Background: an optimization exercise with open tools, aiming at small area. Do not read the settings as production practice.
At most, simulation tests tie the RTL to the original design; equivalence was not proved.
The series may have gaps, and a smaller design here may also do less where the tests do not look.
Only the layout flow was run in runs 4 to 8; the RTL was not checked for function there.

run_1/pdn.png
Bar = 100 microns. Pins as bars on the die edge. Tap cells in grey.
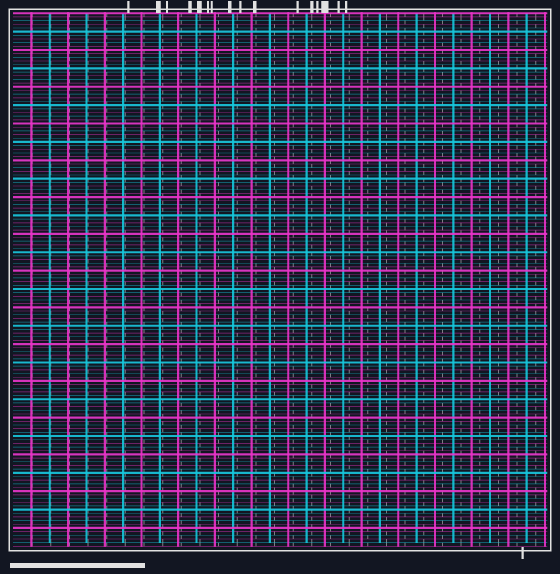
run_1/cell_classes.png
Fill, decap, tap and diode cells in grey.
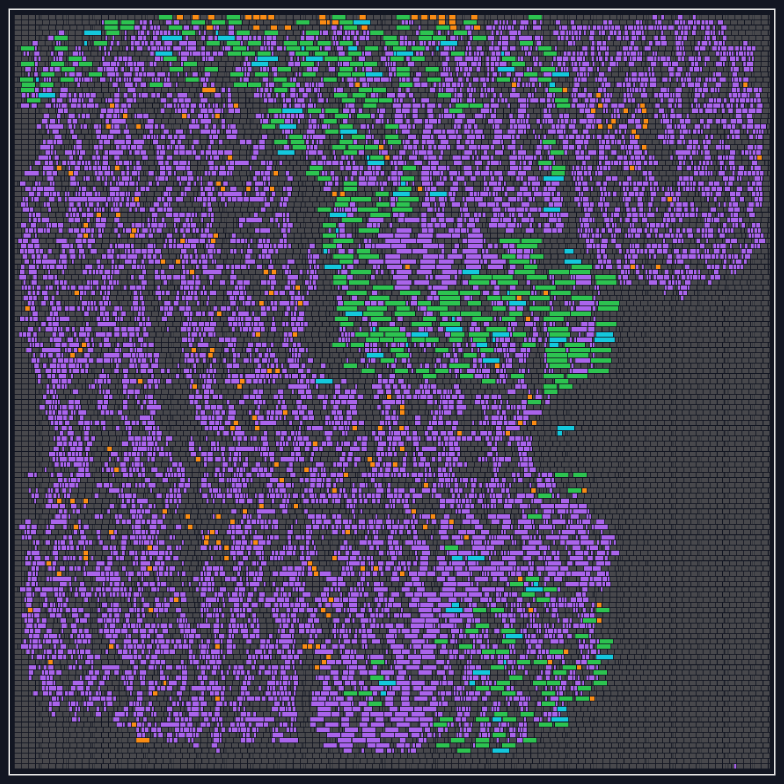
run_1/clock_map.png
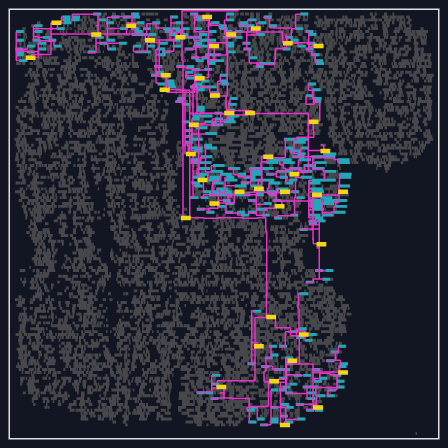
run_1/metal_stack.png
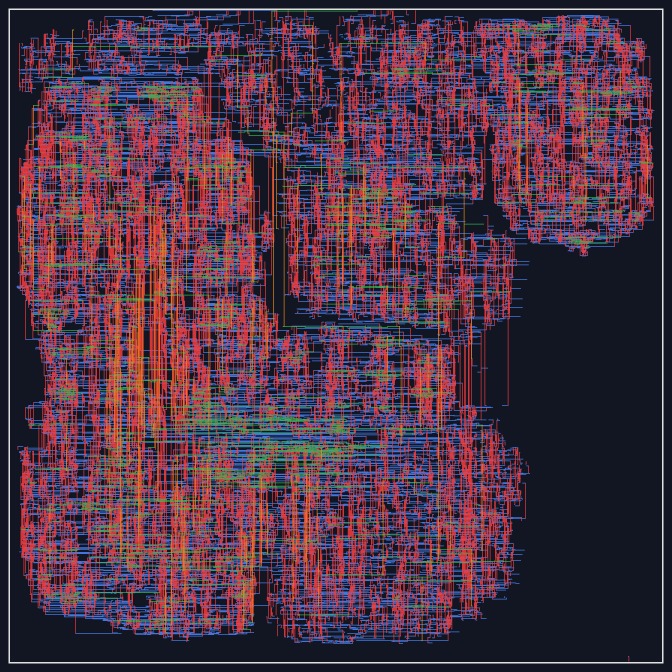
$ cat flow/config.mk
export PLATFORM = sky130hd
export DESIGN_NAME = MatchingGame
export DESIGN_NICKNAME = MatchingGame
export VERILOG_FILES = /design/flow/design.v
export SDC_FILE = /design/flow/constraint.sdc
export NUM_CORES = 4
export LEC_CHECK = 0
export CAP_MARGIN = 20
export CORE_MARGIN = 2
export CORE_UTILIZATION = 40
export SLEW_MARGIN = 20
$ cat flow/run.sh
#!/bin/bash
# synth_recipe.tcl (not shown) runs the flow's synth.tcl, then flattens the netlist and writes it again
# the make line also repeats each setting of config.mk as NAME=value (left out here)
make -C /OpenROAD-flow-scripts/flow DESIGN_CONFIG=/design/flow/config.mk WORK_HOME=/design/flow/orfs CLKGATE_MAP_FILE= SYNTH_SCRIPT=/design/flow/synth_recipe.tcl finish
$ cat flow/design.v
`timescale 1ns / 1ps
module RNG(
    input clk,
    input changeNum,
	 input reset,
	 input seedReset,
    output reg [31:0] randNum
    );
reg [31:0] seed;
reg isSeeded;
always @ (posedge clk) begin
    if (seedReset) begin
        seed <= 1;
    end
    else
        seed <= seed + 1;
end
always @ (posedge clk) begin
	if(reset) begin
			isSeeded <= 0;
			randNum <= 1;
	end
	else if (changeNum) begin
		if(isSeeded == 0) begin
			randNum <= seed;
			isSeeded <= 1;
		end
		else begin
			randNum <= (16_807 * randNum) % 2_147_483_647;
		end
	end
end
endmodule
`timescale 1ns / 1ps
module MapGen(
    input clk,
	input reset,
	input seedReset,
	output reg finishedGen,
    output reg [4 * 4 * 3 - 1:0] logicMap
    );
reg randSig;
wire [31:0] randNum;
reg [3 - 1:0] colorVal;
RNG rng(.clk(clk), .changeNum(~randSig), .reset(reset), .seedReset(seedReset), .randNum(randNum));
reg [4:0] curIndex;
reg [3:0] indexCount [0:7];
always @ (posedge clk) begin
	if(reset) begin
		logicMap <= 0;
		finishedGen <= 0;
		randSig <= 0;
		curIndex <= 0;
		colorVal <= 0;
		indexCount[6] <= 4'b0010;
		indexCount[1] <= 4'b0010;
		indexCount[2] <= 4'b0010;
		indexCount[3] <= 4'b0010;
		indexCount[4] <= 4'b0100;
		indexCount[5] <= 4'b0100;
		indexCount[0] <= 4'b0000;
		indexCount[7] <= 4'b0000;
	end
	else begin
		randSig <= !randSig;
		if(randSig) begin
			colorVal <= randNum % 6 + 1;
			if(indexCount[colorVal] != 0) begin
				indexCount[colorVal] <= indexCount[colorVal] - 1;
				logicMap[(curIndex * 3)+: 3] <= colorVal;
				curIndex <= curIndex + 1;
			end
			else if (curIndex > 4 * 4 - 1) begin
				finishedGen <= 1;
			end
		end
	end
end
endmodule
`timescale 1ns / 1ps
module FSM(
    input clk,
	input reset,
	output reg mapReset,
    input btnU,
    input btnD,
    input btnL,
    input btnR,
    input btnS,
    input [4 * 4 * 3 - 1:0] inputMap,
	input finishedGen,
    output reg [4 * 4 * 3 - 1:0] logicMap,
    output reg [3:0] cursor,
    output reg [7:0] selected,
	output reg [1:0] selectedCount,
	output reg [4:0] removedCards
    );	
wire [8:0] clk_dv_inc;
reg [7:0] clk_dv;
assign clk_dv_inc = clk_dv + 1;
reg clk_en;
reg clk_en_d;
reg [2:0] step_L;
reg [2:0] step_R;
reg [2:0] step_U;
reg [2:0] step_D;
reg [2:0] step_S;
reg buttonL;
reg buttonR;
reg buttonU;
reg buttonD;
reg buttonS;
always @ (posedge clk) begin
	if (reset) begin
		clk_dv   <= 0;
		clk_en   <= 1'b0;
      clk_en_d <= 1'b0;
	end
	else begin
		clk_dv   <= clk_dv_inc[7:0];
		clk_en   <= clk_dv_inc[8];
		clk_en_d <= clk_en;
	end
end   
always @ (posedge clk) begin
	if(reset) begin
		step_L <= 3'b000;
		step_R <= 3'b000;
		step_U <= 3'b000;
		step_D <= 3'b000;
		step_S <= 3'b000;
	end
   else if (clk_en) begin
      step_L[2:0]  <= {btnL, step_L[2:1]};
		step_R[2:0]  <= {btnR, step_R[2:1]};
		step_U[2:0]  <= {btnU, step_U[2:1]};
		step_D[2:0]  <= {btnD, step_D[2:1]};
		step_S[2:0]  <= {btnS, step_S[2:1]};
   end
end
always @ (posedge clk) begin
	if (reset) begin
		buttonL <= 1'b0;
		buttonR <= 1'b0;
		buttonU <= 1'b0;
		buttonD <= 1'b0;
		buttonS <= 1'b0;
	end
	else begin
        buttonL <= ~step_L[0] & step_L[1] & clk_en_d;
		buttonR <= ~step_R[0] & step_R[1] & clk_en_d;
		buttonU <= ~step_U[0] & step_U[1] & clk_en_d;
		buttonD <= ~step_D[0] & step_D[1] & clk_en_d;
		buttonS <= ~step_S[0] & step_S[1] & clk_en_d;
	end
end
reg [3:0] cur_state;
reg [3:0] next_state;
reg [31:0] revealTimer;
always @ (posedge clk) begin
	if(reset) begin
		revealTimer <= 0;
		removedCards <= 0;
		selected <= 0;
		selectedCount <= 0;
		mapReset <= 0;
		cursor <= 0;
	end
	else begin
		case(cur_state)
			0: begin  
				if(finishedGen) begin
					logicMap <= inputMap;
					removedCards <= 0;
				end
			end
			1: begin  
				if(buttonU) begin
					cursor <= ((cursor - 4) + (4 * 4)) 
						% (4 * 4);
				end
				else if(buttonD) begin
					cursor <= (cursor + 4) % (4 * 4);
				end
				else if(buttonL) begin
					cursor <= (cursor / 4) * 4 + ((cursor - 1) % 4);
				end
				else if(buttonR) begin
					cursor <= (cursor / 4) * 4 + ((cursor + 1) % 4);
				end
			end
			2: begin  
				if(logicMap[(cursor * 3)+:3] == 3'b000 || 
						(cursor == selected[3:0] && selectedCount == 1))
					begin
					end
				else begin
					selected[(selectedCount * 4)+:4] <= cursor;
					selectedCount <= selectedCount + 1;
				end
			end
			3: begin  
				if(revealTimer == 40_000) begin
					revealTimer <= 0;
				end
				else begin
					revealTimer <= revealTimer + 1;
				end
			end
			4: begin  
				if(logicMap[(selected[3:0] * 3)+:3] == 
						logicMap[(selected[7:4] * 3)+:3]) begin
					logicMap[(selected[3:0] * 3)+:3] <= 3'b000;  
					logicMap[(selected[7:4] * 3)+:3] <= 3'b000;  
					selectedCount <= 0;
					removedCards <= removedCards + 2;
				end
				else begin
					selectedCount <= 0;
				end
			end
			5: begin  
				if(revealTimer == 400_000) begin
					revealTimer <= 0;
					mapReset <= 0;
				end
				else begin
					revealTimer <= revealTimer + 1;
					mapReset <= 1;
				end
			end
		endcase
	end
end
always @ (*) begin
	next_state = cur_state;
	case(cur_state)
	0: begin
		if(finishedGen)
			next_state = 1;
	end
	1: begin
		if(buttonS)
			next_state = 2;
	end
	2: begin
		if(logicMap[(cursor * 3)+:3] == 3'b000 || 
						(cursor == selected[3:0] && selectedCount == 1))
					next_state = 1;
		else if (selectedCount  == 0)
			next_state = 1;
		else if (selectedCount == 1)
			next_state = 3;
	end
	3: begin
		if(revealTimer == 40_000) 
			next_state = 4;
		else
			next_state = 3;
	end
	4: begin
		if(logicMap[(selected[3:0] * 3)+:3] == 
						logicMap[(selected[7:4] * 3)+:3]) begin
								next_state = (removedCards == 4 * 4 - 2) ? 5 : 1;
		end
		else
			next_state = 1;
	end
	5: begin
		if(revealTimer == 400_000) 
			next_state = 0;
		else
			next_state = 5;
	end
	endcase
end
always @(posedge clk) begin
	if(reset)
		cur_state <= 0;
	else
		cur_state <= next_state;
end
endmodule
`timescale 1ns / 1ps
module vga(
	 input wire clk,
	 input wire reset,
	 input wire [3:0] cursor,
	 input wire [7:0] selected,
	 input wire [1:0] selectedCount,
	 input wire [(3*4*4)-1:0] vid_mem,
    output reg [7:0] rgb,
    output wire hsync,
    output wire vsync
    );
	reg [1:0] pixel_clk;
	wire pixel_clk_en = (pixel_clk == 2'd3);
	always @ (posedge clk) begin
		if (reset)
			pixel_clk <= 0;
		else
			pixel_clk <= pixel_clk + 1;
	end
	reg [9:0] counter_x;
	reg [9:0] counter_y;
	wire [9:0] cursor_x = (cursor % 4)*60 + (((640 - (4 * 60)) / 2)) + (60 / 3);
	wire [9:0] cursor_y = (cursor / 4)*60 + (((480 - (4 * 60)) / 2)) + (60 / 3);
	wire [9:0] card1_x = (selected[3:0] % 4)*60 + (((640 - (4 * 60)) / 2));
	wire [9:0] card1_y = (selected[3:0] / 4)*60 + (((480 - (4 * 60)) / 2));
	wire [9:0] card2_x = (selected[7:4] % 4)*60 + (((640 - (4 * 60)) / 2));
	wire [9:0] card2_y = (selected[7:4] / 4)*60 + (((480 - (4 * 60)) / 2));
	assign hsync = ~(counter_x >= (640 + 16) &&
	                 counter_x < (640 + 16 + 96));
	assign vsync = ~(counter_y >= (480 + 10) &&
	                 counter_y < (480 + 10 + 2));
	reg [9:0] current_block_index;
	reg [2:0] current_vid_mem;
	always @ (posedge clk) begin
		if (reset) begin
			current_block_index <= 0;
			current_vid_mem <= 0;
			rgb <= 8'b00000000;
		end
		else if (pixel_clk_en) begin
		if (counter_x >= (((640 - (4 * 60)) / 2)) && counter_y >= (((480 - (4 * 60)) / 2)) &&
		    counter_x < (((640 - (4 * 60)) / 2)) + (4 * 60) && counter_y < (((480 - (4 * 60)) / 2)) + (4 * 60)) begin
			current_block_index <= ((counter_x-(((640 - (4 * 60)) / 2))+2) /60) + (((counter_y-(((480 - (4 * 60)) / 2)))/60)*4);
			current_vid_mem <= vid_mem[current_block_index * 3 +:3];
			if (counter_x == (((640 - (4 * 60)) / 2)) || counter_x == (((640 - (4 * 60)) / 2)) + (4 * 60) - 1 ||
				counter_y == (((480 - (4 * 60)) / 2)) || counter_y == (((480 - (4 * 60)) / 2)) + (4 * 60) - 1 ||
				counter_x == (((640 - (4 * 60)) / 2)) + 1 || counter_x == (((640 - (4 * 60)) / 2)) + (4 * 60) - 2
 ) begin
				rgb <= 8'b11111111;
			end
			else if (counter_x >= cursor_x && counter_y >= cursor_y &&
					 counter_x < cursor_x + (60 / 3) && counter_y < cursor_y + (60 / 3)) begin
				rgb <= 8'b11111111;
			end
			else if (selectedCount == 2'b01 &&
						counter_x >= card1_x && counter_y >= card1_y &&
						counter_x < card1_x + 60 && counter_y < card1_y + 60) begin
				case (current_vid_mem[2:0])
					3'b000: rgb <= 8'b00000000;
					3'b001: rgb <= 8'b11110000;
					3'b010: rgb <= 8'b00111111;
					3'b011: rgb <= 8'b11000111;
					3'b100: rgb <= 8'b00111000;
					3'b101: rgb <= 8'b00000111;
					3'b110: rgb <= 8'b11000000;
					3'b111: rgb <= 8'b00011111;
				endcase			
			end
			else if (selectedCount == 2'b10 &&
						((counter_x >= card1_x && counter_y >= card1_y &&
						counter_x < card1_x + 60 && counter_y < card1_y + 60)
						||
						(counter_x >= card2_x && counter_y >= card2_y &&
						counter_x < card2_x + 60 && counter_y < card2_y + 60))) begin
				case (current_vid_mem[2:0])
					3'b000: rgb <= 8'b00000000;
					3'b001: rgb <= 8'b11110000;
					3'b010: rgb <= 8'b00111111;
					3'b011: rgb <= 8'b11000111;
					3'b100: rgb <= 8'b00111000;
					3'b101: rgb <= 8'b00000111;
					3'b110: rgb <= 8'b11000000;
					3'b111: rgb <= 8'b00011111;
				endcase			
			end
			else begin
				if (current_vid_mem[2:0] == 3'b000)
					rgb <= 8'b00000000;
				else
					rgb <= 8'b10100100;
			end
		end else begin
			current_block_index <= 0;
			current_vid_mem <= 0;
			rgb <= 8'b00000000;
		end
		end
	end
	always @ (posedge clk) begin
		if (reset) begin
			counter_x <= 0;
			counter_y <= 0;
		end
		else if (pixel_clk_en) begin
		if (counter_x >= 640 + 16 + 96 + 48) begin
			counter_x <= 0;
			if (counter_y >= 480 + 10 + 2 + 33) begin
				counter_y <= 0;
			end else begin
				counter_y <= counter_y + 1;
			end
		end else begin
			counter_x <= counter_x + 1;
		end
		end
	end
endmodule
`timescale 1ns / 1ps
module SevenSeg(
    input clk,
	 input reset,
	 input [4:0] removedCards,
    output reg[7:0] C,   
    output reg[3:0] AN   
    );
reg [1:0] digit;
reg [5:0] value;
reg [15:0] clock;
wire clk_en = (clock == 16'hFFFF);
always @ (posedge clk)
	if (reset)
		clock <= 0;
	else
		clock <= clock + 1;
always @ (posedge clk) begin
	if (reset) begin
		digit <= 0;
		value <= 0;
		AN <= 4'b1111;
		C <= 8'b11111111;
	end
	else if (clk_en) begin
	digit <= digit + 1;
	if (removedCards == 5'b10000) begin
			case(digit)
			0: begin
				AN <= 4'b1011;
				C <= 8'b11000000;
			end
			1: begin
				AN <= 4'b1101;
				C <= 8'b10001000;
			end
			2: begin
				AN <= 4'b1110;
				C <= 8'b11000111;
			end
			3: begin
				AN <= 4'b0111;
				C <= 8'b11000010;
			end
		endcase
	end
	else begin
		case(digit)
			0: begin
				AN <= 4'b0111;
				value <= removedCards % 10;
				case(value)
					0: C <= 8'b11000000;
					1: C <= 8'b11111001;
					2: C <= 8'b10100100;
					3: C <= 8'b10110000;
					4: C <= 8'b10011001;
					5: C <= 8'b10010010;
					6: C <= 8'b10000010;
					7: C <= 8'b11111000;
					8: C <= 8'b10000000;
					9: C <= 8'b10010000;
				endcase
			end
			1: begin
				AN <= 4'b1011;
				value <= removedCards / 10;
				case(value)
					0: C <= 8'b11000000;
					1: C <= 8'b11111001;
					2: C <= 8'b10100100;
					3: C <= 8'b10110000;
					4: C <= 8'b10011001;
					5: C <= 8'b10010010;
					6: C <= 8'b10000010;
					7: C <= 8'b11111000;
					8: C <= 8'b10000000;
					9: C <= 8'b10010000;
				endcase
			end
			2: begin
				AN <= 4'b1101;
				C <= 8'b11111111;
			end
			3: begin
				AN <= 4'b1110;
				C <= 8'b11111111;
			end
		endcase
	end
	end
end
endmodule
`timescale 1ns / 1ps
module MatchingGame(
    input clk,
    input rst,
    input btnU,
    input btnD,
    input btnL,
    input btnR,
    input btnS,
	output [7:0] rgb,
	output hsync,
	output vsync,
	output [7:0] C,   
    output [3:0] AN   
    );
wire arst_i;
reg [1:0] arst_ff;
assign arst_i = rst;
wire reset;
assign reset = arst_ff[0];
always @ (posedge clk)
	if (arst_i)
		arst_ff <= 2'b11;
	else
		arst_ff <= {1'b0, arst_ff[1]}; 
wire mapReset;
wire resetSum;
assign resetSum = mapReset | rst;
wire [4 * 4 * 3 - 1:0] inputMap;
wire [4 * 4 * 3 - 1:0] logicMap;
wire finishedGen;
wire [3:0] cursor;
wire [7:0] selected;
wire [1:0] selectedCount;
wire [4:0] removedCards;
FSM fsm(.clk(clk), .reset(reset), .mapReset(mapReset), .btnU(btnU), .btnD(btnD), .btnL(btnL), .btnR(btnR), .btnS(btnS), .inputMap(inputMap), 
	.finishedGen(finishedGen), .logicMap(logicMap), .cursor(cursor), .selected(selected), .selectedCount(selectedCount), .removedCards(removedCards));
MapGen mapgen(.clk(clk), .reset(resetSum), .seedReset(rst), .finishedGen(finishedGen), .logicMap(inputMap));
vga VGA(.clk(clk), .reset(reset), .cursor(cursor), .vid_mem(logicMap), .rgb(rgb), .hsync(hsync), .vsync(vsync), 
	.selected(selected), .selectedCount(selectedCount));
SevenSeg sevenseg(.clk(clk), .reset(reset), .removedCards(removedCards), .C(C), .AN(AN));
endmodule
$ cat flow/constraint.sdc
create_clock -name core_clock -period 50.0 [get_ports {clk}]
set_input_delay 10.0000 -clock core_clock [delete_from_list [all_inputs] [get_ports {clk}]]
set_output_delay 10.0000 -clock core_clock [all_outputs]
set_load 0.01 [all_outputs]
==> impl_metrics.ini, run 1 <==
[clock_tree]
cts_root_buffer = clkbuf_16
holdBufCountCts = 0
h-tree-depth = 2

[die]
io_pins = 29
die-area_sq_um = 160000

[final_layout]
largest_class = multi-input combinational cells
areaGrowthSynthToFinish_pct = 7.11

[sta]
relSlewSlack_pct = 21.2
tightestPinTransition_ps = 1180
setup_viol = 0

[outcome]
status = complete, no violations

[placement]
post-dp-hpwl_microns = 170000
port_buffers = 27
dp_cells = 10152

[setup_path]
cp.buffers_inverters = 18
path_class = flop to flop

[route]
highest_layer = met4
wl_met1_microns = 97300

[synth]
synthCells = 8282
synth_compound_gate_area_share_pct = 24.3
synth_top_family_by_area = simple AND/OR/NAND/NOR gates
Notes on pdn.png above:
legend:
  VDD:
    colour: cyan
  VSS:
    colour: magenta
rows: 145
met1 rails: 146

Notes on cell_classes.png above:
legend:
  other buffers and delay cells:
    colour: orange
    cells: 212
  flops:
    colour: green
    cells: 370
  clock drivers and dummy loads:
    colour: cyan
    cells: 79
  all other logic:
    colour: purple
    cells: 7545
fin area: 67000 sq um
Final Core Density: 43.0%
Core ar.: 156000 sq um
Seq area share: 12.3%
Core Rows: 145

Notes on clock_map.png above:
legend:
  clock wires:
    colour: magenta
    length: 5840 microns
  cells driving clock nets:
    colour: yellow
    count: 43
  flip-flops:
    colour: cyan
    count: 370
routed clock nets: 44

Notes on metal_stack.png above:
legend:
  met1:
    colour: blue
    wire_length: 97.3 mm
  met3:
    colour: green
    wire_length: 12500 microns
  met2:
    colour: red
    wire_length: 99.1 mm
  met4:
    colour: orange
    wire_length: 7200 microns

[run 1: registers in the layout, indices dropped and copies added, names as in the netlist, 4 cells and up, named ones only]
name,cells
VGA.counter_y,10
mapgen.rng.seed,32
fsm.cursor,4
sevenseg.AN,4
fsm.revealTimer,32
mapgen.curIndex,5
fsm.logicMap,48
mapgen.logicMap,48
VGA.current_block_index,6
sevenseg.value,6
VGA.rgb,7
sevenseg.clock,16
fsm.selected,8
mapgen.indexCount,32
sevenseg.C,7
VGA.counter_x,10
fsm.removedCards,4
mapgen.rng.randNum,32
fsm.clk_dv,8
[run 1: layout by cell type (no fill, tap or decap), drive strengths merged, types with 52 or more instances in the layout]
master	instances
nor2	900
nand2	717
xnor2	599
a21oi	396
ha	365
inv	347
nor3	339
o21ai	326
nand3	325
xor2	291
dfxtp	290
buf	186
nand4	157
nor4	151
mux2i	142
and2	138
and3	131
a211oi	128
fa	114
or3	113
a31oi	105
nand2b	87
a2111oi	87
or2	86
edfxtp	80
nor2b	77
a21o	70
o2111ai	65
o31ai	62
o211ai	61
a221oi	59
mux4	54
a22o	54
or4	54
a22oi	54
o21a	52
clkbuf	52
==> run 2: a larger rewrite; changed files in full <==
==> flow/design.v <==
`timescale 1ns / 1ps
module RNG(
    input clk,
    input seedReset,
    input reset,
    input randSig,
    output reg [31:0] seed,
    output [2:0] color       
    );
always @ (posedge clk)
	if (seedReset)
		seed <= 32'd1;
	else
		seed <= seed + 32'd1;
reg [31:0] r;
reg isSeeded;
wire [31:0] m7   = {r[28:0], 3'b000} - r;
wire [31:0] m49  = {m7[28:0], 3'b000} - m7;
wire [31:0] m343 = {m49[28:0], 3'b000} - m49;
wire [31:0] s = {1'b0, m343[30:0]} + {31'd0, m343[31]};
wire [30:0] red = (s[30:0] == 31'h7FFFFFFF) ? 31'd0 : s[30:0];
wire [31:0] nxt = {1'b0, red[30:1], red[0] | s[31]};
always @ (posedge clk)
	if (randSig)
		r <= m49;
	else if (!isSeeded)
		r <= seed;
	else
		r <= nxt;
always @ (posedge clk)
	if (reset)
		isSeeded <= 1'b0;
	else if (!randSig)
		isSeeded <= 1'b1;
function [1:0] add3;
	input [1:0] a;
	input [1:0] b;
	reg [2:0] t;
	begin
		t = a + b;
		add3 = (t >= 3'd3) ? t - 3'd3 : t[1:0];
	end
endfunction
reg [1:0] m3;
integer i;
always @ (*) begin
	m3 = 2'd0;
	for (i = 0; i < 16; i = i + 1)
		m3 = add3(m3, (r[2*i +: 2] == 2'd3) ? 2'd0 : r[2*i +: 2]);
end
assign color = r[0] ? ((m3 == 2'd1) ? 3'd2 : (m3 == 2'd0) ? 3'd4 : 3'd6)
                    : ((m3 == 2'd0) ? 3'd1 : (m3 == 2'd2) ? 3'd3 : 3'd5);
endmodule
`timescale 1ns / 1ps
module MapGen(
    input clk,
	input reset,
	input [2:0] color,
	input [15:0] clr,
	output reg randSig,
	output reg finishedGen,
    output reg [47:0] logicMap
    );
reg [2:0] colorVal;
reg [1:0] c1, c2, c3, c6;
reg [2:0] c4, c5;
reg nz;
always @ (*)
	case (colorVal)
		3'd1: nz = |c1;
		3'd2: nz = |c2;
		3'd3: nz = |c3;
		3'd4: nz = |c4;
		3'd5: nz = |c5;
		3'd6: nz = |c6;
		default: nz = 1'b0;
	endcase
wire allzero = ~|{c1, c2, c3, c4, c5, c6};
wire place = randSig & nz;
always @ (posedge clk) begin
	if (reset) begin
		randSig <= 1'b0;
		finishedGen <= 1'b0;
		colorVal <= 3'd0;
		c1 <= 2'd2; c2 <= 2'd2; c3 <= 2'd2; c6 <= 2'd2;
		c4 <= 3'd4; c5 <= 3'd4;
	end
	else begin
		randSig <= !randSig;
		if (randSig) begin
			colorVal <= color;
			if (nz) begin
				case (colorVal)
					3'd1: c1 <= c1 - 2'd1;
					3'd2: c2 <= c2 - 2'd1;
					3'd3: c3 <= c3 - 2'd1;
					3'd4: c4 <= c4 - 3'd1;
					3'd5: c5 <= c5 - 3'd1;
					3'd6: c6 <= c6 - 2'd1;
					default: ;
				endcase
			end
			else if (allzero)
				finishedGen <= 1'b1;
		end
	end
end
integer k;
always @ (posedge clk) begin
	if (reset)
		logicMap <= 48'd0;
	else if (place)
		logicMap <= {colorVal, logicMap[47:3]};
	else
		for (k = 0; k < 16; k = k + 1)
			if (clr[k])
				logicMap[3*k +: 3] <= 3'd0;
end
endmodule
`timescale 1ns / 1ps
module FSM(
    input clk,
	input reset,
	input [7:0] tick,
    input btnU,
    input btnD,
    input btnL,
    input btnR,
    input btnS,
	input finishedGen,
	input [2:0] rd,             
	output reg mapReset,
	output [15:0] clr,          
	output reg [2:0] state,
    output reg [3:0] cursor,
	output reg [3:0] sel0,
	output reg [3:0] sel1,
	output reg s1,
	output reg [3:0] pairs      
    );
localparam [18:0] REVEAL_T = 19'h5337d;
localparam [18:0] FINISH_T = 19'h1f7e3;
reg clk_en;
reg [2:0] step_L, step_R, step_U, step_D, step_S;
always @ (posedge clk)
	clk_en <= ~reset & (tick == 8'd2);
always @ (posedge clk) begin
	if (reset) begin
		step_L <= 3'b000;
		step_R <= 3'b000;
		step_U <= 3'b000;
		step_D <= 3'b000;
		step_S <= 3'b000;
	end
	else if (clk_en) begin
		step_L <= {btnL, step_L[2:1]};
		step_R <= {btnR, step_R[2:1]};
		step_U <= {btnU, step_U[2:1]};
		step_D <= {btnD, step_D[2:1]};
		step_S <= {btnS, step_S[2:1]};
	end
end
wire bs = (tick == 8'd5);
wire buttonL = ~step_L[0] & step_L[1] & bs;
wire buttonR = ~step_R[0] & step_R[1] & bs;
wire buttonU = ~step_U[0] & step_U[1] & bs;
wire buttonD = ~step_D[0] & step_D[1] & bs;
wire buttonS = ~step_S[0] & step_S[1] & bs;
reg [18:0] timer;
wire [18:0] timer_n = {timer[17:0], ~(timer[18] ^ timer[17])};
wire t3 = (timer == REVEAL_T);
wire t5 = (timer == FINISH_T);
reg [2:0] col1;
reg mt;
wire invalid = (rd == 3'd0) | ((cursor == sel0) & s1);
always @ (posedge clk) begin
	if (reset) begin
		state <= 3'd0;
		timer <= 19'd0;
		pairs <= 4'd0;
		s1 <= 1'b0;
		cursor <= 4'd0;
		mapReset <= 1'b0;
	end
	else begin
		mapReset <= (state == 3'd5) & ~t5;
		timer <= (((state == 3'd3) & ~t3) | ((state == 3'd5) & ~t5)) ? timer_n : 19'd0;
		case (state)
			3'd0: if (finishedGen) begin
				pairs <= 4'd0;
				state <= 3'd1;
			end
			3'd1: begin
				if (buttonU)
					cursor <= cursor - 4'd4;
				else if (buttonD)
					cursor <= cursor + 4'd4;
				else if (buttonL)
					cursor <= {cursor[3:2], cursor[1:0] - 2'd1};
				else if (buttonR)
					cursor <= {cursor[3:2], cursor[1:0] + 2'd1};
				if (buttonS)
					state <= 3'd2;
			end
			3'd2: begin
				if (!invalid)
					s1 <= ~s1;
				state <= (!invalid && s1) ? 3'd3 : 3'd1;
			end
			3'd3: if (t3) state <= 3'd4;
			3'd4: begin
				if (mt)
					pairs <= pairs + 4'd1;
				state <= (mt && pairs == 4'd7) ? 3'd5 : 3'd1;
			end
			3'd5: if (t5) state <= 3'd0;
			default: ;
		endcase
	end
end
always @ (posedge clk)
	if (!reset && state == 3'd2 && !invalid) begin
		if (!s1) begin
			sel0 <= cursor;
			col1 <= rd;
		end
		else begin
			sel1 <= cursor;
			mt <= (rd == col1);
		end
	end
wire clrEn = (state == 3'd4) & mt;
assign clr = clrEn ? ((16'd1 << sel0) | (16'd1 << sel1)) : 16'd0;
endmodule
`timescale 1ns / 1ps
module vga(
	input wire clk,
	input wire reset,
	input wire [1:0] phase,
	input wire [3:0] cursor,
	input wire [3:0] sel0,
	input wire [3:0] sel1,
	input wire cnt1,
	input wire cnt2,
	input wire gate,           
	input wire [2:0] rd,
	output wire [3:0] idx,
    output reg [7:0] rgb,
    output wire hsync,
    output wire vsync
    );
	wire en   = (phase == 2'd2);
	wire samp = (phase == 2'd3);
	reg [3:0] qx, qy;
	reg [5:0] rx, ry;
	always @ (posedge clk) begin
		if (reset) begin
			qx <= 4'd0;
			rx <= 6'd40;
			qy <= 4'd2;
			ry <= 6'd0;
		end
		else if (en) begin
			if (qx == 4'd14) begin
				qx <= 4'd0;
				rx <= 6'd40;
				if (qy == 4'd10 && ry == 6'd45) begin
					qy <= 4'd2;
					ry <= 6'd0;
				end
				else if (ry == 6'd59) begin
					ry <= 6'd0;
					qy <= qy + 4'd1;
				end
				else
					ry <= ry + 6'd1;
			end
			else if (rx == 6'd59) begin
				rx <= 6'd0;
				qx <= qx + 4'd1;
			end
			else
				rx <= rx + 6'd1;
		end
	end
	assign hsync = ~((qx == 4'd11 && rx >= 6'd36) || qx == 4'd12 || (qx == 4'd13 && rx < 6'd12));
	assign vsync = ~(qy == 4'd10 && (ry == 6'd10 || ry == 6'd11));
	assign idx = {qy[1:0], qx[1:0]};
	reg [2:0] vid;
	always @ (posedge clk)
		if (samp)
			vid <= gate ? 3'd0 : rd;
	wire inb   = (qx[3:2] == 2'b01) && (qy[3:2] == 2'b01);
	wire edgeb = (qx == 4'd4 && rx < 6'd2) || (qx == 4'd7 && rx >= 6'd58) ||
	             (qy == 4'd4 && ry == 6'd0) || (qy == 4'd7 && ry == 6'd59);
	wire curs  = (qx[1:0] == cursor[1:0]) && (qy[1:0] == cursor[3:2]) &&
	             rx >= 6'd20 && rx < 6'd40 && ry >= 6'd20 && ry < 6'd40;
	wire card1 = (qx[1:0] == sel0[1:0]) && (qy[1:0] == sel0[3:2]);
	wire card2 = (qx[1:0] == sel1[1:0]) && (qy[1:0] == sel1[3:2]);
	wire showc = (cnt1 & card1) | (cnt2 & (card1 | card2));
	reg [3:0] code;
	always @ (posedge clk)
		if (reset)
			code <= 4'd0;
		else if (en) begin
			if (!inb)
				code <= 4'd0;
			else if (edgeb || curs)
				code <= 4'b1001;
			else if (showc)
				code <= {1'b0, vid};
			else if (vid == 3'd0)
				code <= 4'd0;
			else
				code <= 4'b1000;
		end
	always @ (*)
		if (code[3])
			rgb = code[0] ? 8'b11111111 : 8'b10100100;
		else
			case (code[2:0])
				3'b000: rgb = 8'b00000000;
				3'b001: rgb = 8'b11110000;
				3'b010: rgb = 8'b00111111;
				3'b011: rgb = 8'b11000111;
				3'b100: rgb = 8'b00111000;
				3'b101: rgb = 8'b00000111;
				3'b110: rgb = 8'b11000000;
				default: rgb = 8'b00011111;
			endcase
endmodule
`timescale 1ns / 1ps
module SevenSeg(
    input clk,
	input reset,
	input [17:0] tick,
	input [3:0] pairs,
    output reg [7:0] C,   
    output reg [3:0] AN   
    );
wire upd = (tick[15:0] == 16'd2);
wire [1:0] d = tick[17:16] - 2'd1;
wire goal = (pairs == 4'd8);
reg started, gl;
reg [1:0] dl;
reg [2:0] vcode, ccode;
always @ (posedge clk) begin
	if (reset) begin
		started <= 1'b0;
		vcode <= 3'd0;
	end
	else if (upd) begin
		started <= 1'b1;
		if (!goal && !d[1])
			vcode <= d[0] ? ((pairs >= 4'd5) ? 3'd5 : 3'd0)
			              : ((pairs >= 4'd5) ? pairs[2:0] - 3'd5 : pairs[2:0]);
	end
end
always @ (posedge clk)
	if (!reset && upd) begin
		gl <= goal;
		dl <= d;
		if (!goal && !d[1])
			ccode <= vcode;
	end
wire [1:0] an_d = gl ? dl + 2'd1 : dl;
always @ (*) begin
	if (!started) begin
		AN = 4'b1111;
		C = 8'b11111111;
	end
	else begin
		case (an_d)
			2'd0: AN = 4'b0111;
			2'd1: AN = 4'b1011;
			2'd2: AN = 4'b1101;
			default: AN = 4'b1110;
		endcase
		if (gl)
			case (dl)
				2'd0: C = 8'b11000000;
				2'd1: C = 8'b10001000;
				2'd2: C = 8'b11000111;
				default: C = 8'b11000010;
			endcase
		else if (dl[1])
			C = 8'b11111111;
		else
			case (ccode)
				3'd0: C = 8'b11000000;
				3'd1: C = 8'b10100100;
				3'd2: C = 8'b10011001;
				3'd3: C = 8'b10000010;
				3'd4: C = 8'b10000000;
				default: C = 8'b11111001;
			endcase
	end
end
endmodule
`timescale 1ns / 1ps
module MatchingGame(
    input clk,
    input rst,
    input btnU,
    input btnD,
    input btnL,
    input btnR,
    input btnS,
	output [7:0] rgb,
	output hsync,
	output vsync,
	output [7:0] C,   
    output [3:0] AN   
    );
reg [1:0] arst_ff;
wire reset = arst_ff[0];
always @ (posedge clk)
	if (rst)
		arst_ff <= 2'b11;
	else
		arst_ff <= {1'b0, arst_ff[1]};
wire mapReset;
wire resetSum = mapReset | rst;
wire [31:0] seed;
wire [2:0] color;
wire randSig;
wire finishedGen;
wire [47:0] map;
wire [15:0] clr;
wire [2:0] state;
wire [3:0] cursor, sel0, sel1;
wire s1;
wire [3:0] pairs;
wire [3:0] vgaIdx;
wire [3:0] idx = (state == 3'd2) ? cursor : vgaIdx;
wire [2:0] rd = map[idx * 3 +: 3];
reg gate_d;
always @ (posedge clk)
	gate_d <= (state == 3'd0);
RNG rng(.clk(clk), .seedReset(rst), .reset(resetSum), .randSig(randSig), .seed(seed), .color(color));
MapGen mapgen(.clk(clk), .reset(resetSum), .color(color), .clr(clr), .randSig(randSig),
	.finishedGen(finishedGen), .logicMap(map));
FSM fsm(.clk(clk), .reset(reset), .tick(seed[7:0]), .btnU(btnU), .btnD(btnD), .btnL(btnL), .btnR(btnR), .btnS(btnS),
	.finishedGen(finishedGen), .rd(rd), .mapReset(mapReset), .clr(clr), .state(state), .cursor(cursor),
	.sel0(sel0), .sel1(sel1), .s1(s1), .pairs(pairs));
vga VGA(.clk(clk), .reset(reset), .phase(seed[1:0]), .cursor(cursor), .sel0(sel0), .sel1(sel1),
	.cnt1(s1), .cnt2(state == 3'd3 || state == 3'd4), .gate(gate_d), .rd(rd), .idx(vgaIdx),
	.rgb(rgb), .hsync(hsync), .vsync(vsync));
SevenSeg sevenseg(.clk(clk), .reset(reset), .tick(seed[17:0]), .pairs(pairs), .C(C), .AN(AN));
endmodule
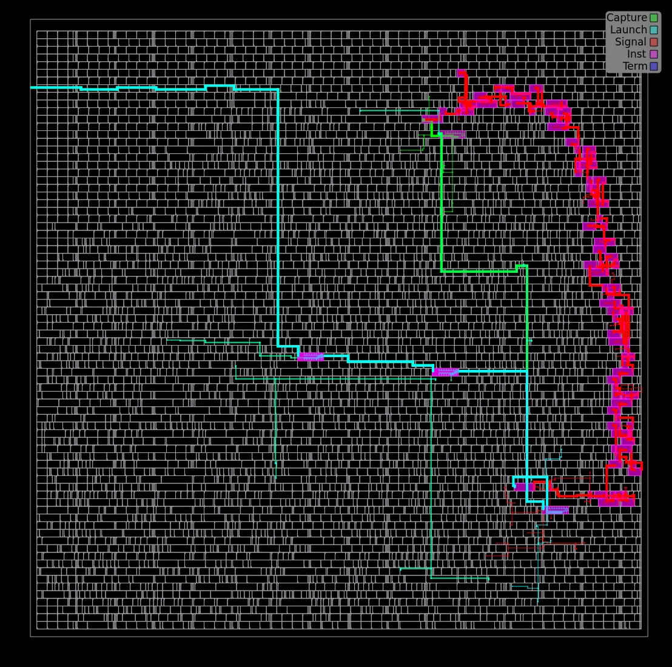
run_2/final_worst_path.png
Final Core Density: 44.2%
worst setup margin: 29080 ps

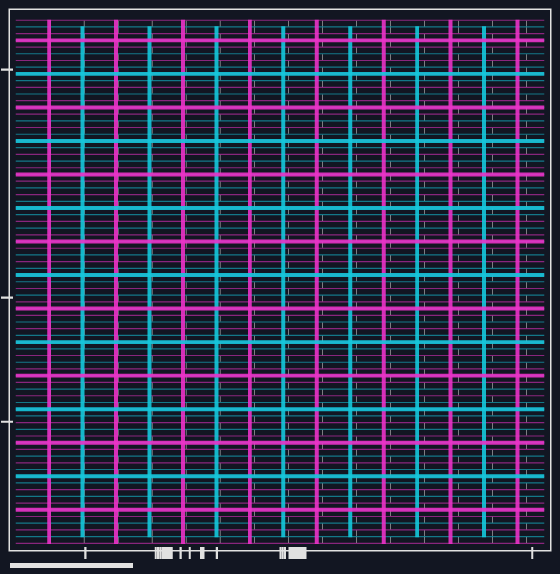
run_2/pdn.png
Bar = 50 microns. Pins as bars on the die edge. Tap cells in grey.
legend:
  VDD:
    colour: cyan
  VSS:
    colour: magenta
met5 straps: 15
tap cells: 600
met4 straps: 15

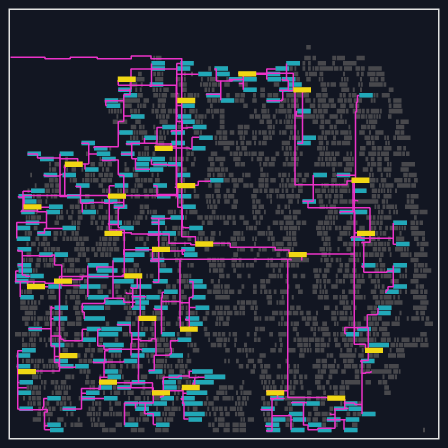
run_2/clock_map.png
legend:
  clock wires:
    colour: magenta
    length: 3520 microns
  cells driving clock nets:
    colour: yellow
    count: 28
  flip-flops:
    colour: cyan
    count: 232
flops lie: spread over the die
routed clock nets: 29

==> impl_metrics.ini, run 2 <==
[placement]
dp_cells = 2871
port_buffers = 27

[synth]
synth_compound_gate_area_share_pct = 23.6
synthCells = 2353
synth_top_family_by_area = compound AO/OA/AOI/OAI gates

[final_layout]
final_cell_mix = 269 x nor2_1, 209 x dfxtp_1, 170 x a21oi_1
layout_commonest_cell = nor2_1
top_register = mapgen.logicMap
fin_area_sq_um = 20100
largest_reg_flops = 48
areaGrowthSynthToFinish_pct = 8.72
reg_top3 = mapgen.logicMap (48), rng.r (32), rng.seed (32)

[sta]
tightestPinTransition_ps = 989
relSlewSlack_pct = 32.3
setup_viol = 0

[die]
rows = 78
core-area_sq_um = 45500
die-area_sq_um = 48000

[outcome]
status = complete, no violations

[clock_tree]
h-tree-depth = 1
cts_root_buffer = clkbuf_16
holdBufCountCts = 0
-- run 2: cell count changes after synthesis, sizes merged, moves of 219 or more --
cell	change
nand2	-556
nand3	-275
xnor2	-513
o21ai	-238
nor2	-630
a21oi	-226
ha	-219
nor3	-280
-- run 2: final cells by class --
type	instances	area [sq um]	area share (%)
clock buffer	32	726	3.61
clock inverter	20	250	1.24
inverter	144	541	2.69
multi-input combinational	1856	12600	62.7
sequential	232	4870	24.2
tap	600	751	3.73
timing repair buffer	39	360	1.79
-- run 2: cell families after synthesis --
group | count (synthesis)
other cells | 1
mux | 28
xor+xnor | 182
compound gates | 652
fa+ha+maj | 161
buf+inv | 265
simple gates | 832
flops | 232
-- run 2: metal layers --
metal | wire length, microns | GRT usage [%] | vias up | share of wire [%]
met2 | 22900 | 34.1 | 333 | 45
met4 | 1430 | 6.17 | 0 | 2.8
met5 | 0 | 0 | - | 0
met3 | 2320 | 2.79 | 79 | 4.6
met1 | 23700 | 28.2 | 8022 | 47
li1 | - | - | 8397 | -
-- run 2: critical path, delay by kind of cell, from the launching register on --
kind | cells | cell delay, ps
compound gates | 16 | 2400
fa+ha+maj | 45 | 12300
simple gates | 20 | 5170
buf+inv | 1 | 220
flops | 1 | 750
==> run 2 -> run 3 <==
--- a/flow/design.v
+++ b/flow/design.v
@@ -16,6 +16,45 @@
 reg isSeeded;
-wire [31:0] m7   = {r[28:0], 3'b000} - r;
-wire [31:0] m49  = {m7[28:0], 3'b000} - m7;
-wire [31:0] m343 = {m49[28:0], 3'b000} - m49;
-wire [31:0] s = {1'b0, m343[30:0]} + {31'd0, m343[31]};
+function [31:0] add32;
+	input [31:0] a;
+	input [31:0] b;
+	reg c;
+	integer j;
+	begin
+		c = 1'b0;
+		for (j = 0; j < 32; j = j + 1) begin
+			add32[j] = a[j] ^ b[j] ^ c;
+			c = (a[j] & b[j]) | (c & (a[j] ^ b[j]));
+		end
+	end
+endfunction
+function [31:0] times7;
+	input [31:0] x;
+	reg c;
+	reg a;
+	reg b;
+	integer j;
+	begin
+		c = 1'b1;
+		for (j = 0; j < 32; j = j + 1) begin
+			a = (j >= 3) ? x[j-3] : 1'b0;
+			b = ~x[j];
+			times7[j] = a ^ b ^ c;
+			c = (a & b) | (c & (a ^ b));
+		end
+	end
+endfunction
+wire [31:0] m3r  = add32({r[30:0], 1'b0}, r);
+wire [31:0] m49  = add32({m3r[27:0], 4'b0000}, r);
+wire [31:0] m343 = times7(m49);
+reg [31:0] s;
+reg cc;
+integer j2;
+always @ (*) begin
+	cc = m343[31];
+	for (j2 = 0; j2 < 31; j2 = j2 + 1) begin
+		s[j2] = m343[j2] ^ cc;
+		cc = m343[j2] & cc;
+	end
+	s[31] = cc;
+end
 wire [30:0] red = (s[30:0] == 31'h7FFFFFFF) ? 31'd0 : s[30:0];
@@ -107,13 +146,11 @@
 end
-integer k;
-always @ (posedge clk) begin
-	if (reset)
-		logicMap <= 48'd0;
-	else if (place)
-		logicMap <= {colorVal, logicMap[47:3]};
-	else
-		for (k = 0; k < 16; k = k + 1)
-			if (clr[k])
-				logicMap[3*k +: 3] <= 3'd0;
-end
+genvar k;
+generate
+	for (k = 0; k < 16; k = k + 1) begin : card
+		wire keep = ~(place | clr[k]);
+		always @ (posedge clk)
+			logicMap[3*k +: 3] <= ({3{place}} & ((k == 15) ? colorVal : logicMap[3*k+3 +: 3]))
+			                    | ({3{keep}} & logicMap[3*k +: 3]);
+	end
+endgenerate
 endmodule
@@ -231,4 +268,8 @@
 	end
-wire clrEn = (state == 3'd4) & mt;
-assign clr = clrEn ? ((16'd1 << sel0) | (16'd1 << sel1)) : 16'd0;
+reg clr2;
+always @ (posedge clk)
+	clr2 <= ~reset & (state == 3'd4) & mt;
+wire clrEn = ((state == 3'd4) & mt) | clr2;
+wire [3:0] clrIdx = clr2 ? sel1 : sel0;
+assign clr = clrEn ? (16'd1 << clrIdx) : 16'd0;
 endmodule
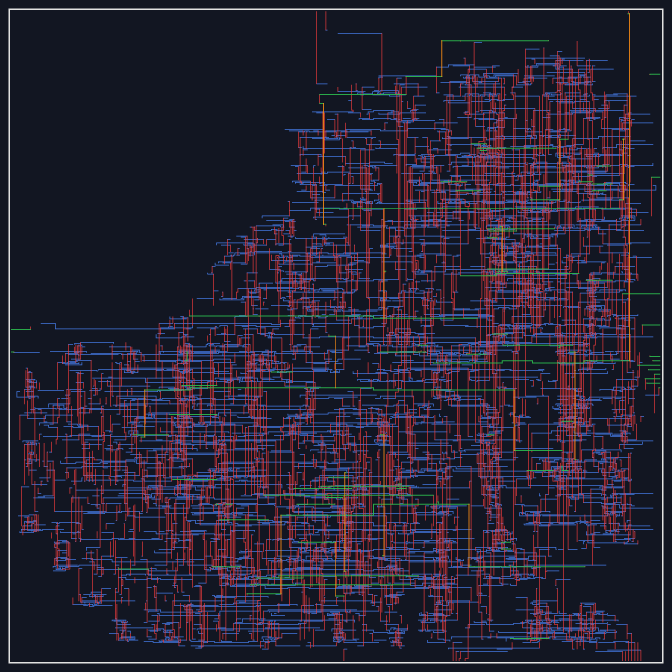
run_3/metal_stack.png
legend:
  met1:
    colour: blue
    wire_length: 15200 microns
  met4:
    colour: orange
    wire_length: 443 microns
  met3:
    colour: green
    wire_length: 1210 microns
  met2:
    colour: red
    wire_length: 15400 microns

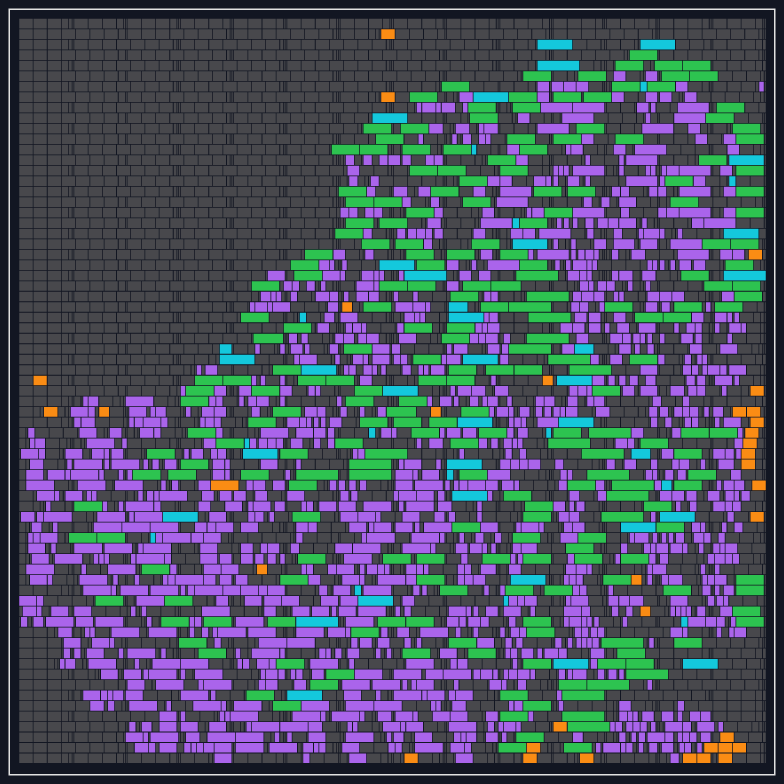
run_3/cell_classes.png
Fill, decap, tap and diode cells in grey.
legend:
  flops:
    colour: green
    cells: 233
  other buffers and delay cells:
    colour: orange
    cells: 35
  all other logic:
    colour: purple
    cells: 1232
  clock drivers and dummy loads:
    colour: cyan
    cells: 49

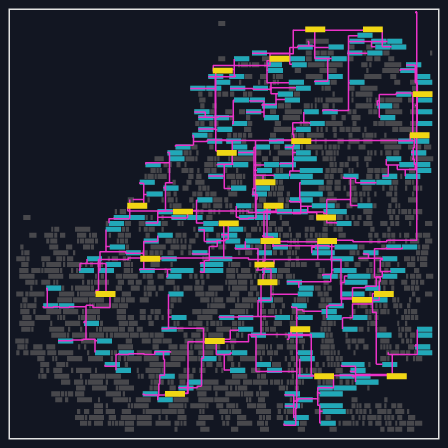
run_3/clock_map.png
legend:
  cells driving clock nets:
    colour: yellow
    count: 27
  flip-flops:
    colour: cyan
    count: 233
  clock wires:
    colour: magenta
    length: 3170 microns
routed clock nets: 28
Layout Skew: 19.5 ps
Skew-Pair Late Insertion Delay: 530 ps

==> impl_metrics.ini, run 3 <==
[final_layout]
multi_input_gates = 1093
reg_top3 = mapgen.logicMap (48), rng.r (32), rng.seed (32)
nNonClkInverters = 139
seqCellArea_sq_um = 4920
seq_share_pct = 29.6
clock_area_share_pct = 5.49
buffers = 35
largest_reg_flops = 48
layout_commonest_cell = dfxtp_1
multi_input_area_share_pct = 55.9
seq_cells = 233
bufAreaShareNonClock_pct = 2.06
multiInputGateArea_sq_um = 9290
largest_class = multi-input combinational cells
fin_area_sq_um = 16600
nClkBuffers = 32
final_cell_mix = 205 x dfxtp_1, 158 x nor2_1, 139 x inv_1
final_util_pct = 44.4
layout.nets = 1751

[die]
taps = 511
core-area_sq_um = 37400
rows = 71
io_pins = 29
die-area_sq_um = 39200

[setup_path]
cp.buffers_inverters = 6
slowest_stage = fa_1
endpoint_kind = flop
timing.critical_path.mode_cell = ha_1
cp_top_family = adder cells

[clock_tree]
h-tree-depth = 1
cts_root_buffer = clkbuf_16
holdBufCountCts = 0

[sta]
tightestPinTransition_ps = 1050
layout_setup_ws_ps = 29240
setup_viol = 0
relSlewSlack_pct = 29.7

[route]
highest_layer = met4
wl_met1_microns = 15200
wl_met2_microns = 15400
route.met3.wl_microns = 1210

[global_route]
met3_usage_pct = 2.01
use_met2_pct = 29.6
globalRoute.busiestLayer = met2
grt.met1_usage_pct = 22.7

[synth]
synthCells = 1542
synth_edf_count = 25

[outcome]
status = complete, no violations

[placement]
place_area_sq_um = 15700
dp_cells = 2010
port_buffers = 27
post-dp-hpwl_microns = 24200
[run 3: cell count changes in the layout (fill, tap and decap cells not counted), moves of 48 or more]
cell	previous run	this run
xnor2_1	86	32
a21oi_1	170	55
fa_1	15	94
a22oi_1	78	8
a22o_1	2	50
nor2_1	269	158
nand2_1	161	65
[run 3: final timing paths]
check                                         from                    end  slack (ps)  cells past startpoint
worst max-delay path            rng.r[0]$_DFFE_PN_      rng.r[17]$_DFF_P_       29240                     72
worst min-delay path            arst_ff[1]$_DFF_P_  arst_ff[0]$_SDFF_PP1_         410                      1
worst max register to register  rng.r[0]$_DFFE_PN_      rng.r[17]$_DFF_P_       29240                     72
worst min register to register  arst_ff[1]$_DFF_P_  arst_ff[0]$_SDFF_PP1_         410                      1
[run 3: cells by family after synthesis]
family	Yosys count	share of synthesized area, %
AOI/OAI and AO/OA	283	13.1
xor gates and xnor gates	78	4.54
adders and majority gates	215	22.6
buffers and inverters	216	5.76
DFF	233	32.6
muxes	45	4.99
other	1	0.0249
and+or+nand+nor	471	16.4
==> run 3 -> run 4 <==
--- a/flow/design.v
+++ b/flow/design.v
@@ -6,3 +6,6 @@
     input randSig,
+    input tmode,
+    input [18:0] timerNext,
     output reg [31:0] seed,
+    output [18:0] timer,
     output [2:0] color       
@@ -63,7 +66,8 @@
 	if (randSig)
-		r <= m49;
+		r <= tmode ? {m49[31:19], timerNext} : m49;
 	else if (!isSeeded)
-		r <= seed;
+		r <= tmode ? {seed[31:19], timerNext} : seed;
 	else
-		r <= nxt;
+		r <= tmode ? {nxt[31:19], timerNext} : nxt;
+assign timer = r[18:0];
 always @ (posedge clk)
@@ -168,2 +172,5 @@
 	input [2:0] rd,             
+	input [18:0] timer,         
+	output tmode,               
+	output [18:0] timerNext,
 	output reg mapReset,
@@ -205,3 +212,3 @@
 wire buttonS = ~step_S[0] & step_S[1] & bs;
-reg [18:0] timer;
+assign tmode = ~reset & (state != 3'd0);
 wire [18:0] timer_n = {timer[17:0], ~(timer[18] ^ timer[17])};
@@ -211,2 +218,3 @@
 reg mt;
+assign timerNext = (((state == 3'd3) & ~t3) | ((state == 3'd5) & ~t5)) ? timer_n : 19'd0;
 wire invalid = (rd == 3'd0) | ((cursor == sel0) & s1);
@@ -215,3 +223,2 @@
 		state <= 3'd0;
-		timer <= 19'd0;
 		pairs <= 4'd0;
@@ -223,3 +230,2 @@
 		mapReset <= (state == 3'd5) & ~t5;
-		timer <= (((state == 3'd3) & ~t3) | ((state == 3'd5) & ~t5)) ? timer_n : 19'd0;
 		case (state)
@@ -480,3 +486,6 @@
 	gate_d <= (state == 3'd0);
-RNG rng(.clk(clk), .seedReset(rst), .reset(resetSum), .randSig(randSig), .seed(seed), .color(color));
+wire tmode;
+wire [18:0] timer, timerNext;
+RNG rng(.clk(clk), .seedReset(rst), .reset(resetSum), .randSig(randSig), .tmode(tmode), .timerNext(timerNext),
+	.seed(seed), .timer(timer), .color(color));
 MapGen mapgen(.clk(clk), .reset(resetSum), .color(color), .clr(clr), .randSig(randSig),
@@ -484,3 +493,3 @@
 FSM fsm(.clk(clk), .reset(reset), .tick(seed[7:0]), .btnU(btnU), .btnD(btnD), .btnL(btnL), .btnR(btnR), .btnS(btnS),
-	.finishedGen(finishedGen), .rd(rd), .mapReset(mapReset), .clr(clr), .state(state), .cursor(cursor),
+	.finishedGen(finishedGen), .rd(rd), .timer(timer), .tmode(tmode), .timerNext(timerNext), .mapReset(mapReset), .clr(clr), .state(state), .cursor(cursor),
 	.sel0(sel0), .sel1(sel1), .s1(s1), .pairs(pairs));
--- a/flow/config.mk
+++ b/flow/config.mk
@@ -9,3 +9,3 @@
 export CORE_MARGIN = 2
-export CORE_UTILIZATION = 40
+export CORE_UTILIZATION = 70
 export SLEW_MARGIN = 20
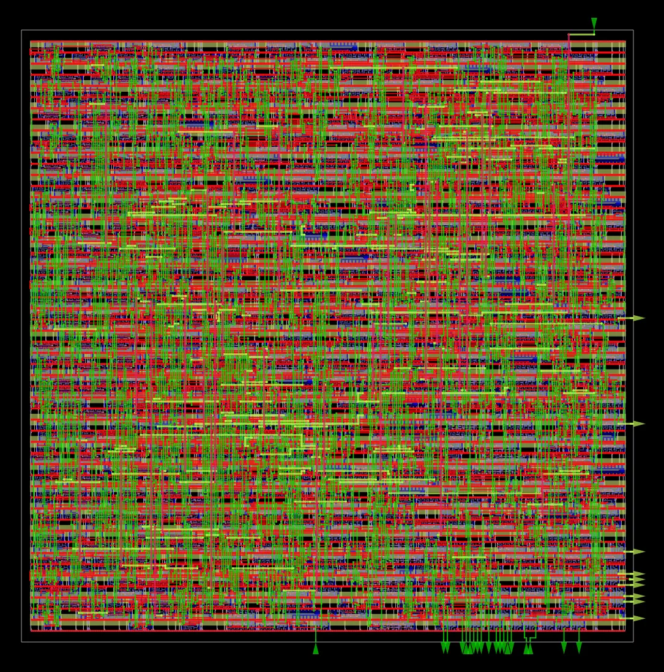
run_4/final_routing.png
wire per inst: 17.8 microns
metal3 WL: 1390 microns

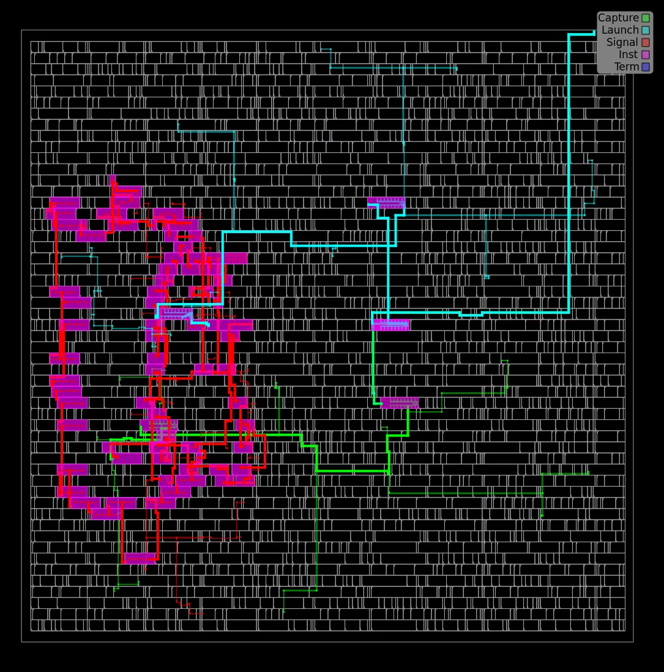
run_4/final_worst_path.png
non-filler cells, final: 1862
worst setup margin: 29210 ps
crit path time final: 20790 ps
Setup Total Neg Slack: 0 ps

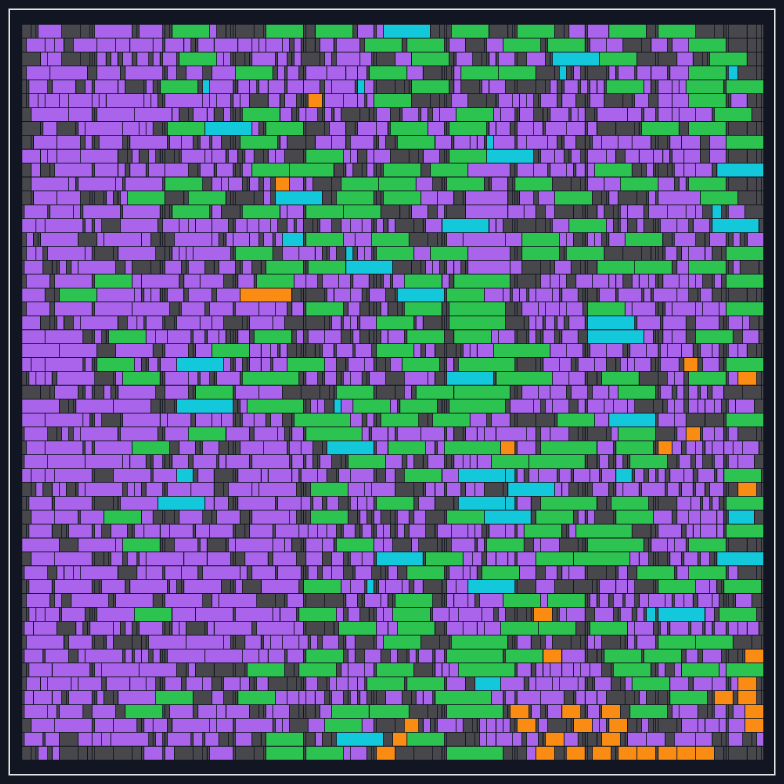
run_4/cell_classes.png
Fill, decap, tap and diode cells in grey.
legend:
  flops:
    colour: green
    cells: 214
  other buffers and delay cells:
    colour: orange
    cells: 36
  all other logic:
    colour: purple
    cells: 1293
  clock drivers and dummy loads:
    colour: cyan
    cells: 44

==> impl_metrics.ini, run 4 <==
[outcome]
status = complete, no violations

[final_layout]
top_register = mapgen.logicMap
final_util_pct = 76.4
final_cell_mix = 187 x dfxtp_1, 174 x nor2_1, 149 x inv_1
fin_area_sq_um = 16000
layout.nets = 1802
layout_commonest_cell = dfxtp_1
areaGrowthSynthToFinish_pct = 7.75

[setup_path]
cp-startpoint = rng.r[0]$_DFFE_PP_
endpoint_kind = flop
crit_end = rng.r[14]$_DFF_P_
rr_worst_depth = 72
r2r_end = rng.r[14]$_DFF_P_
slowest_stage = fa_1
rrSetupSlack_ps = 29210
rr_startpoint = rng.r[0]$_DFFE_PP_

[global_route]
use_met2_pct = 51.6
globalRoute.busiestLayer = met2
met3_usage_pct = 3.38

[hold_path]
min_from = arst_ff[1]$_DFF_P_
min_to = arst_ff[0]$_SDFF_PP1_
worstHoldPathCells = 1

[die]
rows = 53
io_pins = 29
die-area_sq_um = 22400

[placement]
dp_cells = 1817
post-dp-hpwl_microns = 24400
port_buffers = 27
place_area_sq_um = 15200

[route]
highest_layer = met4
wl_met2_microns = 16400
wl_met1_microns = 14100

[clock_tree]
cts_root_buffer = clkbuf_16
h-tree-depth = 1

[sta]
setup_viol = 0
finClkSkew_ps = 15.8
hold_violations = 0
tightestPinTransition_ps = 985
run 4: logic make-up after synthesis:
logic type                 Yosys count  synth area share (%)
buffers and inverters              237                  6.20
adders and majority gates          226                  23.8
DFF                                214                  30.5
AOI/OAI and AO/OA                  307                  14.8
other                                1                0.0252
and+or+nand+nor                    490                  16.7
muxes                               38                  3.19
xor gates and xnor gates            81                  4.78
run 4: final cells by class:
cell class                 instances  area (sq um)  area share [%]
clock inverter                    13           125           0.782
clock buffer                      31           668            4.17
sequential                       214          4540            28.4
multi-input combinational       1143          9410            58.8
tap                              275           344            2.15
inverter                         150           564            3.53
timing repair buffer              36           358            2.24
run 4: worst max-delay path: cells and delay by family, from the launching register on:
| family | cells | cell delay (ps) |
|---|---|---|
| AOI/OAI and AO/OA | 2 | 460 |
| xor gates and xnor gates | 2 | 310 |
| adders and majority gates | 59 | 18140 |
| buffers and inverters | 6 | 600 |
| DFF | 1 | 550 |
| and+or+nand+nor | 3 | 600 |
==> run 4 -> run 5 <==
--- a/flow/design.v
+++ b/flow/design.v
@@ -12,10 +12,25 @@
     );
+function [1:0] add3;
+	input [1:0] a;
+	input [1:0] b;
+	reg [2:0] t;
+	begin
+		t = a + b;
+		add3 = (t >= 3'd6) ? t - 3'd6 : (t >= 3'd3) ? t - 3'd3 : t[1:0];
+	end
+endfunction
+reg [1:0] sig;
 always @ (posedge clk)
-	if (seedReset)
+	if (seedReset) begin
 		seed <= 32'd1;
-	else
+		sig <= 2'd1;
+	end
+	else begin
 		seed <= seed + 32'd1;
+		sig <= (sig == 2'd2) ? 2'd0 : sig + 2'd1;
+	end
 reg [31:0] r;
+reg [1:0] rho;               
 reg isSeeded;
-function [31:0] add32;
+function [32:0] add32;
 	input [31:0] a;
@@ -30,5 +45,6 @@
 		end
+		add32[32] = c;
 	end
 endfunction
-function [31:0] times7;
+function [32:0] times7;
 	input [31:0] x;
@@ -46,7 +62,8 @@
 		end
+		times7[32] = c;
 	end
 endfunction
-wire [31:0] m3r  = add32({r[30:0], 1'b0}, r);
-wire [31:0] m49  = add32({m3r[27:0], 4'b0000}, r);
-wire [31:0] m343 = times7(m49);
+wire [32:0] m3r  = add32({r[30:0], 1'b0}, r);
+wire [32:0] m49  = add32({m3r[27:0], 4'b0000}, r);
+wire [32:0] m343 = times7(m49[31:0]);
 reg [31:0] s;
@@ -62,11 +79,25 @@
 end
-wire [30:0] red = (s[30:0] == 31'h7FFFFFFF) ? 31'd0 : s[30:0];
+wire allOnes = (s[30:0] == 31'h7FFFFFFF);
+wire [30:0] red = allOnes ? 31'd0 : s[30:0];
 wire [31:0] nxt = {1'b0, red[30:1], red[0] | s[31]};
+wire [1:0] hx = add3(m3r[31:30], m3r[29:28]);    
+wire [1:0] neg49 = add3(add3(hx, {1'b0, r[31]}), {1'b0, m3r[32]} + {1'b0, m49[32]});
+wire [1:0] rho49 = add3(rho, (neg49 == 2'd0) ? 2'd0 : 2'd3 - neg49);
+wire [1:0] hh = add3({1'b0, m49[31]}, m49[30:29]);        
+wire k = allOnes | s[31];
+wire [1:0] neg343 = add3(add3(hh, {1'b0, m343[32]}), {1'b0, m343[31]} + {1'b0, k});
+wire [1:0] rhoNxt = add3(add3(rho49, 2'd1), (neg343 == 2'd0) ? 2'd0 : 2'd3 - neg343);
 always @ (posedge clk)
-	if (randSig)
-		r <= tmode ? {m49[31:19], timerNext} : m49;
-	else if (!isSeeded)
+	if (randSig) begin
+		r <= tmode ? {m49[31:19], timerNext} : m49[31:0];
+		rho <= rho49;
+	end
+	else if (!isSeeded) begin
 		r <= tmode ? {seed[31:19], timerNext} : seed;
-	else
+		rho <= sig;
+	end
+	else begin
 		r <= tmode ? {nxt[31:19], timerNext} : nxt;
+		rho <= rhoNxt;
+	end
 assign timer = r[18:0];
@@ -77,20 +108,4 @@
 		isSeeded <= 1'b1;
-function [1:0] add3;
-	input [1:0] a;
-	input [1:0] b;
-	reg [2:0] t;
-	begin
-		t = a + b;
-		add3 = (t >= 3'd3) ? t - 3'd3 : t[1:0];
-	end
-endfunction
-reg [1:0] m3;
-integer i;
-always @ (*) begin
-	m3 = 2'd0;
-	for (i = 0; i < 16; i = i + 1)
-		m3 = add3(m3, (r[2*i +: 2] == 2'd3) ? 2'd0 : r[2*i +: 2]);
-end
-assign color = r[0] ? ((m3 == 2'd1) ? 3'd2 : (m3 == 2'd0) ? 3'd4 : 3'd6)
-                    : ((m3 == 2'd0) ? 3'd1 : (m3 == 2'd2) ? 3'd3 : 3'd5);
+assign color = r[0] ? ((rho == 2'd1) ? 3'd2 : (rho == 2'd0) ? 3'd4 : 3'd6)
+                    : ((rho == 2'd0) ? 3'd1 : (rho == 2'd2) ? 3'd3 : 3'd5);
 endmodule
--- a/flow/config.mk
+++ b/flow/config.mk
@@ -10,2 +10,4 @@
 export CORE_UTILIZATION = 70
+export CTS_BUF_LIST = sky130_fd_sc_hd__clkbuf_4
+export CTS_CLUSTER_SIZE = 10
 export SLEW_MARGIN = 20
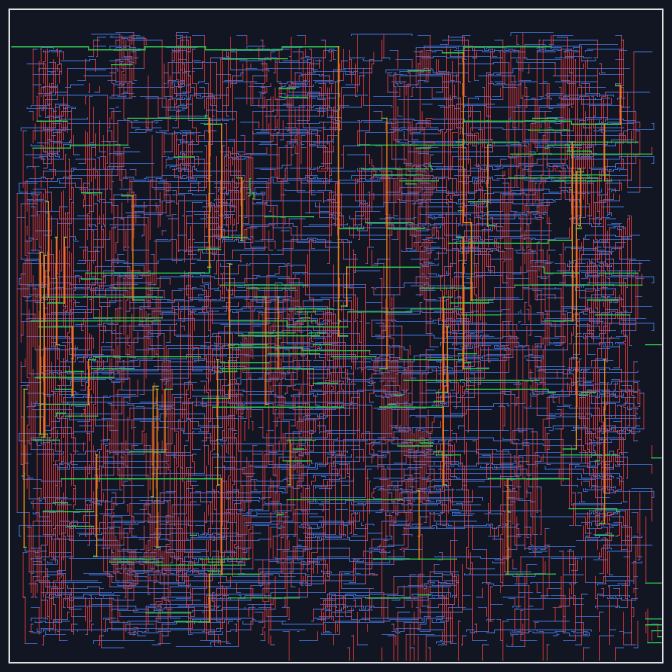
run_5/metal_stack.png
legend:
  met4:
    colour: orange
    wire_length: 1050 microns
  met3:
    colour: green
    wire_length: 1640 microns
  met2:
    colour: red
    wire_length: 16900 microns
  met1:
    colour: blue
    wire_length: 13500 microns
vias: 11508
wire per inst: 17.7 microns
drt total wl: 33000 microns

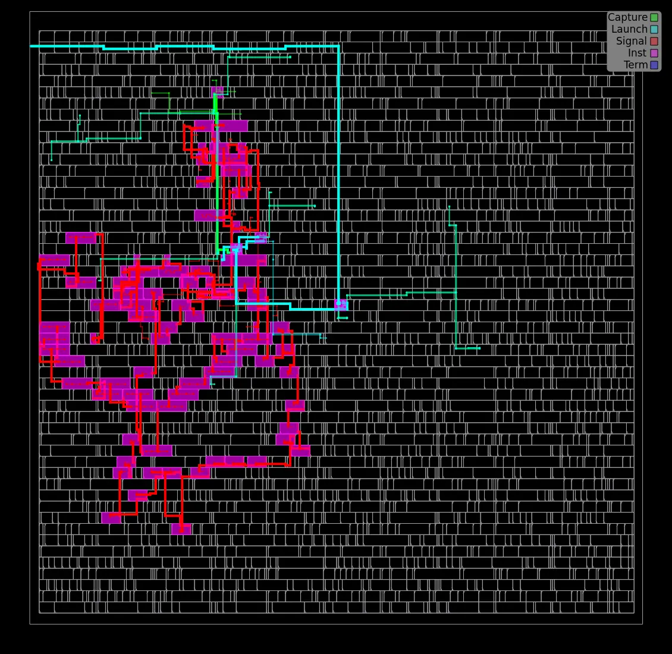
run_5/final_worst_path.png
non-filler cells, final: 1869
Final Core Density: 77.6%
worst setup margin: 25840 ps
crit path time final: 24160 ps

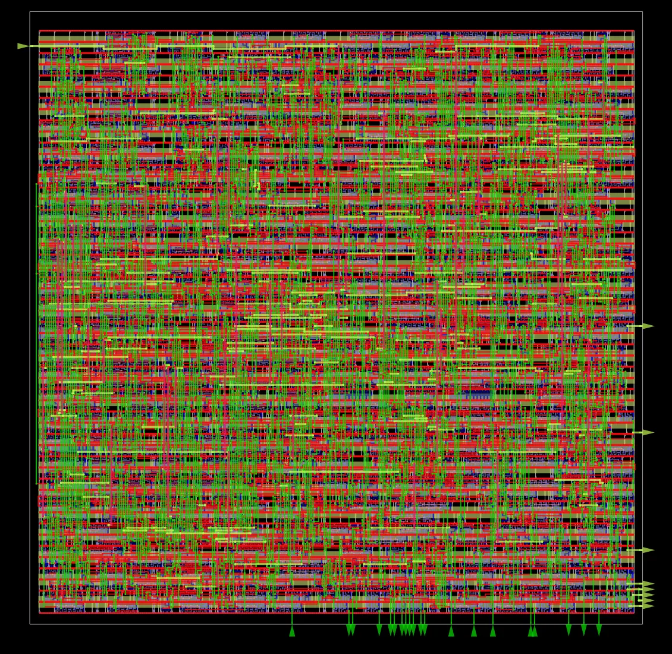
run_5/final_routing.png
Top Metal Used: met4
met2 WL: 16900 microns

==> impl_metrics.ini, run 5 <==
[outcome]
status = complete, no violations

[placement]
post-dp-hpwl_microns = 24000
port_buffers = 27
place_area_sq_um = 15000

[setup_path]
crit_cells = 81
endpoint_kind = flop
cp.buffers_inverters = 6
rr_startpoint = rng.r[0]$_DFFE_PP_
rr_worst_depth = 81
cp-startpoint = rng.r[0]$_DFFE_PP_
rrSetupSlack_ps = 25840
cp_top_family = adder cells
path_class = flop to flop
r2r_end = rng.rho[1]$_DFF_P_

[final_layout]
largest_reg_flops = 48
areaGrowthSynthToFinish_pct = 8.01
final_cell_mix = 191 x dfxtp_1, 170 x inv_1, 157 x nor2_1
reg_top3 = mapgen.logicMap (48), rng.r (32), rng.seed (32)
fin_area_sq_um = 15900

[route]
route.met3.wl_microns = 1640

[hold_path]
min_from = arst_ff[1]$_DFF_P_
min_to = arst_ff[0]$_SDFF_PP1_
worstHoldPathCells = 1

[clock_tree]
clkLatencyLatePin_ps = 730
cts_root_buffer = clkbuf_4
h-tree-depth = 2
holdBufCountCts = 0

[synth]
synthCells = 1537
synth_edf_count = 25

[sta]
setup_viol = 0
finClkSkew_ps = 77.4
final.setup.tns_ps = 0
relSlewSlack_pct = 28.3

[die]
io_pins = 29
core-area_sq_um = 20400
## run 5: cell count changes in the layout (fill, tap and decap cells not counted), moves of 12 or more
cell       change
nand3_1       +15
nand2_1       -14
inv_1         +21
nor2b_1       -24
clkbuf_4      +89
ha_1          -29
a221oi_1      +26
mux4_2        +16
nor2_1        -17
clkbuf_16     -25
o32a_1        -12
a311oi_1      -25
## run 5: through the flow
step / std cells / worst slack (ps)
final: 1869 / 25840
after global routing: 1869 / 24910
after CTS: 1868 / 25940
after detailed placement: 1759 / 26040
after global placement: 1759 / 26700
after floorplan: 1537 / 27510
## run 5: cell type report
cell class | instances | area (sq um)
well taps | 270 | 338
clock inverters | 20 | 170
diodes | 1 | 2.50
multi-input cells | 1061 | 9060
repair buffers | 39 | 360
fillers | 1454 | 4570
clock buffers | 89 | 668
flip-flops and latches | 218 | 4620
inverters | 171 | 642
## run 5: kinds of logic after synthesis
group | share of synthesized area [%]
DFF | 31.4
AOI/OAI and AO/OA | 14.8
other | 0.0255
muxes | 5.33
adders and majority gates | 22.1
buffers and inverters | 6.90
xor gates and xnor gates | 4.47
and+or+nand+nor | 14.9
==> run 5 -> run 6 <==
--- a/flow/config.mk
+++ b/flow/config.mk
@@ -10,4 +10,4 @@
 export CORE_UTILIZATION = 70
-export CTS_BUF_LIST = sky130_fd_sc_hd__clkbuf_4
-export CTS_CLUSTER_SIZE = 10
+export CTS_BUF_LIST = sky130_fd_sc_hd__clkbuf_8
+export CTS_CLUSTER_SIZE = 20
 export SLEW_MARGIN = 20
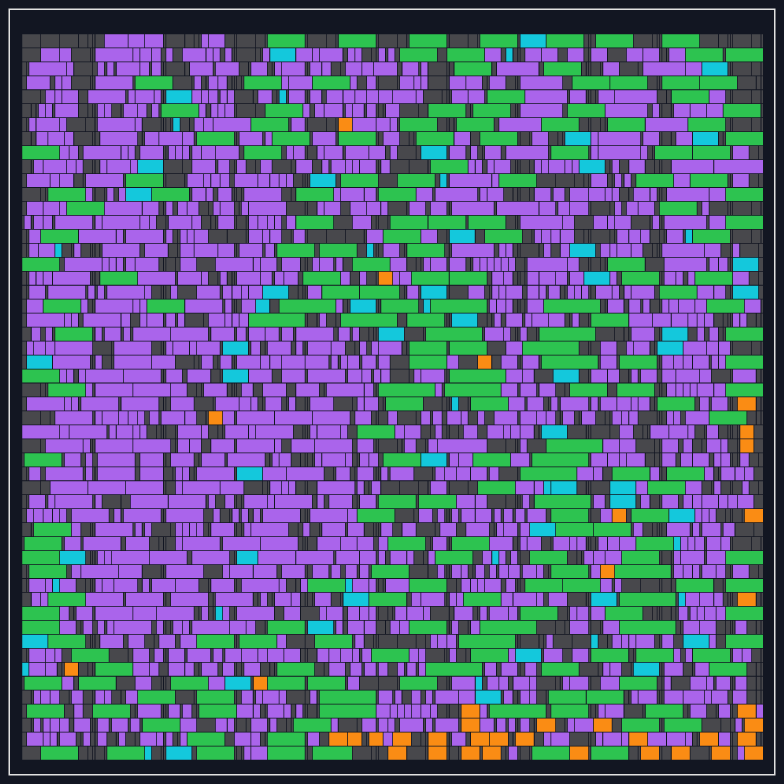
run_6/cell_classes.png
Fill, decap, tap and diode cells in grey.
legend:
  clock drivers and dummy loads:
    colour: cyan
    cells: 68
  other buffers and delay cells:
    colour: orange
    cells: 39
  flops:
    colour: green
    cells: 218
  all other logic:
    colour: purple
    cells: 1232
Final Core Density: 77.1%
Seq area share: 29.3%
fin area: 15700 sq um
Core Rows: 52
Core ar.: 20400 sq um

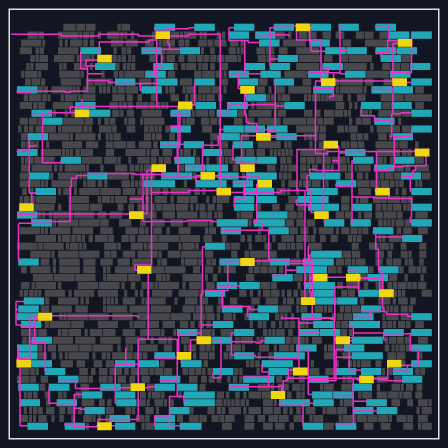
run_6/clock_map.png
legend:
  cells driving clock nets:
    colour: yellow
    count: 38
  clock wires:
    colour: magenta
    length: 3060 microns
  flip-flops:
    colour: cyan
    count: 218
routed clock nets: 39
flops lie: spread over the die
Layout Skew: 31.3 ps

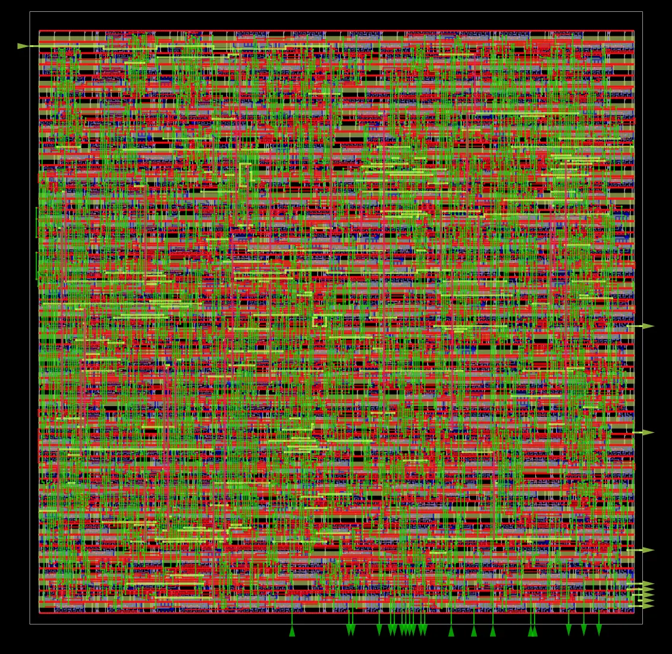
run_6/final_routing.png
vias: 11341
drt total wl: 32600 microns
Tot GR Track Use: 29.9%
wire per inst: 17.8 microns

==> impl_metrics.ini, run 6 <==
[hold_path]
worstHoldPathCells = 1
min_from = arst_ff[1]$_DFF_P_
min_to = arst_ff[0]$_SDFF_PP1_

[clock_tree]
holdBufCountCts = 0
clockBufferDepth = 3
clkLatencyLatePin_ps = 550
h-tree-depth = 2
cts_root_buffer = clkbuf_8

[final_layout]
num_antenna_cells = 0
areaGrowthSynthToFinish_pct = 7.24
reg_top3 = mapgen.logicMap (48), rng.r (32), rng.seed (32)
layout.nets = 1737
top_register = mapgen.logicMap
final_cell_mix = 191 x dfxtp_1, 188 x inv_1, 157 x nor2_1
instances_no_fill = 1827
layout_commonest_cell = dfxtp_1
largest_reg_flops = 48

[die]
die-area_sq_um = 22100
io_pins = 29
die_x_microns = 149

[synth]
synth_edf_count = 25
netlist_area_sq_um = 14700
synthCells = 1537

[setup_path]
endpoint_kind = flop
r2r_end = rng.rho[1]$_DFF_P_
cp_top_family = adder cells
rrSetupSlack_ps = 25920
path_class = flop to flop
crit_cells = 81
slowest_stage = fa_1
rr_startpoint = rng.r[0]$_DFFE_PP_
cp.buffers_inverters = 6
crit_end = rng.rho[1]$_DFF_P_
timing.critical_path.mode_cell = ha_1

[placement]
post-place-ws_ps = 26040
dp_cells = 1759
port_buffers = 27
post-dp-hpwl_microns = 24000
place_area_sq_um = 15000

[job]
maxCapViolations = 0

[sta]
layout_setup_ws_ps = 25920
relSlewSlack_pct = 27.5
period_needed_ps = 24080
rsz0062_at_grt = false
hold_violations = 0
setup_viol = 0
final.setup.tns_ps = 0
tightestPinTransition_ps = 1090

[outcome]
status = complete, no violations

[global_route]
grt_antenna_before_repair = 0
## run 6: cell counts after synthesis
No cell type changed its count.
## run 6: layout make-up
class | instances | area (sq um)
Tap cell | 270 | 338
Clock buffer | 46 | 633
Clock inverter | 22 | 93.8
Inverter | 171 | 642
Fill cell | 1439 | 4690
Sequential cell | 218 | 4620
Timing Repair Buffer | 39 | 360
Multi-Input combinational cell | 1061 | 9060
## run 6: layer usage
layer / routed length (microns) / track usage (%)
met5: 0 / 0
met3: 1430 / 4.10
met2: 16700 / 53.1
met4: 853 / 10.3
met1: 13600 / 37.8
## run 6: logic make-up (layout without fill, tap and decap cells)
| group | Yosys count | count (layout) | share of synthesized area [%] |
|---|---|---|---|
| flip-flops | 218 | 218 | 31.4 |
| AND/OR/NAND/NOR | 433 | 433 | 14.9 |
| buffers and inverters | 258 | 278 | 6.90 |
| other | 1 | 1 | 0.0255 |
| adder cells (fa/ha/maj) | 201 | 201 | 22.1 |
| AO/OA/AOI/OAI | 305 | 305 | 14.8 |
| multiplexers | 46 | 46 | 5.33 |
| XOR/XNOR | 75 | 75 | 4.47 |
==> run 6 -> run 7 <==
--- a/flow/design.v
+++ b/flow/design.v
@@ -191,3 +191,3 @@
 	output reg mapReset,
-	output [15:0] clr,          
+	output clrEn,               
 	output reg [2:0] state,
@@ -292,5 +292,3 @@
 	clr2 <= ~reset & (state == 3'd4) & mt;
-wire clrEn = ((state == 3'd4) & mt) | clr2;
-wire [3:0] clrIdx = clr2 ? sel1 : sel0;
-assign clr = clrEn ? (16'd1 << clrIdx) : 16'd0;
+assign clrEn = ((state == 3'd4) & mt) | clr2;
 endmodule
@@ -496,4 +494,20 @@
 wire [3:0] vgaIdx;
-wire [3:0] idx = (state == 3'd2) ? cursor : vgaIdx;
-wire [2:0] rd = map[idx * 3 +: 3];
+reg [3:0] idx;
+always @ (*)
+	case (seed[1:0])
+		2'd0: idx = sel0;
+		2'd1: idx = sel1;
+		2'd2: idx = cursor;
+		default: idx = vgaIdx;
+	endcase
+wire [15:0] dec = 16'd1 << idx;
+wire clrEn;
+assign clr = clrEn ? dec : 16'd0;
+reg [2:0] rd;
+integer k;
+always @ (*) begin
+	rd = 3'd0;
+	for (k = 0; k < 16; k = k + 1)
+		rd = rd | ({3{dec[k]}} & map[3*k +: 3]);
+end
 reg gate_d;
@@ -508,3 +522,3 @@
 FSM fsm(.clk(clk), .reset(reset), .tick(seed[7:0]), .btnU(btnU), .btnD(btnD), .btnL(btnL), .btnR(btnR), .btnS(btnS),
-	.finishedGen(finishedGen), .rd(rd), .timer(timer), .tmode(tmode), .timerNext(timerNext), .mapReset(mapReset), .clr(clr), .state(state), .cursor(cursor),
+	.finishedGen(finishedGen), .rd(rd), .timer(timer), .tmode(tmode), .timerNext(timerNext), .mapReset(mapReset), .clrEn(clrEn), .state(state), .cursor(cursor),
 	.sel0(sel0), .sel1(sel1), .s1(s1), .pairs(pairs));
--- a/flow/config.mk
+++ b/flow/config.mk
@@ -10,4 +10,5 @@
 export CORE_UTILIZATION = 70
-export CTS_BUF_LIST = sky130_fd_sc_hd__clkbuf_8
-export CTS_CLUSTER_SIZE = 20
+export CTS_BUF_LIST = sky130_fd_sc_hd__clkbuf_16
+export CTS_CLUSTER_DIAMETER = 120
+export CTS_CLUSTER_SIZE = 24
 export SLEW_MARGIN = 20
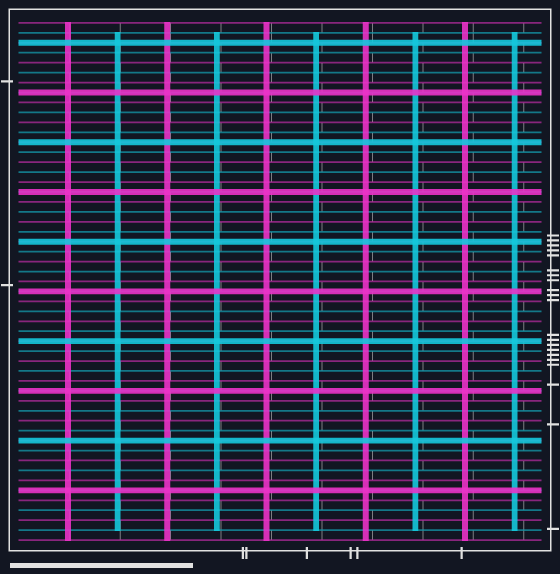
run_7/pdn.png
Bar = 50 microns. Pins as bars on the die edge. Tap cells in grey.
legend:
  VDD:
    colour: cyan
  VSS:
    colour: magenta
signal pins: 29
met5 straps: 10
die width: 148 microns
Core ar.: 20200 sq um
Die Span Y: 148 microns

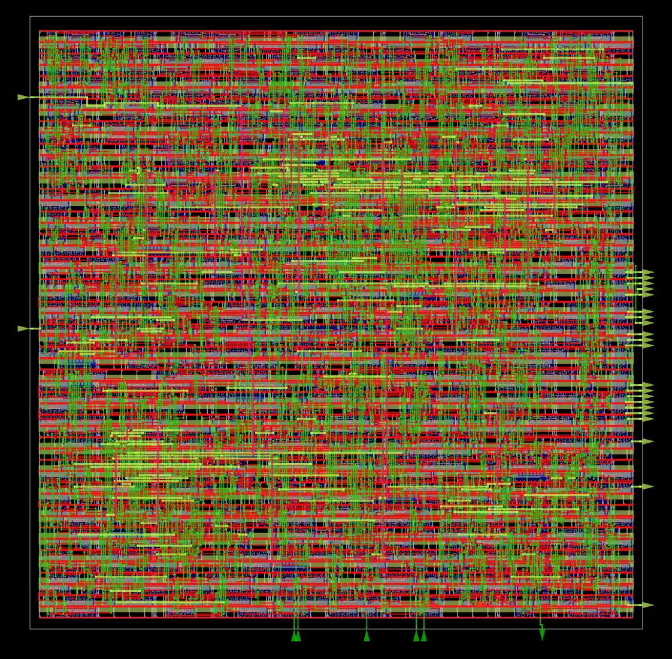
run_7/final_routing.png
Tot GR Track Use: 29.4%
wire per inst: 16.8 microns
drt total wl: 31000 microns
metal3 WL: 1960 microns
met2 WL: 14200 microns

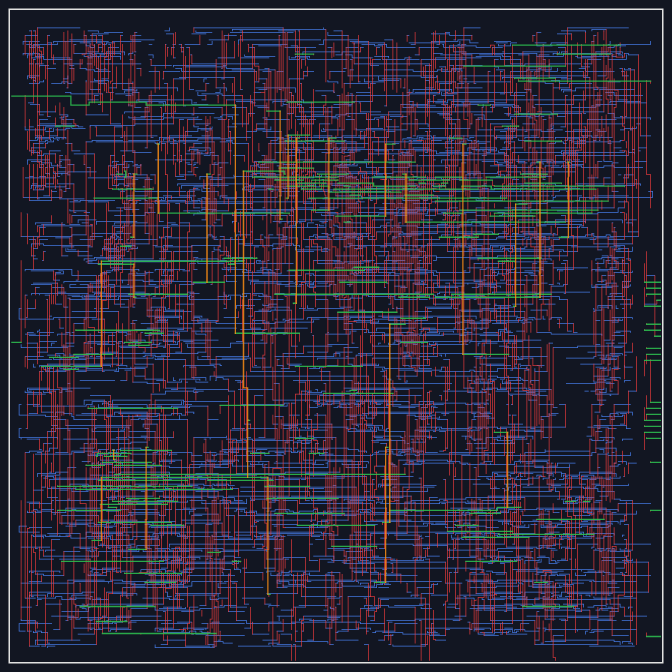
run_7/metal_stack.png
legend:
  met1:
    colour: blue
    wire_length: 14200 microns
  met4:
    colour: orange
    wire_length: 604 microns
  met3:
    colour: green
    wire_length: 1960 microns
  met2:
    colour: red
    wire_length: 14200 microns
vias: 11160

==> impl_metrics.ini, run 7 <==
[outcome]
status = complete, no violations

[final_layout]
top_register = mapgen.logicMap
reg_top3 = mapgen.logicMap (48), rng.r (32), rng.seed (32)
final_util_pct = 75.0
layout_commonest_cell = dfxtp_1
final_cell_mix = 191 x dfxtp_1, 173 x inv_1, 158 x nor2_1
instances_no_fill = 1846
num_antenna_cells = 0
fin_area_sq_um = 15200
largest_reg_flops = 48
fillers = 1502
areaGrowthSynthToFinish_pct = 4.98
layout.nets = 1779

[job]
maxCapViolations = 0

[sta]
fmax_mhz = 43.2
tightestPinTransition_ps = 985
rsz0062_at_grt = false
relSlewSlack_pct = 34.2
setup_viol = 0
layout_setup_ws_ps = 26850
period_needed_ps = 23150
finClkSkew_ps = 31.1
final.setup.tns_ps = 0

[setup_path]
crit_end = rng.rho[1]$_DFF_P_
endpoint_kind = flop
rr_startpoint = rng.r[0]$_DFFE_PP_
cp-startpoint = rng.r[0]$_DFFE_PP_
slowest_stage = edfxtp_1
timing.critical_path.mode_cell = ha_1
rr_worst_depth = 81
path_class = flop to flop
cp_top_family = adder cells
cp.buffers_inverters = 5
crit_cells = 81
rrSetupSlack_ps = 26850

[global_route]
globalRoute.busiestLayer = met2
use_met2_pct = 47.0
grt.met1_usage_pct = 42.2
met3_usage_pct = 4.88
grt_antenna_before_repair = 0

[hold_path]
min_from = arst_ff[1]$_DFF_P_
worstHoldPathCells = 1

[synth]
synth_edf_count = 25
synthCells = 1598
netlist_area_sq_um = 14500

[die]
rows = 52
die-area_sq_um = 21800
io_pins = 29

[route]
wl_met1_microns = 14200

[placement]
post-dp-hpwl_microns = 23400
place_area_sq_um = 14800

[clock_tree]
clockBufferDepth = 3
clkLatencyLatePin_ps = 500
h-tree-depth = 1
cts_root_buffer = clkbuf_16
holdBufCountCts = 0
==> run 7: changes by cell type in the layout (fill, tap and decap cells not counted), sizes merged, moves of 7 or more <==
cell / delta
nand2: +62
a21oi: +40
xor2: +8
mux2i: +13
a221oi: -25
inv: -13
o22ai: +16
mux4: -24
nor3: -7
buf: -7
clkbuf: -33
nor2b: +16
o21ai: +11
==> run 7: kinds of logic (layout without fill, tap and decap cells) <==
group                      Yosys count  after routing  synth area share [%]
adders and majority gates          202            202                  22.6
xor gates and xnor gates            79             79                  4.79
DFF                                218            218                  31.9
AOI/OAI and AO/OA                  336            336                  15.5
and+or+nand+nor                    483            483                  16.0
muxes                               35             35                  2.55
other                                1              1                0.0259
buffers and inverters              244            222                  6.61
==> run 7: cell type report <==
cell class                      count  area (sq um)  share of cell area, %
Tap cell                          270           338                   2.23
Clock inverter                      8          52.6                  0.346
Multi-Input combinational cell   1136          8890                   58.6
Clock buffer                       13           325                   2.14
Sequential cell                   218          4620                   30.4
Inverter                          169           634                   4.18
Timing Repair Buffer               32           308                   2.03
==> run 7 -> run 8 <==
--- a/flow/config.mk
+++ b/flow/config.mk
@@ -10,5 +10,5 @@
 export CORE_UTILIZATION = 70
-export CTS_BUF_LIST = sky130_fd_sc_hd__clkbuf_16
-export CTS_CLUSTER_DIAMETER = 120
-export CTS_CLUSTER_SIZE = 24
+export CTS_BUF_LIST = sky130_fd_sc_hd__clkbuf_8
+export CTS_CLUSTER_DIAMETER = 100
+export CTS_CLUSTER_SIZE = 12
 export SLEW_MARGIN = 20
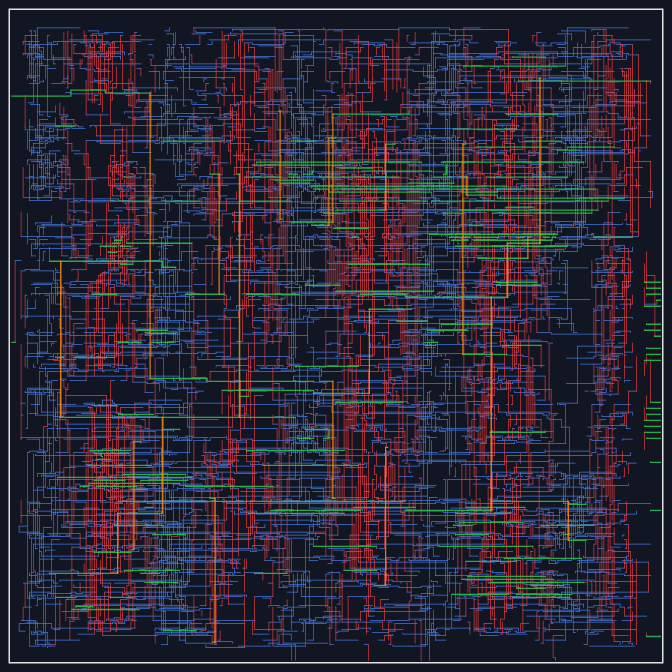
run_8/metal_stack.png
legend:
  met1:
    colour: blue
    wire_length: 14200 microns
  met4:
    colour: orange
    wire_length: 598 microns
  met2:
    colour: red
    wire_length: 14300 microns
  met3:
    colour: green
    wire_length: 2170 microns

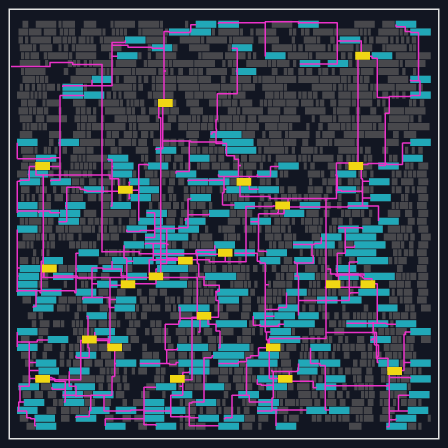
run_8/clock_map.png
legend:
  cells driving clock nets:
    colour: yellow
    count: 22
  flip-flops:
    colour: cyan
    count: 218
  clock wires:
    colour: magenta
    length: 2820 microns
flops lie: spread over the die
routed clock nets: 23

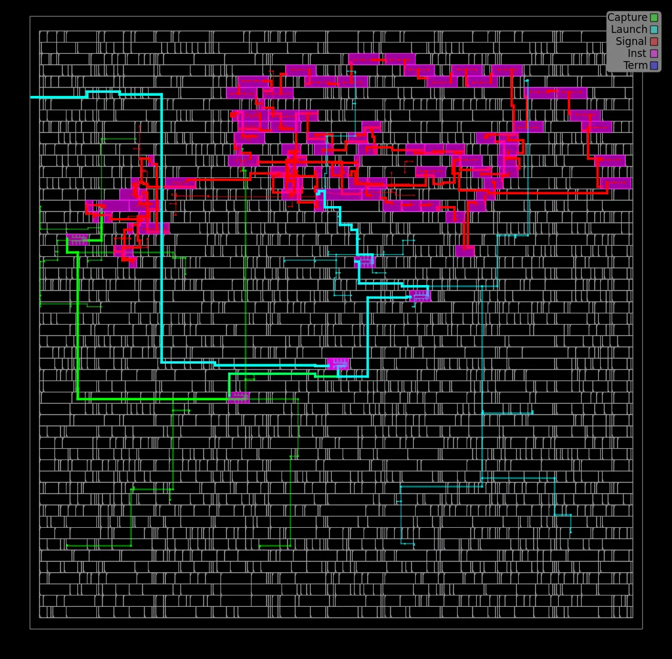
run_8/final_worst_path.png
Final Core Density: 74.9%
non-filler cells, final: 1859
crit path time final: 23110 ps
worst setup margin: 26890 ps

==> impl_metrics.ini, run 8 <==
[outcome]
status = complete, no violations

[placement]
dp_cells = 1825
post-place-ws_ps = 27010

[die]
rows = 52
die_h_microns = 148
die-area_sq_um = 21800
core-area_sq_um = 20200
io_pins = 29

[sta]
rsz0062_at_grt = false
finClkSkew_ps = 23.1
hold_violations = 0
setup_viol = 0
tightestPinTransition_ps = 1000

[route]
wl_met1_microns = 14200
vias = 11195

[clock_tree]
clockBufferDepth = 3
clkLatencyLatePin_ps = 550
h-tree-depth = 1
holdBufCountCts = 0

[global_route]
globalRoute.busiestLayer = met2
grtUsageTotal_pct = 29.4
grt_antenna_before_repair = 0
met3_usage_pct = 4.60

[synth]
yosys.area_share.adder_pct = 22.6
synth_compound_gate_area_share_pct = 15.5
synthCells = 1598
netlist_area_sq_um = 14500
synth_edf_count = 25

[setup_path]
slowest_stage = edfxtp_1

[final_layout]
final_cell_mix = 191 x dfxtp_1, 178 x inv_1, 158 x nor2_1
fin_area_sq_um = 15200
layout_commonest_cell = dfxtp_1
largest_reg_flops = 48
layout.nets = 1788
top_register = mapgen.logicMap
fillers = 1529
==> run 8: critical path, delay by kind of cell (launching register included) <==
kind            cells  cell delay (ps)
simple gates        5              650
fa+ha+maj          65            20440
compound gates      6              850
flops               1              620
buf+inv             5              450
==> run 8: final cells by class <==
type | count | area (sq um) | share of cell area (%)
Multi-Input combinational cell | 1136 | 8890 | 58.7
Tap cell | 270 | 338 | 2.23
Clock buffer | 22 | 303 | 2.00
Sequential cell | 218 | 4620 | 30.5
Timing Repair Buffer | 32 | 308 | 2.03
Inverter | 169 | 634 | 4.19
Clock inverter | 12 | 57.6 | 0.380
==> run 8: worst paths after layout <==
path / cells after the start / start / to / slack (ps)
hold / removal: 1 / arst_ff[1]$_DFF_P_ / arst_ff[0]$_SDFF_PP1_ / 430
setup reg to reg: 81 / rng.r[0]$_DFFE_PP_ / rng.rho[1]$_DFF_P_ / 26890
setup / recovery: 81 / rng.r[0]$_DFFE_PP_ / rng.rho[1]$_DFF_P_ / 26890
hold reg to reg: 1 / arst_ff[1]$_DFF_P_ / arst_ff[0]$_SDFF_PP1_ / 430
==> run 8 -> run 9 <==
--- a/flow/design.v
+++ b/flow/design.v
@@ -33,2 +33,3 @@
 reg [1:0] rho;               
+reg pend;
 reg isSeeded;
@@ -37,2 +38,3 @@
 	input [31:0] b;
+	input ci;
 	reg c;
@@ -40,3 +42,3 @@
 	begin
-		c = 1'b0;
+		c = ci;
 		for (j = 0; j < 32; j = j + 1) begin
@@ -50,2 +52,3 @@
 	input [31:0] x;
+	input p;
 	reg c;
@@ -57,3 +60,3 @@
 		for (j = 0; j < 32; j = j + 1) begin
-			a = (j >= 3) ? x[j-3] : 1'b0;
+			a = (j >= 3) ? x[j-3] : p;
 			b = ~x[j];
@@ -65,19 +68,9 @@
 endfunction
-wire [32:0] m3r  = add32({r[30:0], 1'b0}, r);
-wire [32:0] m49  = add32({m3r[27:0], 4'b0000}, r);
-wire [32:0] m343 = times7(m49[31:0]);
-reg [31:0] s;
-reg cc;
-integer j2;
-always @ (*) begin
-	cc = m343[31];
-	for (j2 = 0; j2 < 31; j2 = j2 + 1) begin
-		s[j2] = m343[j2] ^ cc;
-		cc = m343[j2] & cc;
-	end
-	s[31] = cc;
-end
-wire allOnes = (s[30:0] == 31'h7FFFFFFF);
-wire [30:0] red = allOnes ? 31'd0 : s[30:0];
-wire [31:0] nxt = {1'b0, red[30:1], red[0] | s[31]};
+wire [32:0] m3r  = add32({r[30:0], pend}, r, pend);
+wire [32:0] m49  = add32({m3r[27:0], {4{pend}}}, r, pend);
+wire [32:0] m343 = times7(m49[31:0], pend);
+wire bOnes = &m343[30:1];
+wire k = bOnes & (m343[0] | m343[31]);
+wire [31:0] nxt = k ? 32'd0 : {1'b0, m343[30:0]};
+wire nxtPend = k ? (m343[31] & m343[0]) : m343[31];
 wire [1:0] hx = add3(m3r[31:30], m3r[29:28]);    
@@ -86,3 +79,2 @@
 wire [1:0] hh = add3({1'b0, m49[31]}, m49[30:29]);        
-wire k = allOnes | s[31];
 wire [1:0] neg343 = add3(add3(hh, {1'b0, m343[32]}), {1'b0, m343[31]} + {1'b0, k});
@@ -97,2 +89,3 @@
 		rho <= sig;
+		pend <= 1'b0;
 	end
@@ -101,2 +94,3 @@
 		rho <= rhoNxt;
+		pend <= nxtPend;
 	end
@@ -108,3 +102,4 @@
 		isSeeded <= 1'b1;
-assign color = r[0] ? ((rho == 2'd1) ? 3'd2 : (rho == 2'd0) ? 3'd4 : 3'd6)
+wire par = r[0] ^ pend;
+assign color = par ? ((rho == 2'd1) ? 3'd2 : (rho == 2'd0) ? 3'd4 : 3'd6)
                     : ((rho == 2'd0) ? 3'd1 : (rho == 2'd2) ? 3'd3 : 3'd5);
--- a/flow/config.mk
+++ b/flow/config.mk
@@ -7,2 +7,3 @@
 export LEC_CHECK = 0
+export ABC_AREA = 1
 export CAP_MARGIN = 20
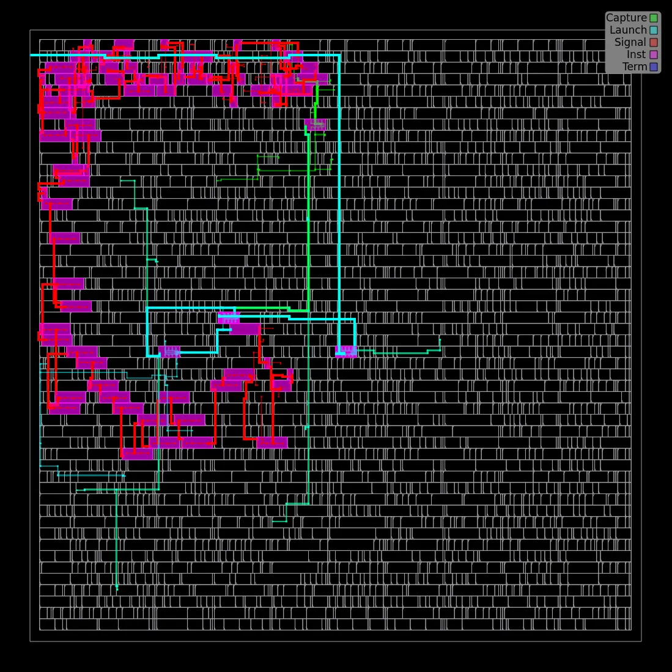
run_9/final_worst_path.png
crit path time final: 22200 ps
non-filler cells, final: 2042
worst setup margin: 27800 ps

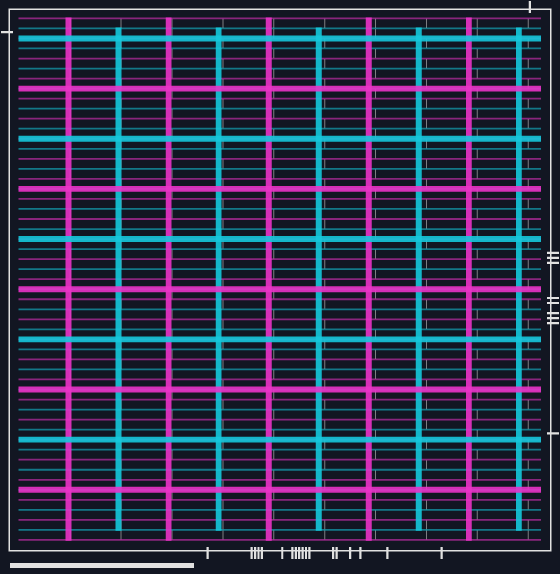
run_9/pdn.png
Bar = 50 microns. Pins as bars on the die edge. Tap cells in grey.
legend:
  VSS:
    colour: magenta
  VDD:
    colour: cyan
rows: 52
met4 straps: 10
met5 straps: 10
tap cells: 270
Core ar.: 20000 sq um
Die Span Y: 146 microns
die width: 146 microns

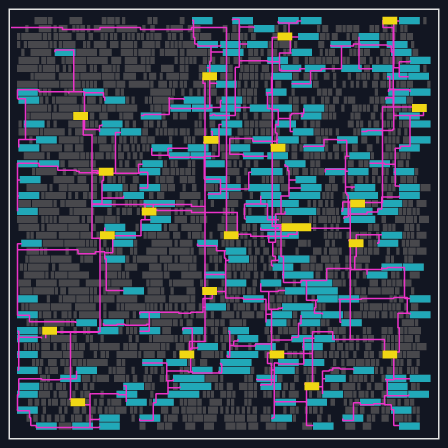
run_9/clock_map.png
legend:
  cells driving clock nets:
    colour: yellow
    count: 22
  clock wires:
    colour: magenta
    length: 2780 microns
  flip-flops:
    colour: cyan
    count: 219
flops lie: spread over the die

==> impl_metrics.ini, run 9 <==
[outcome]
status = complete, no violations

[placement]
post-place-ws_ps = 27710

[route]
wl_met2_microns = 15400
wl_microns = 31500
route.met3.wl_microns = 1520
wl_met1_microns = 13500

[final_layout]
fillers = 1621
layout_commonest_cell = inv_1
areaGrowthSynthToFinish_pct = 5.46

[clock_tree]
h-tree-depth = 1
clkLatencyLatePin_ps = 550
holdBufCountCts = 0
clockBufferDepth = 3
cts_root_buffer = clkbuf_8

[die]
rows = 52
die-area_sq_um = 21400
io_pins = 29

[synth]
synthCells = 1763
synth_edf_count = 22

[global_route]
grt_antenna_before_repair = 0
use_met2_pct = 52.6

[sta]
final.setup.tns_ps = 0
hold_violations = 0
rsz0062_at_grt = false
fmax_mhz = 45.0

[setup_path]
crit_end = rng.rho[0]$_DFF_P_
slowest_stage = fa_1
cp-startpoint = rng.r[0]$_DFF_P_
r2r_end = rng.rho[0]$_DFF_P_
rr_worst_depth = 80
cp_top_family = adder cells

[hold_path]
min_from = arst_ff[1]$_DFF_P_
min_to = arst_ff[0]$_SDFF_PP1_
worstHoldPathCells = 1

[job]
maxCapViolations = 0
[run 9: layout make-up]
| type | instances | area [sq um] | area share, % |
|---|---|---|---|
| Multi-Input combinational cell | 1141 | 8040 | 53.7 |
| Tap cell | 270 | 338 | 2.26 |
| Inverter | 344 | 1290 | 8.62 |
| Sequential cell | 219 | 4600 | 30.7 |
| Clock inverter | 8 | 35.0 | 0.234 |
| Clock buffer | 24 | 330 | 2.21 |
| Timing Repair Buffer | 36 | 338 | 2.26 |
[run 9: kinds of logic (layout without fill, tap and decap cells)]
group | after synthesis | in the layout | share of synthesized area, %
AND/OR/NAND/NOR | 596 | 596 | 19.2
buffers and inverters | 403 | 412 | 11.1
AO/OA/AOI/OAI | 330 | 330 | 13.9
flip-flops | 219 | 219 | 32.4
adder cells (fa/ha/maj) | 176 | 176 | 21.0
XOR/XNOR | 36 | 36 | 2.22
multiplexers | 2 | 2 | 0.141
other | 1 | 1 | 0.0264
[run 9: metrics by stage]
stage / instance area, sq um
after floorplan: 14200
after global placement: 14600
final: 15000
after global routing: 15000
after detailed placement: 14600
after CTS: 15000
==> run 9 -> run 10 <==
--- a/flow/config.mk
+++ b/flow/config.mk
@@ -7,3 +7,2 @@
 export LEC_CHECK = 0
-export ABC_AREA = 1
 export CAP_MARGIN = 20
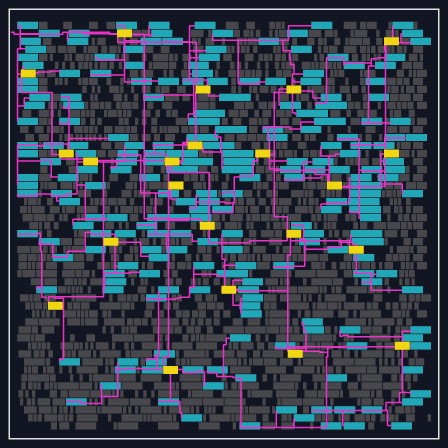
run_10/clock_map.png
legend:
  flip-flops:
    colour: cyan
    count: 219
  cells driving clock nets:
    colour: yellow
    count: 22
  clock wires:
    colour: magenta
    length: 2650 microns
routed clock nets: 23
flops lie: spread over the die
Layout Skew: 18.8 ps
Skew-Pair Late Insertion Delay: 540 ps

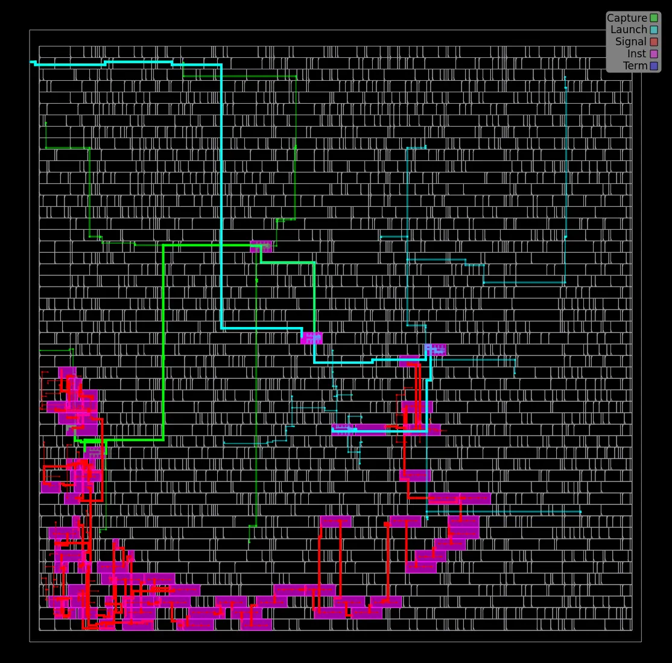
run_10/final_worst_path.png
non-filler cells, final: 1780
Final Core Density: 75.3%

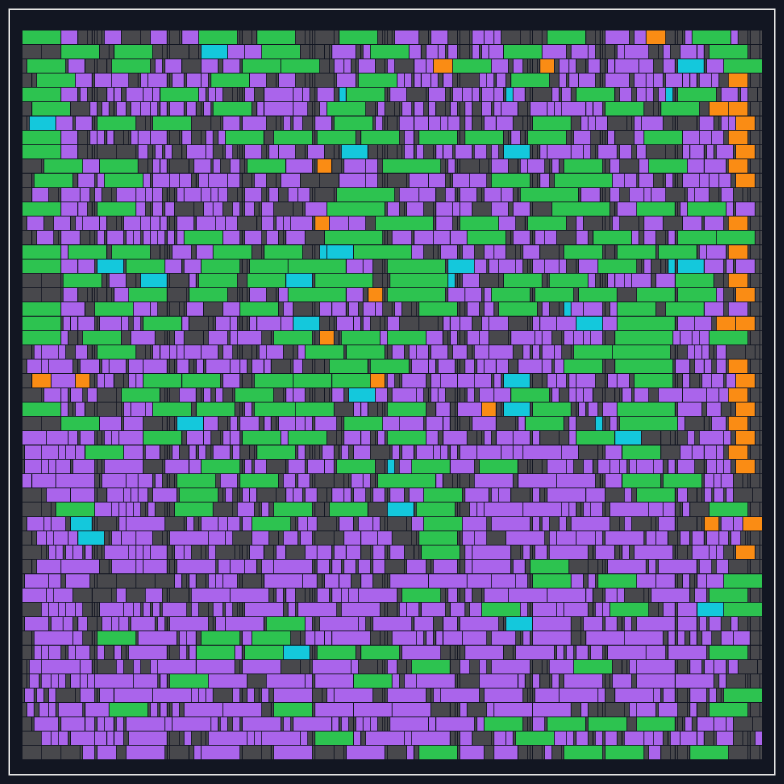
run_10/cell_classes.png
Fill, decap, tap and diode cells in grey.
legend:
  all other logic:
    colour: purple
    cells: 1227
  flops:
    colour: green
    cells: 219
  clock drivers and dummy loads:
    colour: cyan
    cells: 33
  other buffers and delay cells:
    colour: orange
    cells: 36
Seq area share: 31.3%
fin area: 14700 sq um
Core Rows: 51

==> impl_metrics.ini, run 10 <==
[outcome]
status = complete, no violations

[final_layout]
bufAreaShareNonClock_pct = 2.30
largest_class = multi-input combinational cells
areaGrowthSynthToFinish_pct = 5.22
multi_input_gates = 1051
largest_reg_flops = 48
nNonClkInverters = 176
seq_cells = 219
nClkBuffers = 23
reg_top3 = mapgen.logicMap (48), rng.r (32), rng.seed (32)
buffers = 36
multi_input_area_share_pct = 57.1

[synth]
synth_edf_count = 22
synth_top_family_by_area = adder cells
synth_compound_gate_area_share_pct = 15.6
synthCells = 1522
yosys.area_share.adder_pct = 21.3

[route]
highest_layer = met4
wl_met1_microns = 13800
wl_microns = 29900
wl_per_cell_microns = 16.8

[die]
core-area_sq_um = 19500
taps = 265
die_h_microns = 145

[setup_path]
endpoint_kind = flop

[job]
maxCapViolations = 0

[placement]
post-place-ws_ps = 27570
place_area_sq_um = 14300

[global_route]
grt.met1_usage_pct = 42.5
grt_antenna_before_repair = 0
globalRoute.busiestLayer = met2

[sta]
final.setup.tns_ps = 0
period_needed_ps = 22400
rsz0062_at_grt = false

[clock_tree]
h-tree-depth = 1
holdBufCountCts = 0
==> run 10: final timing paths <==
check	from	to	slack [ps]	cells past startpoint
max	rng.r[0]$_DFF_P_	rng.rho[0]$_DFF_P_	27600	76
min	arst_ff[1]$_DFF_P_	arst_ff[0]$_SDFF_PP1_	410	1
max reg2reg	rng.r[0]$_DFF_P_	rng.rho[0]$_DFF_P_	27600	76
min reg2reg	arst_ff[1]$_DFF_P_	arst_ff[0]$_SDFF_PP1_	410	1
==> run 10: critical path, delay by kind of cell, from the launching register on <==
kind	cells	cell delay (ps)
adders and majority gates	46	18220
AOI/OAI and AO/OA	9	1470
DFF	1	360
muxes	2	550
buffers and inverters	13	1140
and+or+nand+nor	6	540
==> run 10 -> run 11 <==
==> flow/flow/run.sh (new file) <==
#!/bin/bash
# Standard layout, with the port buffers made from the smallest buffer cell.
set -euo pipefail
export BUFFER_PORTS_ARGS="-buffer_cell sky130_fd_sc_hd__buf_1"
bash standard.sh > standard.log 2>&1
==> flow/standard.sh (new file) <==
#!/bin/bash
# synth_recipe.tcl (not shown) runs the flow's synth.tcl, then flattens the netlist and writes it again
# the make line also repeats each setting of config.mk as NAME=value (left out here)
make -C /OpenROAD-flow-scripts/flow DESIGN_CONFIG=/design/flow/config.mk WORK_HOME=/design/flow/orfs CLKGATE_MAP_FILE= SYNTH_SCRIPT=/design/flow/synth_recipe.tcl "${@:-finish}"
--- a/flow/config.mk
+++ b/flow/config.mk
@@ -7,2 +7,3 @@
 export LEC_CHECK = 0
+export ABC_AREA = 1
 export CAP_MARGIN = 20
removed: flow/run.sh
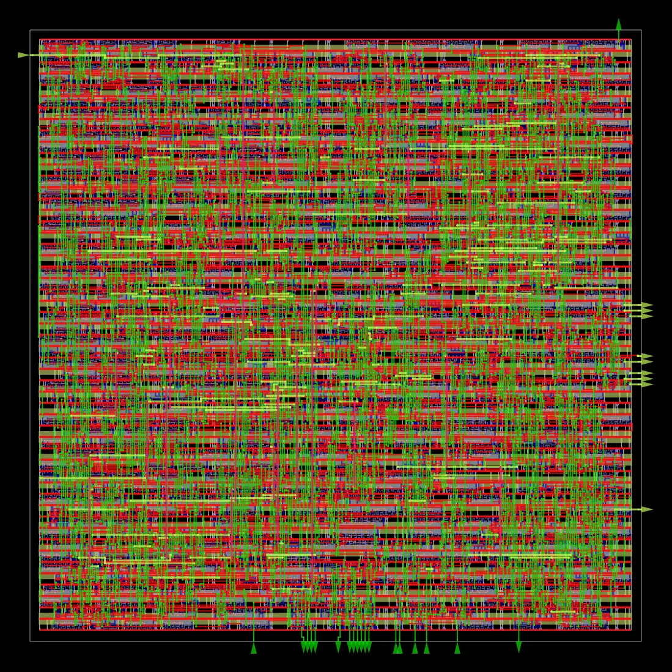
run_11/final_routing.png
Metal-1 WL: 13600 microns
metal3 WL: 1400 microns
vias: 11575
wire per inst: 15.2 microns

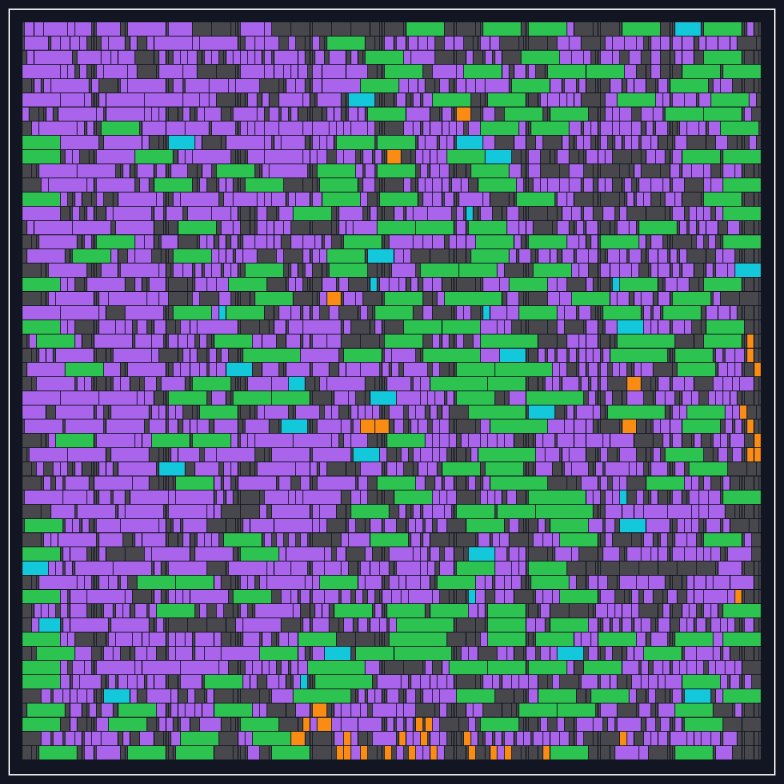
run_11/cell_classes.png
Fill, decap, tap and diode cells in grey.
legend:
  flops:
    colour: green
    cells: 219
  all other logic:
    colour: purple
    cells: 1485
  clock drivers and dummy loads:
    colour: cyan
    cells: 32
  other buffers and delay cells:
    colour: orange
    cells: 37
Core Rows: 52
Seq area share: 31.1%

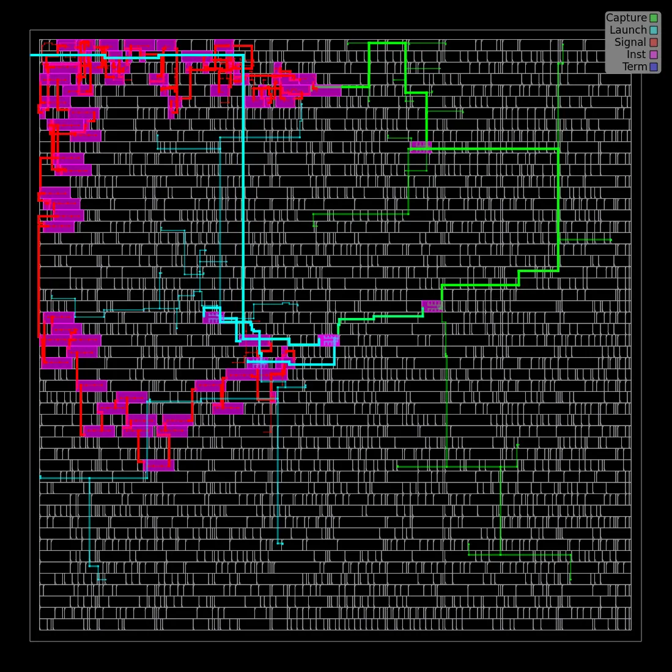
run_11/final_worst_path.png
worst setup margin: 27880 ps
non-filler cells, final: 2043
crit path time final: 22120 ps

==> impl_metrics.ini, run 11 <==
[outcome]
status = complete, no violations

[final_layout]
num_antenna_cells = 0
seq_cells = 219
areaGrowthSynthToFinish_pct = 4.18
fillers = 1599
top_register = mapgen.logicMap
fin_area_sq_um = 14800

[sta]
hold_violations = 0
rsz0062_at_grt = false
final.setup.tns_ps = 0
setup_viol = 0
finClkSkew_ps = 29.5
fmax_mhz = 45.2

[die]
taps = 270
die_h_microns = 146

[clock_tree]
cts_root_buffer = clkbuf_8
clockBufferDepth = 3

[global_route]
grt_antenna_before_repair = 0
grtUsageTotal_pct = 29.5

[placement]
post-dp-hpwl_microns = 23200
port_buffers = 27
place_area_sq_um = 14400
dp_cells = 2011
post-place-ws_ps = 27820

[setup_path]
rr_startpoint = rng.r[0]$_DFF_P_
timing.critical_path.mode_cell = fa_1
endpoint_kind = flop
crit_cells = 80
path_class = flop to flop
rrSetupSlack_ps = 27880

[route]
highest_layer = met4
wl_met2_microns = 15300

[hold_path]
min_to = sevenseg.ccode[0]$_DFFE_PP_

[synth]
synthCells = 1763
run 11: cell count changes in the layout (fill, tap and decap cells not counted), moves of 29 or more:
| cell | change |
|---|---|
| nand3_1 | +29 |
| nand4_1 | +35 |
| nand2_1 | +164 |
| a22o_1 | -49 |
| inv_1 | +164 |
| nor2_1 | -39 |
| o21ai_0 | +56 |
run 11: cells by family after synthesis:
kind of cell / count (synthesis) / synth area share [%]
compound gates: 330 / 13.9
xor+xnor: 36 / 2.22
fa+ha+maj: 176 / 21.0
buf+inv: 403 / 11.1
flops: 219 / 32.4
mux: 2 / 0.141
other cells: 1 / 0.0264
simple gates: 596 / 19.2
run 11: layer usage:
layer	up-vias	GRT usage, %
li1	5763	-
met4	0	8.79
met1	5468	38.0
met3	49	3.56
met5	-	0
met2	295	52.5

## re-timing with driven ports
How much do the figures lean on ideal ports? The routed layouts below were timed once more, with nothing changed but the port constraints. Step 1, drivers: a clkbuf_16 drives clk and a buf_2 each remaining input, both assumed. Step 2 moves the port delays by t, midway between the first and last clock arrival at a register: inputs arrive t later, outputs are due t later. That takes back most of the time a late clock gives input paths. a / b / c = no drivers / after step 1 / after step 2; a / b = the first two.
| run | shift t [ns] | setup slack, ns | worst setup path at the end | clock arrival spread, ns | cell pins on the clock port's net |
|---|---|---|---|---|---|
| run 1 | 0.648 | 2.735 / 2.735 / 2.735 | register to register | 0.045 / 0.046 | 1 |
| run 2 | 0.625 | 29.078 / 29.078 / 29.078 | register to register | 0.024 / 0.023 | 1 |
| run 3 | 0.570 | 29.238 / 29.238 / 29.238 | register to register | 0.020 / 0.020 | 1 |
| run 4 | 0.553 | 29.206 / 29.206 / 29.206 | register to register | 0.018 / 0.018 | 1 |
| run 5 | 0.732 | 25.839 / 25.839 / 25.839 | register to register | 0.082 / 0.081 | 1 |
| run 6 | 0.578 | 25.920 / 25.920 / 25.920 | register to register | 0.033 / 0.032 | 1 |
| run 7 | 0.532 | 26.849 / 26.849 / 26.849 | register to register | 0.031 / 0.031 | 1 |
| run 8 | 0.582 | 26.886 / 26.886 / 26.886 | register to register | 0.030 / 0.030 | 1 |
| run 9 | 0.584 | 27.796 / 27.796 / 27.796 | register to register | 0.024 / 0.024 | 1 |
| run 10 | 0.578 | 27.598 / 27.598 / 27.598 | register to register | 0.022 / 0.022 | 1 |
| run 11 | 0.583 | 27.880 / 27.880 / 27.880 | register to register | 0.036 / 0.035 | 1 |
After both steps setup and hold are still met in every run listed.
